This is an optimization exercise on Yosys and OpenROAD, whose aim is small area, not a production implementation.
Where RTL was checked, it was by simulation tests only, not by an equivalence proof against the original.
The series may have gaps, and a smaller design here may also do less where the tests do not look.
No functional check of the RTL was part of run 7.
No activity file was given, so power comes from the tool's default toggle rates.

===== design/flow/config.mk =====
export PLATFORM = sky130hd
export DESIGN_NAME = regfile
export DESIGN_NICKNAME = regfile
export VERILOG_FILES = /design/flow/design.v
export SDC_FILE = /design/flow/constraint.sdc
export NUM_CORES = 4
export LEC_CHECK = 0
export CAP_MARGIN = 20
export CORE_MARGIN = 2
export CORE_UTILIZATION = 45
export SETUP_SLACK_MARGIN = 0.1
export SLEW_MARGIN = 20
export SYNTH_HIERARCHICAL = 1

===== design/flow/constraint.sdc =====
create_clock -name core_clock -period 5.0 [get_ports {clk}]
set_input_delay 1.0000 -clock core_clock [delete_from_list [all_inputs] [get_ports {clk}]]
set_output_delay 1.0000 -clock core_clock [all_outputs]
set_load 0.01 [all_outputs]

===== design/flow/design.v =====
module rf_aoi222 (a1, a2, b1, b2, c1, c2, y);
	input a1, a2, b1, b2, c1, c2;
	output y;
	assign y = ~((a1 & a2) | (b1 & b2) | (c1 & c2));
endmodule
module rf_nand2 (a1, a2, y);
	input a1, a2;
	output y;
	assign y = ~(a1 & a2);
endmodule
module rf_or11n (n, y);
	input [10:0] n;
	output y;
	assign y = ~&n;
endmodule
module rf_hold (en, en_n, d, q, y);
	input en, en_n, d, q;
	output y;
	assign y = (en & d) | (en_n & q);
endmodule
module rf_rdbit (d, sel, y);
	input [31:1] d, sel;
	output y;
	wire [10:0] n;
	genvar g;
	generate
		for (g = 0; g < 10; g = g + 1) begin : grp
			rf_aoi222 u (.a1(d[3*g+1]), .a2(sel[3*g+1]), .b1(d[3*g+2]), .b2(sel[3*g+2]),
			             .c1(d[3*g+3]), .c2(sel[3*g+3]), .y(n[g]));
		end
	endgenerate
	rf_nand2 u31 (.a1(d[31]), .a2(sel[31]), .y(n[10]));
	rf_or11n uor (.n(n), .y(y));
endmodule
module regfile (r_data1, r_data2, clk, rst, r_reg1, r_reg2, w_reg, w_data, w_enable);
	output [31:0] r_data1, r_data2;
	input [31:0] w_data;
	input [4:0] r_reg1, r_reg2, w_reg;
	input clk, rst, w_enable;
	reg  [31:1] valid;
	wire [31:1] we, we_n, s1, s2;
	reg  [32*32-1:32] data;
	genvar i, j;
	generate
		for (i = 1; i < 32; i = i + 1) begin : r
			wire [31:0] dnext;
			assign we[i]   = w_enable && (w_reg == i);
			assign we_n[i] = ~we[i];
			always @(posedge clk or negedge rst)
				if (!rst)
					valid[i] <= 1'b0;
				else if (we[i])
					valid[i] <= 1'b1;
			for (j = 0; j < 32; j = j + 1) begin : b
				rf_hold h (.en(we[i]), .en_n(we_n[i]), .d(w_data[j]), .q(data[32*i+j]), .y(dnext[j]));
			end
			always @(posedge clk)
				data[32*i +: 32] <= dnext;
			assign s1[i] = valid[i] && (r_reg1 == i);
			assign s2[i] = valid[i] && (r_reg2 == i);
		end
		for (j = 0; j < 32; j = j + 1) begin : c
			wire [31:1] col;
			for (i = 1; i < 32; i = i + 1) begin : m
				assign col[i] = data[32*i+j];
			end
			rf_rdbit rd1 (.d(col), .sel(s1), .y(r_data1[j]));
			rf_rdbit rd2 (.d(col), .sel(s2), .y(r_data2[j]));
		end
	endgenerate
endmodule

===== design/flow/flow/run.sh =====
#!/bin/bash
# The standard layout (standard.sh), with two changes:
#  - port buffers use the smallest buffer (buf_1) instead of the resizer's choice;
#  - the clock tree uses clkbuf_8 with sink clusters of up to 16 flip-flops
#    within 80 um, and no dummy clock loads.
# All tool output goes to standard.log in this folder (ORFS's own per-step logs
# are kept under orfs/logs/).
set -euo pipefail
export BUFFER_PORTS_ARGS="-buffer_cell sky130_fd_sc_hd__buf_1"
export CTS_ARGS="-sink_clustering_enable -repair_clock_nets -dont_use_dummy_load -buf_list {sky130_fd_sc_hd__clkbuf_8} -sink_clustering_size 16 -sink_clustering_max_diameter 80"
bash standard.sh > standard.log 2>&1

===== design/flow/standard.sh =====
#!/bin/bash
# synth_recipe.tcl (not shown) runs the flow's synth.tcl, then flattens the netlist and writes it again
# the make line also repeats each setting of config.mk as NAME=value (left out here)
make -C /OpenROAD-flow-scripts/flow DESIGN_CONFIG=/design/flow/config.mk WORK_HOME=/design/flow/orfs CLKGATE_MAP_FILE= SYNTH_SCRIPT=/design/flow/synth_recipe.tcl "${@:-finish}"

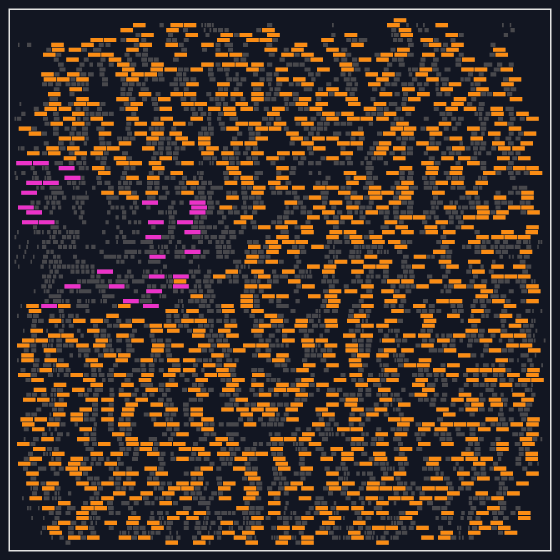
**Above:** run 1 (sequential cells colored by netlist name).
Other cells in gray.
`data` -> orange  # sequential cells 992, where widely spread
`valid` -> magenta  # sequential cells 31, where left middle
Seq/total area: 47.3%
Final Util: 51.1%
total sequential power: 11100 uW
FF+latch area: 0.0206 mm2

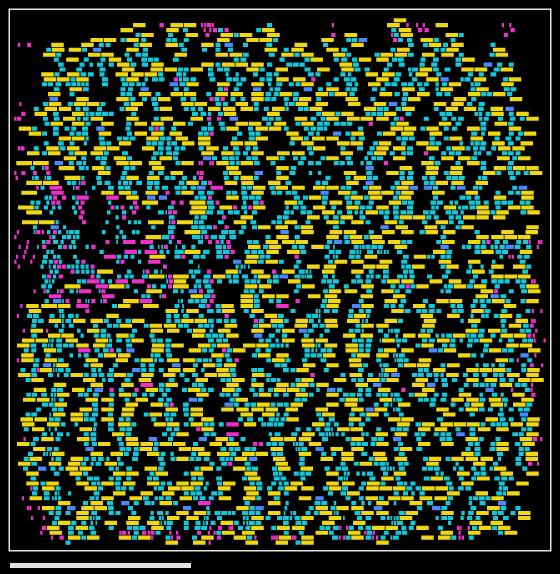
**Above:** run 1 (cell classes on the final placement).
Bar = 100 um.
remaining buffers and delay cells -> magenta  # cells 288, share of their area 4.9%
registers -> yellow  # cells 1023, share of their area 49%
remaining logic cells -> cyan  # cells 2167, share of their area 44%
clock-net drivers -> blue  # cells 74, share of their area 2.4%

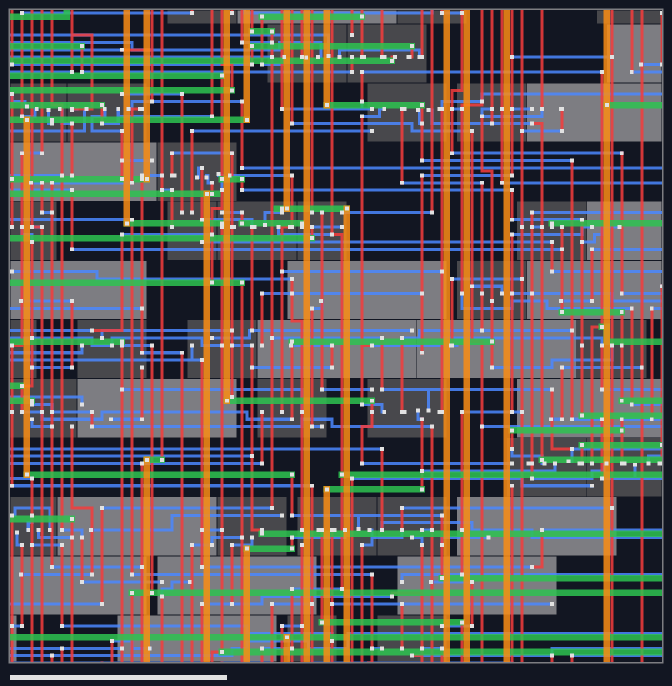
**Above:** run 1 (layout detail).
Bar = 10 um. Window x 134 to 164, y 74 to 104 um. Cells in gray, sequential cells in the stronger gray; small squares are vias.
M1 -> blue
M3 -> green
M4 -> orange
M2 -> red
netlist names of flops here include = `data` (15)
most frequent = dfxtp_1 (15), a222oi_1 (12), a22o_1 (12)
sequential cells in the window = 15
cells with their middle in the window = 42

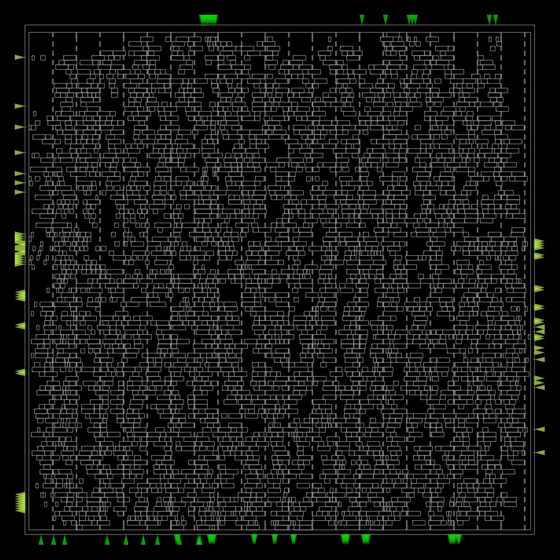
**Above:** run 1 (placement view).
non-filler cells in the finished layout: 4707
row count: 107
floorplan core area: 0.0854 mm2

==> results by group, run 1 <==
Outcome
  – Run status: timing/DRC/antenna clean

Route
  – Routed Antenna Nets: 0
  – Via count: 39900
  – Drc violations: 0
  – WL final: 200 mm
  – Wire length per cell: 42.4 um
  – Initial DRC Count: 10600

Worst setup path
  – CP arrival: 3.88 ns
  – Crit path kind: input port to primary output
  – Slowest CP cell: nand4_1
  – Buf/Inv on CP: 3
  – Crit path max fanout: 19
  – Crit end category: primary output

Flow run
  – Max Cap Violations: 0

GRT
  – Gr ovfl total: 0
  – Initial antenna violation count: 18
  – Pin count of the biggest net entering global routing: 33
  – Total global-route track usage: 42.2%
  – First-pass GRT wire length: 276 mm

Clock network
  – H-tree depth: 3
  – Max clock buf depth: 3
  – Cts-stage hold buffer count: 0
  – Setup bufs post-CTS: 0
  – TritonCTS clock tree: done
  – Worst-Skew Late Latency: 0.75 ns

Placed design
  – Detailed placement HPWL: 108 mm
  – GP Congestion: 0.984
  – Place WS: 0.245 ns
  – Number of port buffers: 113
  – DP Cell Count: 4622

Die
  – Die area: 0.0888 mm2
  – Io pins: 114
  – Starting Density: 45.6%

Synth
  – Synth Area in Compound Gates: 39.4%
  – Count of state elements after synthesis: 1023
  – Synth area leaders: dfxtp_1 (51%), a22o_1 (22%), a222oi_1 (16%)
  – Simple logic cell fraction of the synthesized area: 7.31%
  – Post-Syn Nets: 3261
  – Synth cell count leaders: a22o_1 (992), dfxtp_1 (992), a222oi_1 (640)
  – Post-synth top area cell: dfxtp_1

Timing
  – F_max: 0.205 GHz
  – RSZ-0062 raised after global routing: no
  – Pins Over Slew Limit: 0
  – Min Tclk post-route: 4.88 ns
  – Slew headroom: 10.4%
  – Period Utilization, post-route: 97.7%
  – Endpoints failing hold: 0
  – Clock Skews: 0 ns
  – Setup TNS: 0 ns

Layout
  – Layout cell share with drive strength beyond 1: 8.95%
  – Final instance area: 0.0436 mm2
  – Area growth, synth to finish: 12.2%
  – Multi-input gate area: 0.0185 mm2

Power and ir drop
  – Power Dens Cells: 404 mW/mm2
## run 1: registers in the layout, summed over array words and instances, names as in the netlist
register  flops
data        992
valid        31
## run 1: layer usage
metal	part of all wire, %	global-route usage (%)	up-vias
li1	-	-	15500
met1	36	53.5	19500
met2	40	58.5	4036
met3	16	16.1	889
met4	7.9	29.6	12
met5	0.098	1.57	-
## run 1: cell families (layout without fill, tap and decap cells)
kind of cell           after synthesis  in the layout
DFF                               1023           1023
AOI/OAI and AO/OA                 1663           1663
buffers and inverters               21            362
and+or+nand+nor                    504            504
other                                0             11
## run 1: path summary, 6_finish.rpt
check,depth (start not counted),to,slack (ns),startpoint
max in group asynchronous,1,valid[22],4.01,rst
setup reg to reg,1,valid[31],4.20,valid[31]
min in group core_clock,1,valid[22],0.49,valid[22]
hold / removal,1,valid[6],0.36,rst
setup / recovery,8,r_data1[13],0.12,r_reg1[4]
hold reg to reg,1,valid[22],0.49,valid[22]
## run 1: metrics by stage
stage | utilization (%) | hold slack, ns
floorplan | - | 0.433
global placement | 49.9 | 0.464
detailed placement | 49.9 | 0.463
CTS | 51.1 | 0.381
global route | 51.1 | 0.415
finish | 51.1 | 0.362
## run 1: cells in the final DEF, fill, tap and decap left out, drive strengths merged
cell and n:
nor4bb 1, nor3b 6, or3 64, nor2 30
buf 286, nand4 129, or4b 1, and4 1
nand2 89, nor4b 1, clkbuf 76, and3 64
nand4b 3, and4bb 2, a21o 23, dfrtp 31
and4b 3, nand2b 4, a22o 992, dfxtp 992
a222oi 640, o21bai 8, diode 11, nand3 72
nor3 9, nand4bb 3, and3b 6, nor2b 12
and2 4
## run 1: modules after synthesis, one instance, submodules excluded, excerpt
module	flip-flops and latches	cells inside	copies in the design
rf_or11n	0	4	64
rf_aoi222	0	1	640
rf_nand2	0	1	64
regfile	1023	1259	1
rf_hold	0	1	992
## run 1: area by class of cell
cell class / count / area share [%]
antenna: 11 / 0.0631
clock buffer: 74 / 2.33
multi-input combinational: 2167 / 42.3
sequential: 1023 / 47.3
tap: 1144 / 3.28
timing repair buffer: 288 / 4.74
## run 1: power by group
group | total [uW] | switching (uW) | internal (uW) | leakage, uW
Combinational | 2440 | 1210 | 1240 | 0.00847
Clock | 4070 | 2730 | 1340 | 0.000532
Sequential | 11100 | 1350 | 9780 | 0.00861
==> run 1 -> run 2 <==
--- a/design/flow/config.mk
+++ b/design/flow/config.mk
@@ -8,5 +8,5 @@
 export CAP_MARGIN = 20
 export CORE_MARGIN = 2
-export CORE_UTILIZATION = 45
+export CORE_UTILIZATION = 52
 export SETUP_SLACK_MARGIN = 0.1
 export SLEW_MARGIN = 20
==> run 2 against run 1 <==
Die area shrank 13%. First-iteration DRC count grew 2.8%. Combinational power is essentially flat. Worst setup slack lost 0.088 ns. Clock skew is the same. Synthesized area is the same.
==> results by group, run 2 <==
Synth
  – Synth area leaders: dfxtp_1 (51%), a22o_1 (22%), a222oi_1 (16%)
  – Count of state elements after synthesis: 1023 (unchanged)
  – Post-synth top area cell: dfxtp_1
  – Synth cell count leaders: a22o_1 (992), dfxtp_1 (992), a222oi_1 (640)

Layout
  – Regs by FF count: data (992), valid (31)
  – Area growth, synth to finish: 12.1% (about the same)
  – Most frequent cells in the layout: a22o_1 (992), dfxtp_1 (992), a222oi_1 (640), buf_4 (134), nand4_1 (129)
  – Layout cell share with drive strength beyond 1: 9.53% (+0.57 points)
  – Max reg flops: 992 (unchanged)
  – Final instance area: 0.0436 mm2 (about the same)

Route
  – Routed Antenna Nets: 0 (unchanged)
  – Drc violations: 0 (unchanged)
  – Initial DRC Count: 10900 (+2.8%)
  – Wire length per cell: 42.6 um (+0.41%)
  – Via count: 40400 (+1.3%)

Timing
  – Min Tclk post-route: 4.97 ns (+0.0878 ns)
  – Clock Skews: 0 ns (unchanged)
  – F_max: 0.201 GHz (-1.8%)
  – Pins Over Slew Limit: 0 (unchanged)
  – Final hold slack: 0.362 ns (+0.000486 ns)
  – RSZ-0062 raised after global routing: yes
  – Setup TNS: 0 ns (unchanged)

Placed design
  – Number of port buffers: 113 (unchanged)
  – GP Congestion: 0.980 (-0.35%)
  – Detailed placement HPWL: 109 mm (+1.2%)

Flow run
  – Max Cap Violations: 0 (unchanged)

Worst setup path
  – Worst R2R Setup Slack: 4.19 ns (about the same)
  – Crit path max fanout: 16 (-3)
  – Worst reg2reg endpoint: valid[19]
  – CP arrival: 3.97 ns (+0.09 ns)
  – Crit. Startpoint: r_reg1[2]

Die
  – Io pins: 114 (unchanged)

GRT
  – Pin count of the biggest net entering global routing: 33 (unchanged)
  – First-pass GRT wire length: 270 mm (-2.1%)
  – Initial antenna violation count: 18 (unchanged)
  – Total global-route track usage: 47.4% (+5.2 points)

Clock network
  – H-tree depth: 3 (unchanged)
  – Worst-Skew Late Latency: 0.73 ns (-0.02 ns)
  – TritonCTS clock tree: done

Outcome
  – Run status: timing/DRC/antenna clean
[run 2: cell counts after synthesis]
Identical to the previous run, type by type.
[run 2: final cells by class]
| class | instances | area (um2) | share of cell area [%] |
|---|---|---|---|
| flip-flops and latches | 1023 | 20600 | 47.3 |
| multi-input cells | 2167 | 18500 | 42.4 |
| repair buffers | 284 | 2200 | 5.05 |
| well taps | 969 | 1210 | 2.78 |
| clock buffers | 74 | 1020 | 2.34 |
| diodes | 14 | 35.0 | 0.0803 |
[run 2: critical path, stage by stage]
cell and delay [ns]:
buf_1 0.17, and3b_1 0.26, and3_1 0.58, buf_4 0.33, a222oi_1 0.22, nand4_1 0.66
or3_1 0.59, buf_1 0.14
[run 2: kinds of logic (layout without fill, tap and decap cells)]
group	count (synthesis)	after routing	synth area share (%)
flops	1023	1023	53.0
simple gates	504	504	7.31
other cells	0	14	0
buf+inv	21	358	0.251
compound gates	1663	1663	39.4
[run 2: repair_timing]
item / 4_1_cts / 5_1_grt
resized for setup: 0 / 5
buffers inserted: 0 / 0
endpoints found under the setup margin: 0 / 8
[run 2: per-stage QoR]
stage / worst slack (ns) / cells / utilization [%]
6_report: 0.0285 / 4531 / 58.7
5_1_grt: 0.0799 / 4522 / 58.7
4_1_cts: 0.144 / 4514 / 58.5
3_5_place_dp: 0.202 / 4440 / 57.1
3_3_place_gp: 0.289 / 4436 / 57.0
2_1_floorplan: 1.38 / 3211 / -
[run 2: layer usage]
layer,global-route usage (%),vias to the layer above,part of all wire (%)
met2,65.5,4354,40
li1,-,15500,-
met3,18.3,976,17
met5,0.375,-,0.053
met4,32.3,12,8.0
met1,60.8,19600,35
[run 2: worst max-delay path by stage]
stage	slack (ns)	cells past startpoint	end
finish	0.03	8	r_data1[27]
global route	0.08	8	r_data2[27]
CTS	0.14	8	r_data2[30]
detailed placement	0.20	8	r_data2[30]
global placement	0.29	8	r_data2[30]
floorplan	1.38	5	data[100]
[run 2: Yosys stat by module (local to each module, per instance), a selection]
module,copies in the design,cells inside
rf_nand2,64,1
rf_or11n,64,4
rf_hold,992,1
rf_aoi222,640,1
regfile,1,1259
[run 2: power breakdown]
group / switching [uW] / leakage, uW / internal [uW] / total, uW
sequential: 1370 / 0.00861 / 9780 / 11100
combinational: 1200 / 0.00854 / 1240 / 2440
clock: 2740 / 0.000532 / 1340 / 4070
total: 5310 / 0.0177 / 12400 / 17700
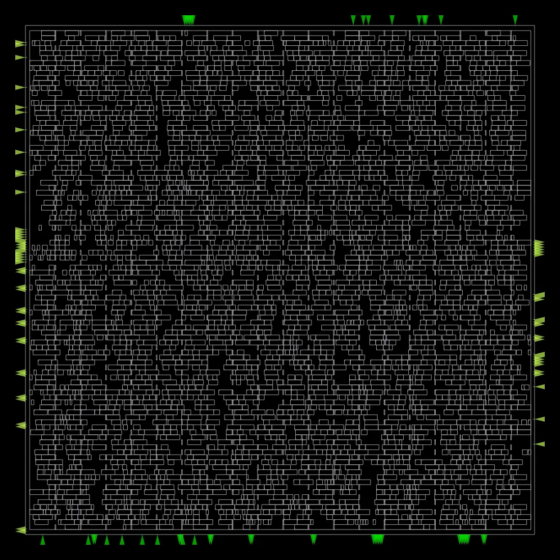
**Above:** run 2 (placement view).
row count: 100
non-filler cells in the finished layout: 4531

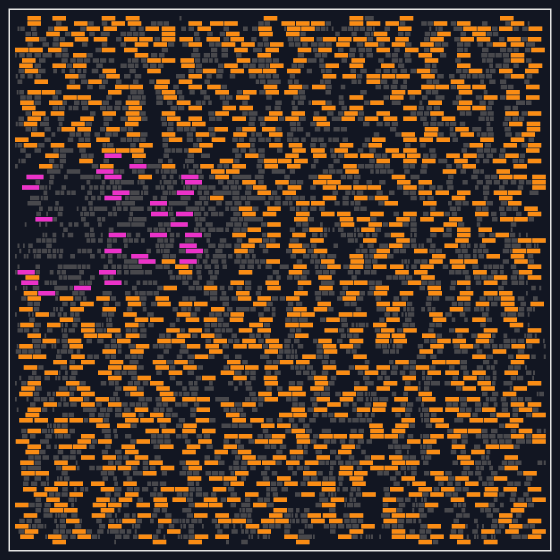
**Above:** run 2 (sequential cells colored by netlist name).
Other cells in gray.
`valid` -> magenta  # sequential cells 31, where left middle
`data` -> orange  # sequential cells 992, where widely spread

==> run 2 -> run 3 <==
==> design/flow/flow/run.sh (replaced) <==
#!/bin/bash
# The standard layout (standard.sh), with two changes:
#  - port buffers use the smallest buffer (buf_1) instead of the resizer's choice;
#  - the clock tree uses clkbuf_8 with sink clusters of up to 14 flip-flops
#    within 80 um, and no dummy clock loads.
# All tool output goes to standard.log in this folder (ORFS's own per-step logs
# are kept under orfs/logs/).
set -euo pipefail
export BUFFER_PORTS_ARGS="-buffer_cell sky130_fd_sc_hd__buf_1"
export CTS_ARGS="-sink_clustering_enable -repair_clock_nets -dont_use_dummy_load -buf_list {sky130_fd_sc_hd__clkbuf_8} -sink_clustering_size 14 -sink_clustering_max_diameter 80"
bash standard.sh > standard.log 2>&1
--- a/design/flow/config.mk
+++ b/design/flow/config.mk
@@ -8,5 +8,6 @@
 export CAP_MARGIN = 20
 export CORE_MARGIN = 2
-export CORE_UTILIZATION = 52
+export CORE_UTILIZATION = 45
+export GPL_TIMING_DRIVEN = 0
 export SETUP_SLACK_MARGIN = 0.1
 export SLEW_MARGIN = 20
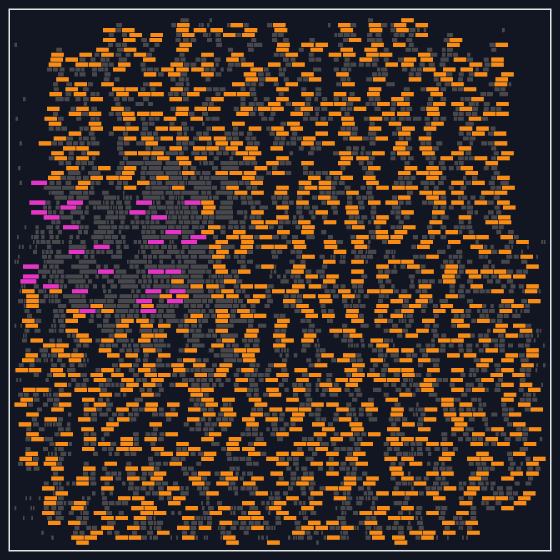
**Above:** run 3 (sequential cells colored by netlist name).
Other cells in gray.
`valid` -> magenta  # sequential cells 31, where left middle
`data` -> orange  # sequential cells 992, where widely spread

==> run 3 against run 2 <==
Synthesized area is the same. Largest power group unchanged. Register-to-register slack improved by 0.06 ns. Critical path depth unchanged. Clock skew stayed put. Critical endpoint is now r_data1[28]. Routed wire length up 1.1%.
==> results by group, run 3 <==
GRT
  – Met1 Usage GRT: 51.5% (-9.4 points)
  – First-pass GRT wire length: 275 mm (+1.6%)
  – GR peak layer: met2
  – Total global-route track usage: 41.5% (-5.9 points)
  – Pin count of the biggest net entering global routing: 33 (unchanged)
  – GRT met3 Usage: 15.3% (-3.0 points)
  – Met2 Use GR: 59.6% (-5.9 points)

Timing
  – Min Tclk post-route: 4.84 ns (-0.130 ns)
  – F_max: 0.207 GHz (+2.7%)
  – Clock Skews: 0 ns (unchanged)
  – RSZ-0062 raised after global routing: no
  – Pins Over Slew Limit: 0 (unchanged)

Layout
  – Most frequent cells in the layout: a22o_1 (992), dfxtp_1 (992), a222oi_1 (640), nand4_1 (129), clkbuf_8 (83)
  – Regs by FF count: data (992), valid (31)
  – Layout cell share with drive strength beyond 1: 11.4% (+1.8 points)
  – Max reg flops: 992 (unchanged)
  – Area growth, synth to finish: 16.7%

Placed design
  – GP Congestion: 0.943 (-3.8%)
  – Number of port buffers: 113 (unchanged)
  – Detailed placement HPWL: 127 mm (+17%)

Synth
  – Simple logic cell fraction of the synthesized area: 7.31% (unchanged)
  – Count of state elements after synthesis: 1023 (unchanged)
  – Synth Area in Compound Gates: 39.4% (unchanged)
  – Synth cell count leaders: a22o_1 (992), dfxtp_1 (992), a222oi_1 (640)
  – Post-synth top area cell: dfxtp_1
  – XOR/XNOR share of the synthesized area: 0% (unchanged)
  – Netlist Area Pre-Place: 0.0389 mm2
  – Largest family of logic cells by synthesized area: compound AO/OA/AOI/OAI gates

Clock network
  – Worst-Skew Late Latency: 0.75 ns (+0.02 ns)
  – TritonCTS clock tree: done
  – Setup bufs post-CTS: 0 (unchanged)
  – Post_cts resized: 0 (unchanged)

Worst setup path
  – Crit path max fanout: 17 (+1)
  – Worst R2R Setup Slack: 4.25 ns (+0.06 ns)
  – CP arrival: 3.84 ns (-0.13 ns)

Route
  – Drc violations: 0 (unchanged)
  – Via count: 40000 (-1.2%)
  – Wire length per cell: 41.4 um (-2.8%)

Flow run
  – Max Cap Violations: 0 (unchanged)

Die
  – Io pins: 114 (unchanged)

Outcome
  – Run status: timing/DRC/antenna clean
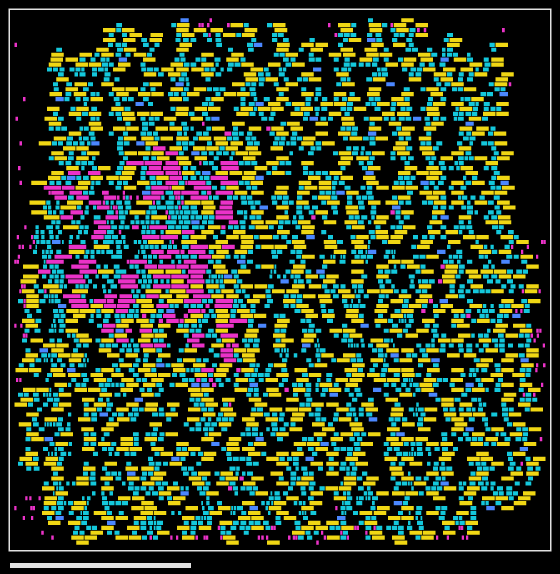
**Above:** run 3 (cell classes on the final placement).
Bar = 100 um.
registers -> yellow  # cells 1023, share of their area 47%
remaining logic cells -> cyan  # cells 2167, share of their area 42%
remaining buffers and delay cells -> magenta  # cells 283, share of their area 8.2%
clock-net drivers -> blue  # cells 83, share of their area 2.6%
Seq/total area: 45.4%
Final Util: 53.2%
final instance area: 0.0454 mm2

run 3: Yosys stat by module, one instance, submodules excluded, excerpt:
module	copies in the design	cell area, um2	cells inside	flops+latches
rf_or11n	64	23.8	4	0
regfile	1	22100	1259	1023
rf_nand2	64	3.75	1	0
rf_aoi222	640	10.0	1	0
rf_hold	992	8.76	1	0
run 3: kinds of logic (layout without fill, tap and decap cells):
| kind of cell | after synthesis | in the layout |
|---|---|---|
| simple gates | 504 | 504 |
| compound gates | 1663 | 1663 |
| flops | 1023 | 1023 |
| other cells | 0 | 11 |
| buf+inv | 21 | 366 |
run 3: per-stage QoR:
step	setup TNS (ns)	cell area [um2]	setup WS, ns	std cells
detailed placement	0	44300	0.288	4617
CTS	0	45400	0.279	4700
finish	0	45400	0.158	4711
floorplan	0	38900	1.38	3211
global placement	-616.93	40800	-2.46	4468
global route	0	45400	0.178	4706
run 3: power breakdown:
group,switching [uW],internal [uW]
clock,2780,1490
combinational,1220,1260
sequential,1330,9780
run 3: worst max-delay path, stage by stage:
cell      delay [ns]
buf_1           0.28
and3b_1         0.28
and3_2          0.42
buf_16          0.26
a222oi_1        0.33
nand4_1         0.50
or3_1           0.60
buf_1           0.17
run 3: worst max path at each step:
stage / startpoint / to / slack, ns / cells after the start
3_3_place_gp: w_reg[0] / data[123] / -2.46 / 6
5_1_grt: r_reg2[1] / r_data2[28] / 0.18 / 8
4_1_cts: r_reg1[4] / r_data1[28] / 0.28 / 8
2_1_floorplan: w_reg[1] / data[100] / 1.38 / 5
3_5_place_dp: r_reg1[4] / r_data1[28] / 0.29 / 8
6_report: r_reg1[4] / r_data1[28] / 0.16 / 8
run 3: area by class of cell:
type                    count  area [um2]
repair buffers            262        3490
diodes                     11        27.5
fillers                  7286       40000
clock buffers              83        1140
plain buffers              21        97.6
well taps                1144        1430
flip-flops and latches   1023       20600
multi-input cells        2167       18600
run 3: per-layer routing:
metal	part of all wire, %	vias to the layer above
met2	41	3957
li1	-	15500
met3	15	869
met1	36	19700
met4	7.8	4
met5	0.012	-
==> run 3 -> run 4 <==
--- a/design/flow/config.mk
+++ b/design/flow/config.mk
@@ -9,5 +9,4 @@
 export CORE_MARGIN = 2
 export CORE_UTILIZATION = 45
-export GPL_TIMING_DRIVEN = 0
 export SETUP_SLACK_MARGIN = 0.1
 export SLEW_MARGIN = 20
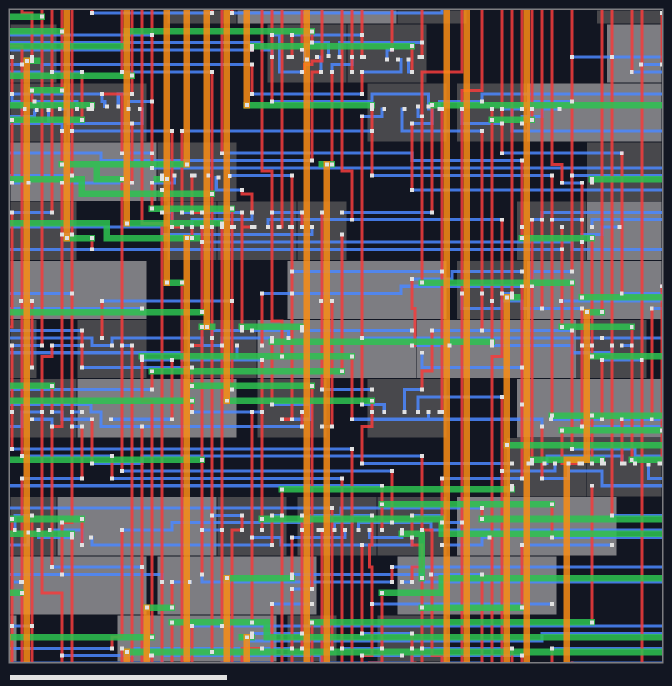
**Above:** run 4 (layout detail).
Bar = 10 um. Window x 134 to 164, y 74 to 104 um. Cells in gray, sequential cells in the stronger gray; small squares are vias.
M2 -> red
M1 -> blue
M4 -> orange
M3 -> green
most frequent = dfxtp_1 (15), a222oi_1 (12), a22o_1 (12)
sequential cells in the window = 15
netlist names of flops here include = `data` (15)
cells with their middle in the window = 44

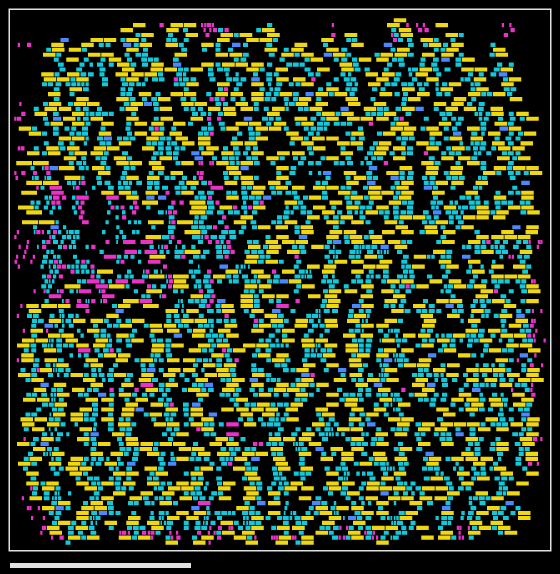
**Above:** run 4 (cell classes on the final placement).
Bar = 100 um.
registers -> yellow  # cells 1023, share of their area 49%
remaining buffers and delay cells -> magenta  # cells 288, share of their area 4.9%
clock-net drivers -> blue  # cells 83, share of their area 2.7%
remaining logic cells -> cyan  # cells 2167, share of their area 44%

==> run 4 against run 3 <==
Largest power group unchanged. Critical path type unchanged. First-iteration DRC count rose by 16%. Utilization fell by 1.9 points. Clock skew is the same. Fmax is 0.20% lower. Count of clock-buffer cells in the layout unchanged. Still clean on timing, DRC and antenna. Non-clock buffer count is 5 higher. Worst setup slack lost 0.0095 ns. Combinational power is essentially flat.
==> results by group, run 4 <==
Outcome
  – Run status: timing/DRC/antenna clean

Layout
  – Regs by FF count: data (992), valid (31)
  – Multi-input gate area: 0.0185 mm2 (-0.70%)
  – Max reg flops: 992 (unchanged)
  – Number of fill cells: 7631 (+4.7%)
  – Layout cell share with drive strength beyond 1: 9.21% (-2.2 points)

GRT
  – First-pass GRT wire length: 277 mm (+0.68%)
  – Total global-route track usage: 42.3% (+0.77 points)

Flow run
  – Max Cap Violations: 0 (unchanged)

Worst setup path
  – Buf/Inv on CP: 3 (unchanged)
  – Critical path cell sequence: buf_1 -> and3b_1 -> and3_1 -> buf_4 -> a222oi_1 -> nand4_1 -> or3_1 -> buf_1
  – Crit-path max cell delay: 0.53 ns (-0.07 ns)
  – Slowest CP cell: or3_1
  – Crit path max fanout: 19 (+2)
  – CP arrival: 3.85 ns (about the same)
  – Worst R2R Setup Slack: 4.20 ns (-0.05 ns)
  – Critical Path Stages: 8 (unchanged)
  – Critical Path Most Common Cell: buf_1

Placed design
  – Place WS: 0.245 ns (-0.0425 ns)
  – Detailed placement HPWL: 108 mm (-15%)
  – Area post-placement: 0.0426 mm2 (-3.8%)

Timing
  – Final worst slack: 0.149 ns (-0.00947 ns)
  – Clock Skews: 0 ns (unchanged)
  – Min Tclk post-route: 4.85 ns (+0.00947 ns)

Synth
  – Post-synth top area cell: dfxtp_1
  – Netlist Area Pre-Place: 0.0389 mm2 (unchanged)
  – Synth cell count leaders: a22o_1 (992), dfxtp_1 (992), a222oi_1 (640)

Clock network
  – Worst-Skew Late Latency: 0.76 ns (about the same)
  – Post_cts resized: 0 (unchanged)
  – TritonCTS clock tree: done

Route
  – Wire length per cell: 42.4 um (+2.4%)
  – Drc violations: 0 (unchanged)
  – Via count: 40200 (+0.59%)

Die
  – Io pins: 114 (unchanged)
[run 4: cell type report]
class | instances | share of cell area (%)
Clock buffer | 83 | 2.61
Timing Repair Buffer | 288 | 4.74
Antenna cell | 11 | 0.0629
Multi-Input combinational cell | 2167 | 42.2
Sequential cell | 1023 | 47.1
Tap cell | 1144 | 3.27
[run 4: cell families after synthesis]
logic type	Yosys count	synth area share, %
simple gates	504	7.31
compound gates	1663	39.4
flops	1023	53.0
buf+inv	21	0.251
[run 4: worst max-delay path by stage]
| stage | slack (ns) | to | start |
|---|---|---|---|
| global route | 0.11 | r_data2[1] | r_reg2[4] |
| detailed placement | 0.25 | r_data1[25] | r_reg1[4] |
| finish | 0.15 | r_data1[13] | r_reg1[4] |
| floorplan | 1.38 | data[100] | w_reg[1] |
| global placement | 0.32 | r_data1[13] | r_reg1[4] |
| CTS | 0.25 | r_data1[25] | r_reg1[4] |
[run 4: modules after synthesis (local to each module, per instance), a selection]
module     area, um2  times used
regfile        22100           1
rf_or11n        23.8          64
rf_aoi222       10.0         640
rf_hold         8.76         992
rf_nand2        3.75          64
[run 4: routing by layer]
metal	routed length, um	vias up	global-route usage (%)
li1	-	15500	-
met1	72500	19600	53.9
met2	80600	4183	59.1
met3	31800	889	15.9
met4	15100	4	28.5
met5	27	-	0.595
[run 4: where the power goes]
| group | leakage, uW | internal [uW] | switching (uW) |
|---|---|---|---|
| Sequential | 0.00861 | 9780 | 1350 |
| Combinational | 0.00847 | 1240 | 1210 |
| Clock | 0.000597 | 1490 | 2790 |
| Total | 0.0177 | 12500 | 5350 |
[run 4: through the flow]
stage	std cells	utilization, %
6_report	4716	51.3
5_1_grt	4710	51.2
4_1_cts	4705	51.2
3_5_place_dp	4622	49.9
3_3_place_gp	4622	49.9
2_1_floorplan	3211	-
==> run 4 -> run 5 <==
==> design/flow/flow/run.sh (replaced) <==
#!/bin/bash
# The standard layout (standard.sh), with two changes:
#  - port buffers use the smallest buffer (buf_1) instead of the resizer's choice;
#  - the clock tree uses clkbuf_8 with sink clusters of up to 14 flip-flops
#    within 80 um, and no dummy clock loads;
#  - after global routing, gates off the critical paths are downsized
#    (ORFS's power recovery over all paths with positive slack).
# All tool output goes to standard.log in this folder (ORFS's own per-step logs
# are kept under orfs/logs/).
set -euo pipefail
export BUFFER_PORTS_ARGS="-buffer_cell sky130_fd_sc_hd__buf_1"
export CTS_ARGS="-sink_clustering_enable -repair_clock_nets -dont_use_dummy_load -buf_list {sky130_fd_sc_hd__clkbuf_8} -sink_clustering_size 14 -sink_clustering_max_diameter 80"
export RECOVER_POWER=100
bash standard.sh > standard.log 2>&1
==> run 5 against run 4 <==
Now fails the layout checks on max-capacitance violations, max-slew violations. Clock power barely moved. Combinational power barely moved. Routed wire length barely moved. Fmax fell by 1.3%. Hold slack improved by 0.14 ns. Global-route usage did not move. Sequential power barely moved. Largest power group unchanged.
==> results by group, run 5 <==
Layout
  – Final Util: 51.0% (-0.27 points)
  – Layout cell share with drive strength beyond 1: 7.89% (-1.3 points)
  – Regs by FF count: data (992), valid (31)
  – Number of fill cells: 7677 (+0.60%)
  – Final instance area: 0.0436 mm2
  – Area growth, synth to finish: 11.9%
  – Max reg flops: 992 (unchanged)
  – Most frequent cells in the layout: a22o_1 (992), dfxtp_1 (992), a222oi_1 (640), nand4_1 (129), buf_4 (112)

Synth
  – Synth cell count leaders: a22o_1 (992), dfxtp_1 (992), a222oi_1 (640)
  – Post-Syn Nets: 3261
  – Count of state elements after synthesis: 1023
  – Netlist Area Pre-Place: 0.0389 mm2 (unchanged)
  – Synth area leaders: dfxtp_1 (51%), a22o_1 (22%), a222oi_1 (16%)
  – Post-synth top area cell: dfxtp_1
  – Seq/Total Area, Yosys: 53.0%
  – Syn Inst Count: 3211
  – Synth Warn #: 7

Timing
  – Clock Skews: 0 ns (unchanged)
  – Final setup vio count: 0
  – Pins Over Slew Limit: 981
  – Setup TNS: 0 ns
  – Min Tclk post-route: 4.92 ns (+0.0662 ns)
  – Final worst slack: 0.0827 ns (-0.0662 ns)
  – Endpoints failing hold: 0

Power and ir drop
  – LEAKAGE: 0.0175 uW
  – Power Dens Cells: 410 mW/mm2

Clock network
  – Worst-Skew Late Latency: 0.76 ns (about the same)
  – Max clock buf depth: 3
  – TritonCTS clock tree: done
  – Root Buffer: clkbuf_8
  – # clock sinks: 1023
  – H-tree depth: 3
  – Number of CTS-inserted buffers: 83
  – Clock-pin slew on the worst setup and hold paths: 0.05 ns

GRT
  – Total global-route track usage: 42.3% (unchanged)
  – First-pass GRT wire length: 277 mm (unchanged)

Placed design
  – Detailed placement HPWL: 108 mm (unchanged)
  – Area post-placement: 0.0426 mm2 (unchanged)
  – Place WS: 0.245 ns (unchanged)
  – Number of port buffers: 113

Worst setup path
  – FF-to-FF Start: valid[31]
  – Crit. Startpoint: r_reg1[4]
  – Worst R2R Setup Slack: 4.21 ns (about the same)
  – CP arrival: 3.92 ns (+0.07 ns)
  – Crit end category: primary output
  – Crit path max fanout: 14 (-5)

Route
  – Routed Antenna Nets: 0
  – WL final: 200 mm
  – Wire length per cell: 42.4 um (about the same)
  – Vias/cell: 8.51
  – Drc violations: 0 (unchanged)
  – Via count: 40100 (-0.19%)

Outcome
  – Run status: complete, but fails checks
  – Violated checks: max-capacitance violations, max-slew violations

Die
  – Die X: 298 um
  – Io pins: 114 (unchanged)
  – Floorplan core area: 0.0854 mm2

Flow run
  – Max Cap Violations: 32 (+32)

Min path
  – Hold Crit Class: flip-flop to flip-flop
## run 5: cell counts after synthesis
Identical to the previous run, type by type.
## run 5: final timing paths
check	end
worst max-delay path	r_data1[2]
worst min-delay path	valid[22]
worst max register to register	valid[31]
worst min register to register	valid[22]
max in group asynchronous	valid[22]
min in group asynchronous	valid[6]
## run 5: repair_timing
item | 4_1_cts | 5_1_grt
setup endpoints to repair | 0 | 1
setup buffers | 0 | 0
gates resized for setup | 0 | 4
## run 5: layout make-up
class / count / area (um2) / share of cell area [%]
timing repair buffer: 288 / 1930 / 4.43
clock buffer: 83 / 1140 / 2.62
sequential: 1023 / 20600 / 47.4
antenna: 9 / 22.5 / 0.0517
multi-input combinational: 2167 / 18400 / 42.2
tap: 1144 / 1430 / 3.29
## run 5: worst max-delay path, stage by stage
cell and delay (ns):
clkbuf_1 0.23, and3b_1 0.27, and3_1 0.48, a222oi_1 0.65, nand4_1 0.54, or3_1 0.57
buf_1 0.16
## run 5: cells by family (layout without fill, tap and decap cells)
logic type | Yosys count | after routing | synth area share (%)
other | 0 | 9 | 0
flip-flops | 1023 | 1023 | 53.0
AND/OR/NAND/NOR | 504 | 504 | 7.31
buffers and inverters | 21 | 371 | 0.251
AO/OA/AOI/OAI | 1663 | 1663 | 39.4
## run 5: per-stage QoR
stage | power [uW] | cells
5_1_grt | 18400 | 4710
3_5_place_dp | 13600 | 4622
3_3_place_gp | 13400 | 4622
4_1_cts | 17700 | 4705
6_report | 17800 | 4714
2_1_floorplan | 12400 | 3211
## run 5: per-module statistics from Yosys (local to each module, per instance), a selection
| module | times used | cells |
|---|---|---|
| regfile | 1 | 1259 |
| rf_or11n | 64 | 4 |
| rf_aoi222 | 640 | 1 |
| rf_hold | 992 | 1 |
| rf_nand2 | 64 | 1 |
## run 5: routing by layer
metal  vias to the layer above  GRT usage, %  part of all wire [%]
li1                      15500             -                     -
met1                     19600          53.9                    36
met2                      4116          59.1                    41
met3                       901          15.9                    16
met4                         8          28.5                   7.6
met5                         -         0.595                 0.035
## run 5: report_power, final
group / internal, uW / leakage, uW / total [uW] / switching [uW]
registers: 9780 / 0.00861 / 11100 / 1350
clock network: 1490 / 0.000597 / 4270 / 2780
logic: 1240 / 0.00833 / 2440 / 1210
total: 12500 / 0.0175 / 17800 / 5340
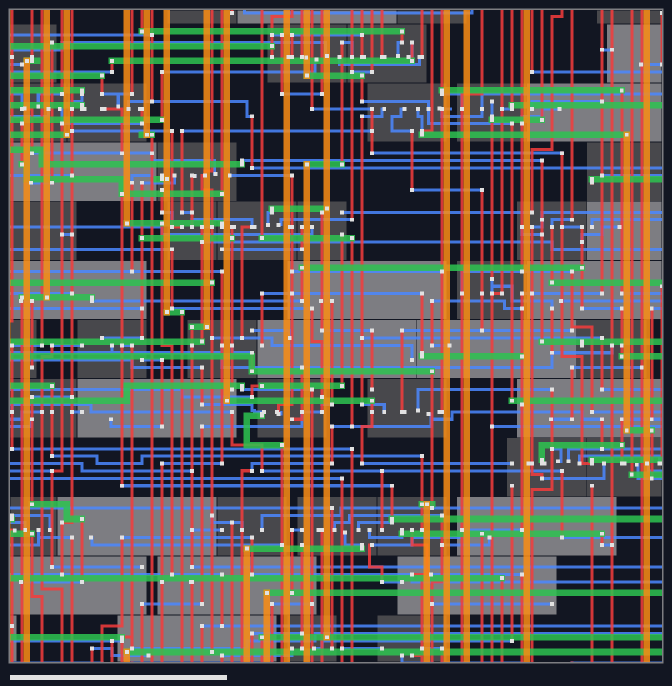
**Above:** run 5 (layout detail).
Bar = 10 um. Window x 134 to 164, y 74 to 104 um. Cells in gray, sequential cells in the stronger gray; small squares are vias.
M3 -> green
M4 -> orange
M2 -> red
M1 -> blue
most frequent = dfxtp_1 (15), a222oi_1 (12), a22o_1 (12)
netlist names of flops here include = `data` (15)
cells with their middle in the window = 44
sequential cells in the window = 15

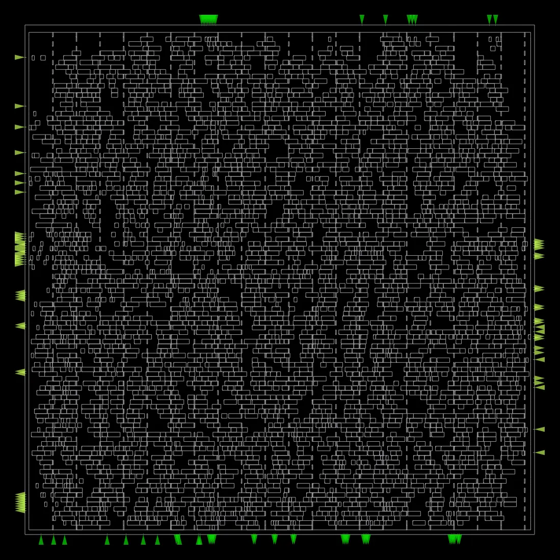
**Above:** run 5 (placement view).
flip-flop and latch count: 1023
row count: 107

==> run 5 -> run 6 <==
--- a/design/flow/config.mk
+++ b/design/flow/config.mk
@@ -6,4 +6,5 @@
 export NUM_CORES = 4
 export LEC_CHECK = 0
+export ABC_AREA = 1
 export CAP_MARGIN = 20
 export CORE_MARGIN = 2
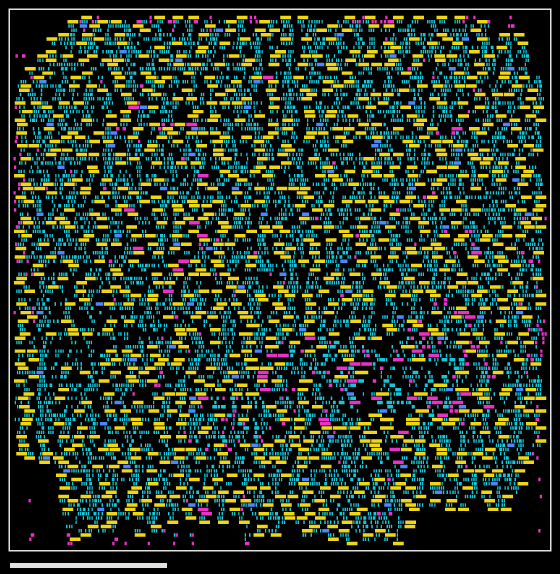
**Above:** run 6 (cell classes on the final placement).
Bar = 100 um.
remaining logic cells -> cyan  # cells 7841, share of their area 57%
remaining buffers and delay cells -> magenta  # cells 292, share of their area 4.0%
registers -> yellow  # cells 1023, share of their area 37%
clock-net drivers -> blue  # cells 85, share of their area 2.1%

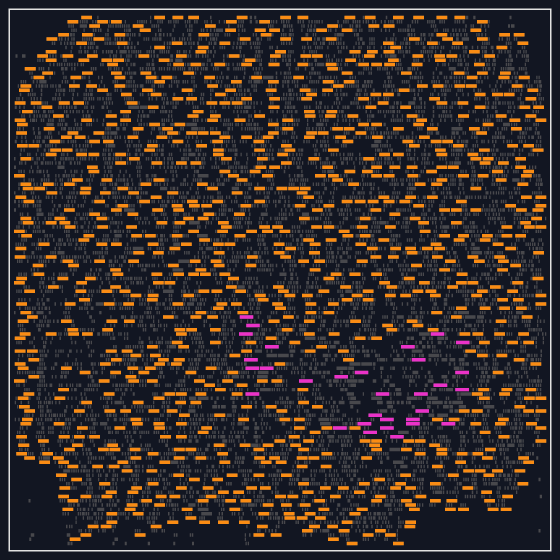
**Above:** run 6 (sequential cells colored by netlist name).
Other cells in gray.
`valid` -> magenta  # sequential cells 31
`data` -> orange  # sequential cells 992, where widely spread

==> run 6 against run 5 <==
The layout still fails its checks (max-capacitance violations, max-slew violations). Design area up 32%. Largest cell class is now multi-input combinational cells. Final cell count is 130% higher. Synthesized area increased by 33%. Critical path depth up 2. Count of clock-buffer cells in the layout rose by 2. Combinational power increased by 8%. Clock power rose by 5%. Non-clock buffer count increased by 4. Synthesized cell count grew to 2.8 times the previous value. Die area is 33% higher. Sequential power about the same.
==> results by group, run 6 <==
Synth
  – XOR/XNOR share of the synthesized area: 0% (unchanged)
  – Synth cell count leaders: nand2_1 (6046), dfxtp_1 (992), inv_1 (787)
  – Largest family of logic cells by synthesized area: simple AND/OR/NAND/NOR gates
  – Syn Inst Count: 8869 (+180%)
  – Synth area leaders: nand2_1 (44%), dfxtp_1 (38%), nor2_2 (7.8%)
  – Seq/Total Area, Yosys: 39.8% (-13 points)
  – Synth Area in Compound Gates: 0% (-39 points)
  – Multiplexer share of the synthesized area: 0% (unchanged)

Clock network
  – Post_cts resized: 0 (unchanged)
  – Clock-pin slew on the worst setup and hold paths: 0.09 ns (+0.04 ns)
  – # clock sinks: 1023 (unchanged)
  – Number of CTS-inserted buffers: 85 (+2.4%)

Worst setup path
  – Critical path cell sequence: clkbuf_1 -> inv_1 -> nor2_1 -> nand3_2 -> clkbuf_1 -> inv_1 -> clkbuf_2 -> nand2_1 -> nand2_1
  – FF-to-FF Start: valid[7]
  – Worst R2R Setup Slack: 4.15 ns (-0.06 ns)
  – Crit. Startpoint: w_reg[1]
  – Crit end category: flip-flop

Timing
  – Pins Over Slew Limit: 1078 (+9.9%)
  – Final setup vio count: 0 (unchanged)
  – Final worst slack: 0.278 ns (+0.195 ns)
  – Setup TNS: 0 ns (unchanged)

Route
  – Via count: 54600 (+36%)
  – Drc violations: 0 (unchanged)
  – Wire length per cell: 21.5 um (-49%)
  – Routed Antenna Nets: 0 (unchanged)

Die
  – Io pins: 114 (unchanged)
  – Row count: 124 (+16%)
  – Floorplan core area: 0.114 mm2 (+34%)

Layout
  – Number of fill cells: 12200 (+59%)
  – Area growth, synth to finish: 10.7%
  – Regs by FF count: data (992), valid (31)
  – Non-filler cells in the finished layout: 10800 (+130%)

Placed design
  – Number of port buffers: 113 (unchanged)
  – Place WS: 0.583 ns (+0.338 ns)
  – Detailed placement HPWL: 151 mm (+40%)

Power and ir drop
  – Sw Ratio: 33.2% (+3.3 points)
  – Combinational power share: 14.6% (+0.9 points)
  – Design Power: 18000 uW (+0.88%)

Flow run
  – Max Cap Violations: 34 (+6.3%)

GRT
  – Met1 Usage GRT: 50.6% (-3.3 points)

Outcome
  – Run status: complete, but fails checks
  – Violated checks: max-capacitance violations, max-slew violations

Min path
  – Hold Crit Class: flip-flop to flip-flop
run 6: changes by cell type after synthesis, moves of 20 or more:
| cell | change |
|---|---|
| a21o_1 | -23 |
| and3_1 | -64 |
| nor2_2 | +644 |
| a222oi_1 | -640 |
| nor2_1 | +238 |
| nand4_1 | -129 |
| inv_1 | +787 |
| nand3_1 | +20 |
| a22o_1 | -992 |
| or3_1 | -64 |
| nand2_1 | +5957 |
run 6: per-layer routing:
layer  vias up  share of wire, %
li1      26700                 -
met3       604               9.8
met5         -             0.018
met1     24700                41
met4         6               6.3
met2      2583                43
run 6: worst min-delay path by stage:
stage / from / to / slack, ns / depth (start not counted)
after global routing: data[242] / data[242] / 0.47 / 2
after global placement: data[694] / data[694] / 0.44 / 2
after detailed placement: data[52] / data[52] / 0.44 / 2
after floorplan: data[1000] / data[1000] / 0.43 / 2
after CTS: rst / valid[30] / 0.31 / 1
final: data[715] / data[715] / 0.45 / 2
run 6: logic make-up after synthesis:
group,Yosys count
simple gates,7053
flops,1023
buf+inv,793
run 6: final cells by class:
class                      instances  area (um2)  share of cell area, %
multi-input combinational       7053       28500                   49.7
inverter                         788        2960                   5.15
tap                             1512        1890                   3.30
antenna                            3        7.51                 0.0131
timing repair buffer             292        2190                   3.82
clock buffer                      85        1170                   2.04
sequential                      1023       20600                   36.0
run 6: worst min-delay path: stages, from the launching register on:
cell and delay [ns]:
dfxtp_1 0.32, nand2_1 0.05, nand2_1 0.04
run 6: metrics by stage:
step	hold WS, ns	util [%]
after floorplan	0.431	-
after global placement	0.437	49.5
after detailed placement	0.442	49.5
after CTS	0.309	50.5
after global routing	0.469	50.2
final	0.453	50.2
run 6: Yosys stat by module, one instance, submodules excluded, a selection:
module | copies in the design | cell area, um2 | flip-flops and latches | cells inside
regfile | 1 | 21900 | 1023 | 1349
rf_aoi222 | 640 | 25.0 | 0 | 6
rf_hold | 992 | 11.3 | 0 | 3
rf_nand2 | 64 | 3.75 | 0 | 1
rf_or11n | 64 | 38.8 | 0 | 10
run 6: power by group through the flow:
stage	Sequential (uW)	Clock [uW]	Combinational, uW
finish	10900	4470	2630
global route	11100	4760	2950
CTS	10900	4520	2590
detailed placement	11100	0	2590
global placement	11000	0	2500
floorplan	10800	0	1530
**Run 6: placement view**

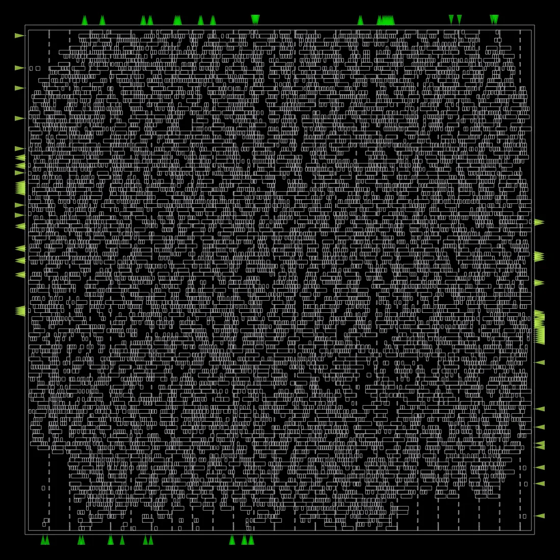

--- run 7 (changed files replaced; the others as in run 6) ---
removed: design/flow/flow/run.sh
removed: design/flow/standard.sh
==> design/flow/design.v <==
module dec2to4 (i, en, o);
input [1:0] i;
input en;
output [3:0] o;
wire i0n, i1n;
not n1(i0n, i[0]);
not n2(i1n, i[1]);
and n4(o[0], i0n, i1n, en);
and n5(o[1], i[0], i1n, en);
and n6(o[2], i0n, i[1], en);
and n7(o[3], i[0], i[1], en);
endmodule
module dec3to8(i, en, o);
input [2:0]i;
input en;
output [7:0]o;
wire i0n, i1n, i2n;
not n1(i0n, i[0]);
not n2(i1n, i[1]);
not n3(i2n, i[2]);
and d1(o[0], i0n, i1n, i2n, en);
and d2(o[1], i[0], i1n, i2n, en);
and d3(o[2], i0n, i[1], i2n, en);
and d4(o[3], i[0], i[1], i2n, en);
and d5(o[4], i0n, i1n, i[2], en);
and d6(o[5], i[0], i1n, i[2], en);
and d7(o[6], i0n, i[1], i[2], en);
and d8(o[7], i[0], i[1], i[2], en);
endmodule
module dec5to32(in, en, out);
input [4:0] in;
input en;
output [31:0] out;
wire [3:0] enb;
dec2to4 a1(.i(in[4:3]), .en(en), .o(enb));
dec3to8 a2(.i(in[2:0]), .en(enb[0]), .o(out[7:0]));
dec3to8 a3(.i(in[2:0]), .en(enb[1]), .o(out[15:8]));
dec3to8 a4(.i(in[2:0]), .en(enb[2]), .o(out[23:16]));
dec3to8 a5(.i(in[2:0]), .en(enb[3]), .o(out[31:24]));
endmodule
module mux2to1(data1, data2, q, sel);
	output q;
	input sel,data1 , data2;
	wire w1,w2,w3;
	not n1(w1,sel);
	and a1(w2,w1,data1);
	and a2(w3,sel,data2);
	or o1(q,w2,w3);
endmodule
module mux4to1(data1, data2, data3, data4, q, sel);
	input data1, data2, data3, data4;
	input [1:0] sel;
	output q;
	wire mux_1, mux_2;
	mux2to1 m1(data1, data2, mux_1, sel[0]);
	mux2to1 m2(data3, data4, mux_2, sel[0]);
	mux2to1 m3(mux_1, mux_2, q, sel[1]);
endmodule 
module mux8to1(d0, d1, d2, d3, d4, d5, d6, d7, q, sel);
	input d0, d1, d2, d3, d4, d5, d6, d7;
	input[2:0] sel;
	output q;
	wire q1, q2;
	mux4to1 m1(d0, d1, d2, d3, q1, sel[1:0]);
	mux4to1 m2(d4, d5, d6, d7, q2, sel[1:0]);
	mux2to1 m3(q1, q2, q, sel[2]);
endmodule
module mux16to1(data, q, sel);
	input [15:0] data;
	input [3:0] sel;
	output q;
	wire mux_1, mux_2, mux_3, mux_4;
	mux4to1 m1(data[0], data[1], data[2], data[3], mux_1, sel[1:0]); 
	mux4to1 m2(data[4], data[5], data[6], data[7], mux_2, sel[1:0]);
	mux4to1 m3(data[8], data[9], data[10], data[11], mux_3, sel[1:0]);
	mux4to1 m4(data[12], data[13], data[14], data[15], mux_4, sel[1:0]);
	mux4to1 m5(mux_1, mux_2, mux_3, mux_4, q, sel[3:2]);
endmodule
module mux32to1(data, q, sel);
	input [31:0] data;
	input [4:0] sel;
	output q;
	wire mux_1, mux_2;
	mux16to1 m1(data[31:16], mux_1, sel[3:0]);
	mux16to1 m2(data[15:0], mux_2, sel[3:0]);
	mux2to1  m3(mux_2, mux_1, q, sel[4]);
endmodule
module muxControl (reg0, reg1, reg2, reg3, reg4, reg5, reg6, reg7,
		   reg8, reg9, reg10, reg11, reg12, reg13, reg14, reg15,
		   reg16, reg17, reg18, reg19, reg20, reg21, reg22, reg23,
		   reg24, reg25, reg26, reg27, reg28, reg29, reg30, reg31, readData, sel);
	input [31:0] reg0, reg1, reg2, reg3, reg4, reg5, reg6, reg7,
		   reg8, reg9, reg10, reg11, reg12, reg13, reg14, reg15,
		   reg16, reg17, reg18, reg19, reg20, reg21, reg22, reg23,
		   reg24, reg25, reg26, reg27, reg28, reg29, reg30, reg31;
	input[4:0] sel;
	output [31:0] readData;
	genvar i;
 generate
	 for (i = 0; i < 32; i = i + 1) begin : eachmux
		mux32to1 mux (.data({reg31[i],reg30[i], reg29[i], reg28[i], reg27[i], reg26[i], reg25[i], reg24[i], reg23[i], reg22[i], 
		reg21[i], reg20[i], reg19[i], reg18[i], reg17[i], reg16[i], reg15[i], reg14[i], reg13[i],reg12[i],
		reg11[i], reg10[i], reg9[i], reg8[i], reg7[i], reg6[i], reg5[i], reg4[i],reg3[i], reg2[i], 
		reg1[i], reg0[i]}), .q(readData[i]), .sel(sel));
	end
 endgenerate
endmodule
module register(dataOut,  dataIn, enable, clk, rst);
	input clk, rst, enable;
	input [31:0] dataIn;
	output wire [31:0] dataOut;
	wire [31:0] dataOutBar;
	genvar i;
	generate 
		for (i=0; i<32; i=i+1) begin: eachDFF
			DFF_e D (.Q(dataOut[i]), .Qbar(dataOutBar[i]), .dataIn(dataIn[i]), .enable(enable), .clk(clk), .rst(rst));
		end
	endgenerate
endmodule
module DFF_e(Q, Qbar, dataIn, enable, clk, rst);
	input clk, rst, enable;
	input dataIn;
	output reg Q;
	output reg Qbar;
	always @ (posedge clk or negedge rst)
		if (!rst) begin
			Q <= 1'b0;
			Qbar <= 1'b1;
		end
		else if(enable) begin 
			Q <= dataIn;
			Qbar <= ~dataIn;
		end
endmodule 
module DFF_e4(output reg [3:0] Q, input [3:0] dataIn, input enable, clk, rst);
	always @(posedge clk or negedge rst)
		if (!rst)
			Q <= 4'b0;
		else if (enable) begin
			Q[0] <= dataIn[0];
			Q[1] <= dataIn[1];
			Q[2] <= dataIn[2];
			Q[3] <= dataIn[3];
		end	
endmodule 
module register32(out, w_data, w_enable, clk, rst, w_address);
	output [31:0] [31:0] out;
	input clk, rst, w_enable;
	input [31:0] w_address;
	input [31:0] w_data;
	genvar i;
	generate
		register register0 (.dataOut(out[0]), .dataIn(32'b0), 
							.enable(1'b0), .clk(clk), .rst(rst));    
		for (i = 1; i < 32; i = i + 1) begin : eachRegister
			register register (.dataOut(out[i]), .dataIn(w_data), .enable(w_enable && w_address[i]),
									.clk(clk), .rst(rst));
		end
	endgenerate
endmodule
module regfile (r_data1, r_data2, clk, rst, r_reg1, r_reg2, w_reg, w_data, w_enable);
	output [31:0] r_data1, r_data2;
	input [31:0] w_data;
	input [4:0] r_reg1, r_reg2, w_reg;
	input clk, rst, w_enable;
	wire [31:0] w_address;
	wire [31:0] [31:0] register_data;
	dec5to32 d1 (.in(w_reg), .out(w_address), .en(1'b1));
	register32 r1 (.out(register_data), .w_data(w_data), .w_enable(w_enable), .clk(clk), 
						.rst(rst), .w_address(w_address));
	muxControl m1 (register_data[0], register_data[1], register_data[2], register_data[3], 
			register_data[4], register_data[5], register_data[6], register_data[7],
		   register_data[8], register_data[9], register_data[10], register_data[11], 
			register_data[12], register_data[13], register_data[14], register_data[15],
		   register_data[16], register_data[17], register_data[18], register_data[19], 
			register_data[20], register_data[21], register_data[22], register_data[23],
		   register_data[24], register_data[25], register_data[26], register_data[27],
			register_data[28], register_data[29], register_data[30], register_data[31],
			r_data1, r_reg1);
	muxControl m2 (register_data[0], register_data[1], register_data[2], register_data[3],
			register_data[4], register_data[5], register_data[6], register_data[7],
		   register_data[8], register_data[9], register_data[10], register_data[11], 
			register_data[12], register_data[13], register_data[14], register_data[15],
		   register_data[16], register_data[17], register_data[18], register_data[19],
			register_data[20], register_data[21], register_data[22], register_data[23],
		   register_data[24], register_data[25], register_data[26], register_data[27], 
			register_data[28], register_data[29], register_data[30], register_data[31],
			r_data2, r_reg2);
endmodule
==> design/flow/run.sh <==
#!/bin/bash
# synth_recipe.tcl (not shown) runs the flow's synth.tcl, then flattens the netlist and writes it again
# the make line also repeats each setting of config.mk as NAME=value (left out here)
make -C /OpenROAD-flow-scripts/flow DESIGN_CONFIG=/design/flow/config.mk WORK_HOME=/design/flow/orfs CLKGATE_MAP_FILE= SYNTH_SCRIPT=/design/flow/synth_recipe.tcl finish
==> design/flow/config.mk <==
export PLATFORM = sky130hd
export DESIGN_NAME = regfile
export DESIGN_NICKNAME = regfile
export VERILOG_FILES = /design/flow/design.v
export SDC_FILE = /design/flow/constraint.sdc
export NUM_CORES = 4
export LEC_CHECK = 0
export CAP_MARGIN = 20
export CORE_MARGIN = 2
export CORE_UTILIZATION = 40
export SLEW_MARGIN = 20
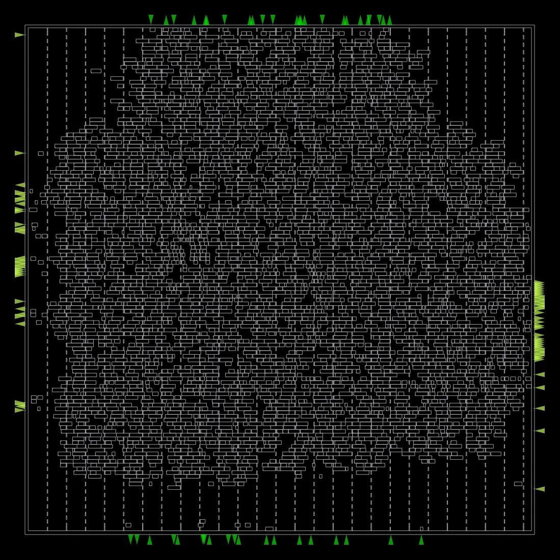
**Above:** run 7 (placement view).
row count: 134
floorplan core area: 0.133 mm2
flip-flop and latch count: 992
non-filler cells in the finished layout: 5342
n_taps: 1768

==> run 7 against run 6 <==
Worst setup slack improved by 0.10 ns. Count of clock-buffer cells in the layout rose by 89. Critical path type is now input port to primary output. Sequential share of layout area rose by 4.8 points. Power rose by 37%. Clock skew did not move. Sequential cell count fell by 31. Critical endpoint is now r_data1[10]. Combinational power rose by 98%. Largest power group unchanged. The run now finishes clean.
==> results by group, run 7 <==
Power and ir drop
  – Max rail drop VDD: 299 uV

Worst setup path
  – Worst R2R Setup Slack: 4.20 ns (+0.05 ns)
  – Crit-path max cell delay: 0.51 ns
  – Crit end category: primary output
  – Critical path cell sequence: buf_8 -> buf_12 -> buf_12 -> mux4_2 -> mux2_2 -> a221o_1 -> clkdlybuf4s50_1

Clock network
  – Number of CTS-inserted buffers: 112 (+32%)
  – # clock sinks: 992 (-3.0%)
  – Post_cts resized: 0 (unchanged)

Min path
  – Hold Crit Class: input port to async pin

Placed design
  – Detailed placement HPWL: 99.9 mm (-34%)
  – Number of port buffers: 113 (unchanged)

Route
  – Via count: 33100 (-39%)
  – Wire length per cell: 31.1 um (+45%)
  – Routed Antenna Nets: 0 (unchanged)

Synth
  – Seq/Total Area, Yosys: 46.5% (+6.7 points)
  – Synth area leaders: dfrtp_1 (47%), mux2_2 (23%), mux4_2 (19%)
  – Syn Inst Count: 3498 (-61%)
  – Top-count cell post-synth: mux2_2
  – Synth cell count leaders: mux2_2 (1088), dfrtp_1 (992), mux4_2 (454)

Flow run
  – Max Cap Violations: 0 (-100%)

Timing
  – Pins Over Slew Limit: 0 (-100%)
  – Setup TNS: 0 ns (unchanged)
  – Final setup vio count: 0 (unchanged)
  – Final hold slack: 0.285 ns (-0.167 ns)

Outcome
  – Run status: timing/DRC/antenna clean
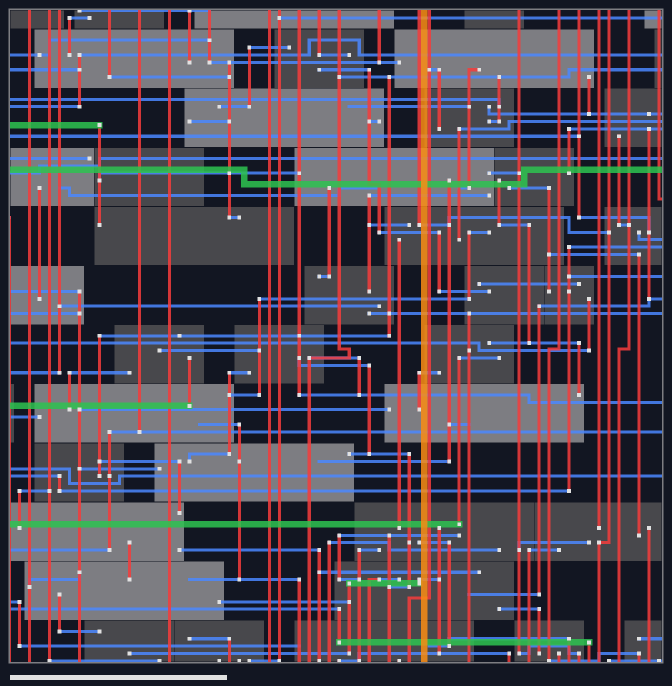
**Above:** run 7 (layout detail).
Bar = 10 um. Window x 170 to 200, y 96 to 126 um. Cells in gray, sequential cells in the stronger gray; small squares are vias.
M1 -> blue
M4 -> orange
M2 -> red
M3 -> green
cells with their middle in the window = 31
sequential cells in the window = 9
netlist names of flops here include = `r1.eachRegister.register.eachDFF.D.Q` (9)
most frequent = mux2_2 (10), dfrtp_1 (9), mux4_2 (5)

-- run 7: cell types whose count changed in the layout (fill, tap and decap cells not counted), moves of 78 or more --
cell	previous run	this run
nand2_1	6046	15
mux2_2	0	1088
dfxtp_1	992	0
dfrtp_1	31	992
inv_1	786	0
nor2_2	661	0
mux4_2	0	454
nor2_1	223	2
mux2i_1	0	122
a22o_1	0	115
clkbuf_16	0	114
clkdlybuf4s50_1	0	86
nand3_1	82	2
buf_1	78	0
-- run 7: final timing paths --
kind                                                              start                                      endpoint  cells after the start
min                                                                 rst  r1.eachRegister[14].register.eachDFF[22].D.Q                      1
max in group asynchronous                                           rst   r1.eachRegister[12].register.eachDFF[4].D.Q                      3
min in group core_clock     r1.eachRegister[22].register.eachDFF[7].D.Q   r1.eachRegister[22].register.eachDFF[7].D.Q                      1
max reg2reg                r1.eachRegister[17].register.eachDFF[24].D.Q  r1.eachRegister[17].register.eachDFF[24].D.Q                      1
min reg2reg                 r1.eachRegister[22].register.eachDFF[7].D.Q   r1.eachRegister[22].register.eachDFF[7].D.Q                      1
max                                                           r_reg1[1]                                   r_data1[10]                      7
-- run 7: logic make-up after synthesis --
group                  count (synthesis)  synth area share [%]
muxes                               1664                  44.4
DFF                                  992                  46.5
buffers and inverters                442                  3.91
AOI/OAI and AO/OA                    295                  4.16
and+or+nand+nor                      105                  1.02
-- run 7: layer usage --
layer / track usage [%] / vias to the layer above / routed length, um
li1: - / 13500 / -
met1: 35.2 / 18200 / 73900
met2: 38.5 / 1062 / 77600
met3: 4.11 / 280 / 9820
met4: 6.51 / 10 / 4650
met5: 0 / - / 60
-- run 7: metrics by stage --
stage / worst slack, ns / utilization (%) / power, uW / cells / instance area, um2
after floorplan: 1.10 / - / 14500 / 3498 / 53400
after global placement: 0.357 / 42.9 / 16000 / 5128 / 57000
after detailed placement: 0.357 / 42.9 / 16100 / 5128 / 57000
after CTS: 0.351 / 45.8 / 24800 / 5337 / 60900
after global routing: 0.279 / 45.8 / 25700 / 5339 / 60900
final: 0.381 / 45.8 / 24600 / 5342 / 60900
-- run 7: cell type report --
type,count,area (um2)
Fill cell,11700,72100
Multi-Input combinational cell,2064,26700
Sequential cell,992,24800
Clock buffer,174,3480
Timing Repair Buffer,303,3220
Tap cell,1768,2210
Clock inverter,35,434
Antenna cell,5,12.5
Inverter,1,3.75
-- run 7: power breakdown --
part | internal [uW] | total [uW] | switching, uW
sequential | 9610 | 10800 | 1160
combinational | 3250 | 5200 | 1960
clock | 5180 | 8660 | 3480

==> notes/layouts.md <==
Pictures saved along the way, in no particular order.

Logic cells by family.
picture 1
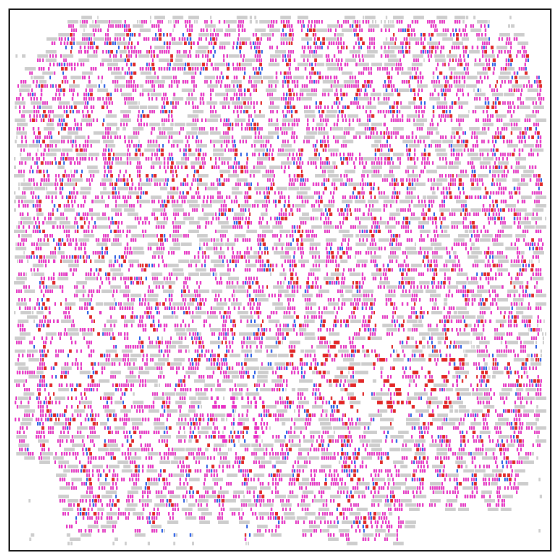
picture 2
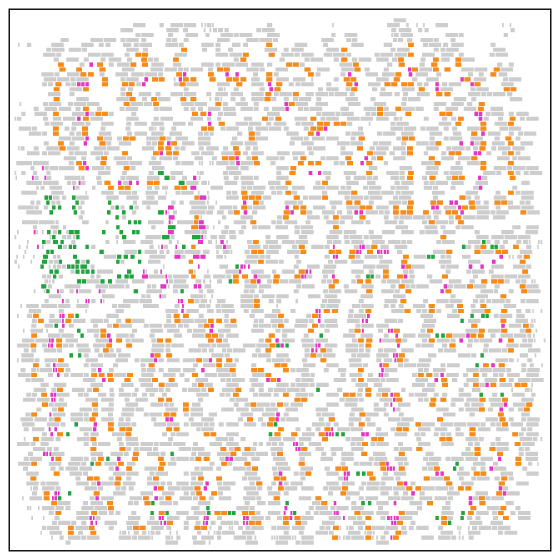
picture 3
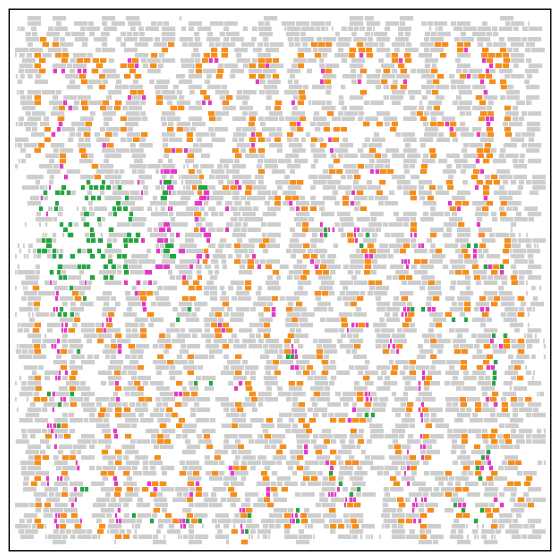
picture 4
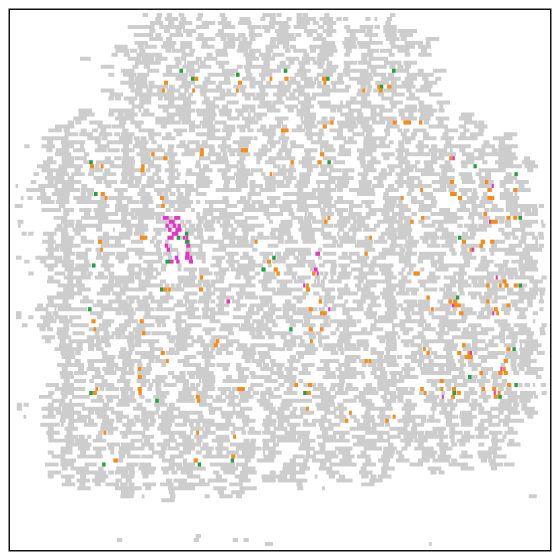
- picture 3 = run 2
- picture 2 = run 5
- picture 1 = run 6
- picture 4 = run 7
- most cells: picture 1

Key to picture 1:
inv cells -> blue  # cells 788, most used inv_1, where widely spread
nand cells -> magenta  # cells 6139, most used nand2_1, where widely spread
nor cells -> red  # cells 914, most used nor2_2, where widely spread


==> gallery <==
Cell classes on the final placement.
Bar = 100 um.
(a)
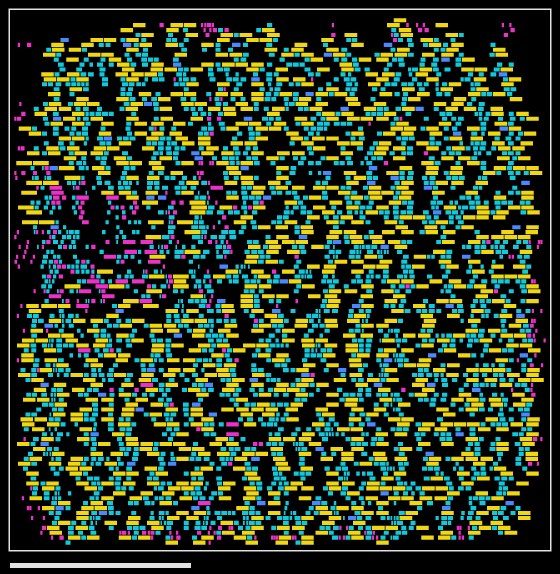
(b)
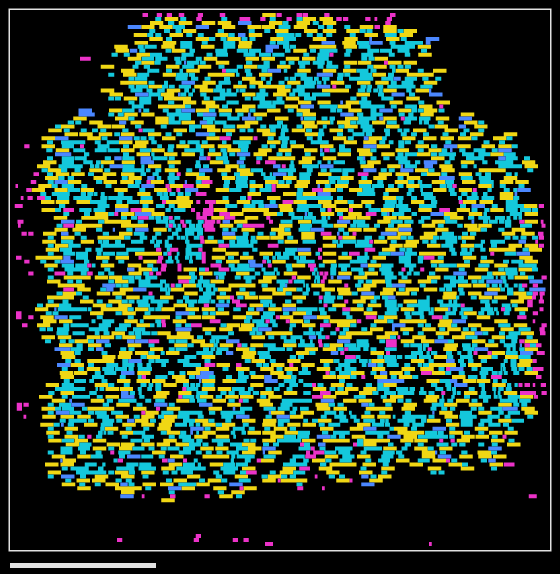
(c)
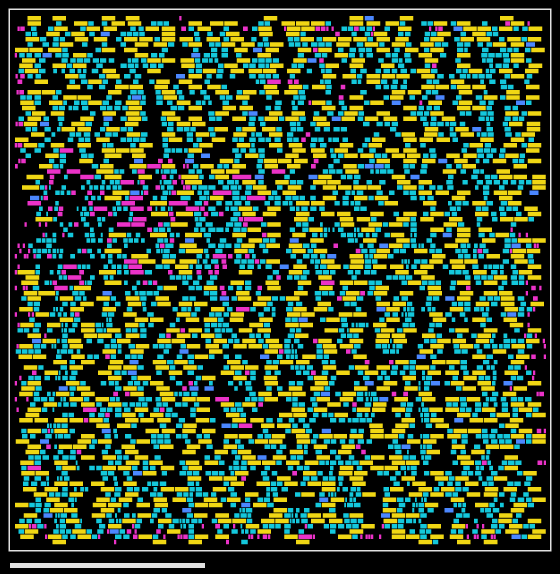
run 5 -> (a)
run 7 -> (b)
run 2 -> (c)
- smallest die: (c)

Key to (b):
remaining logic cells -> cyan  # cells 2065, share of their area 46%
remaining buffers and delay cells -> magenta  # cells 303, share of their area 5.5%
clock drivers and dummy loads -> blue  # cells 209, share of their area 6.7%
registers -> yellow  # cells 992, share of their area 42%

[separate check: timing with driven ports]
No port has a modelled driver above. Below, the same layouts with a new extraction and two added sets of constraints. Step 1 (the two cells are an assumption about what drives the block):
set clk [get_ports {clk}]
set_driving_cell -lib_cell sky130_fd_sc_hd__clkbuf_16 $clk
set_driving_cell -lib_cell sky130_fd_sc_hd__buf_2 [delete_from_list [all_inputs] $clk]
Step 2 moves the port delays by t, midway between the first and last clock arrival at a register: inputs arrive t later, outputs are due t later. That takes back most of the time a late clock gives input paths. a / b / c = ideal / step 1 / step 2; a / b = the first two.
run	t, ns	setup WS [ns]	clock arrival spread, ns
run 1	0.784	0.116 / 0.090 / 0.090	0.083 / 0.083
run 2	0.778	0.029 / -0.003 / -0.003	0.086 / 0.086
run 3	0.801	0.158 / 0.127 / 0.127	0.086 / 0.086
run 4	0.790	0.149 / 0.123 / 0.123	0.089 / 0.088
run 5	0.791	0.083 / 0.053 / -0.525	0.081 / 0.081
run 6	0.855	0.278 / 0.317 / -0.537	0.098 / 0.097
run 7	0.784	0.381 / 0.319 / 0.319	0.029 / 0.029
The setup slack of run 6, which loses most, moves by +0.039 ns with the drivers and by -0.815 ns with both steps.
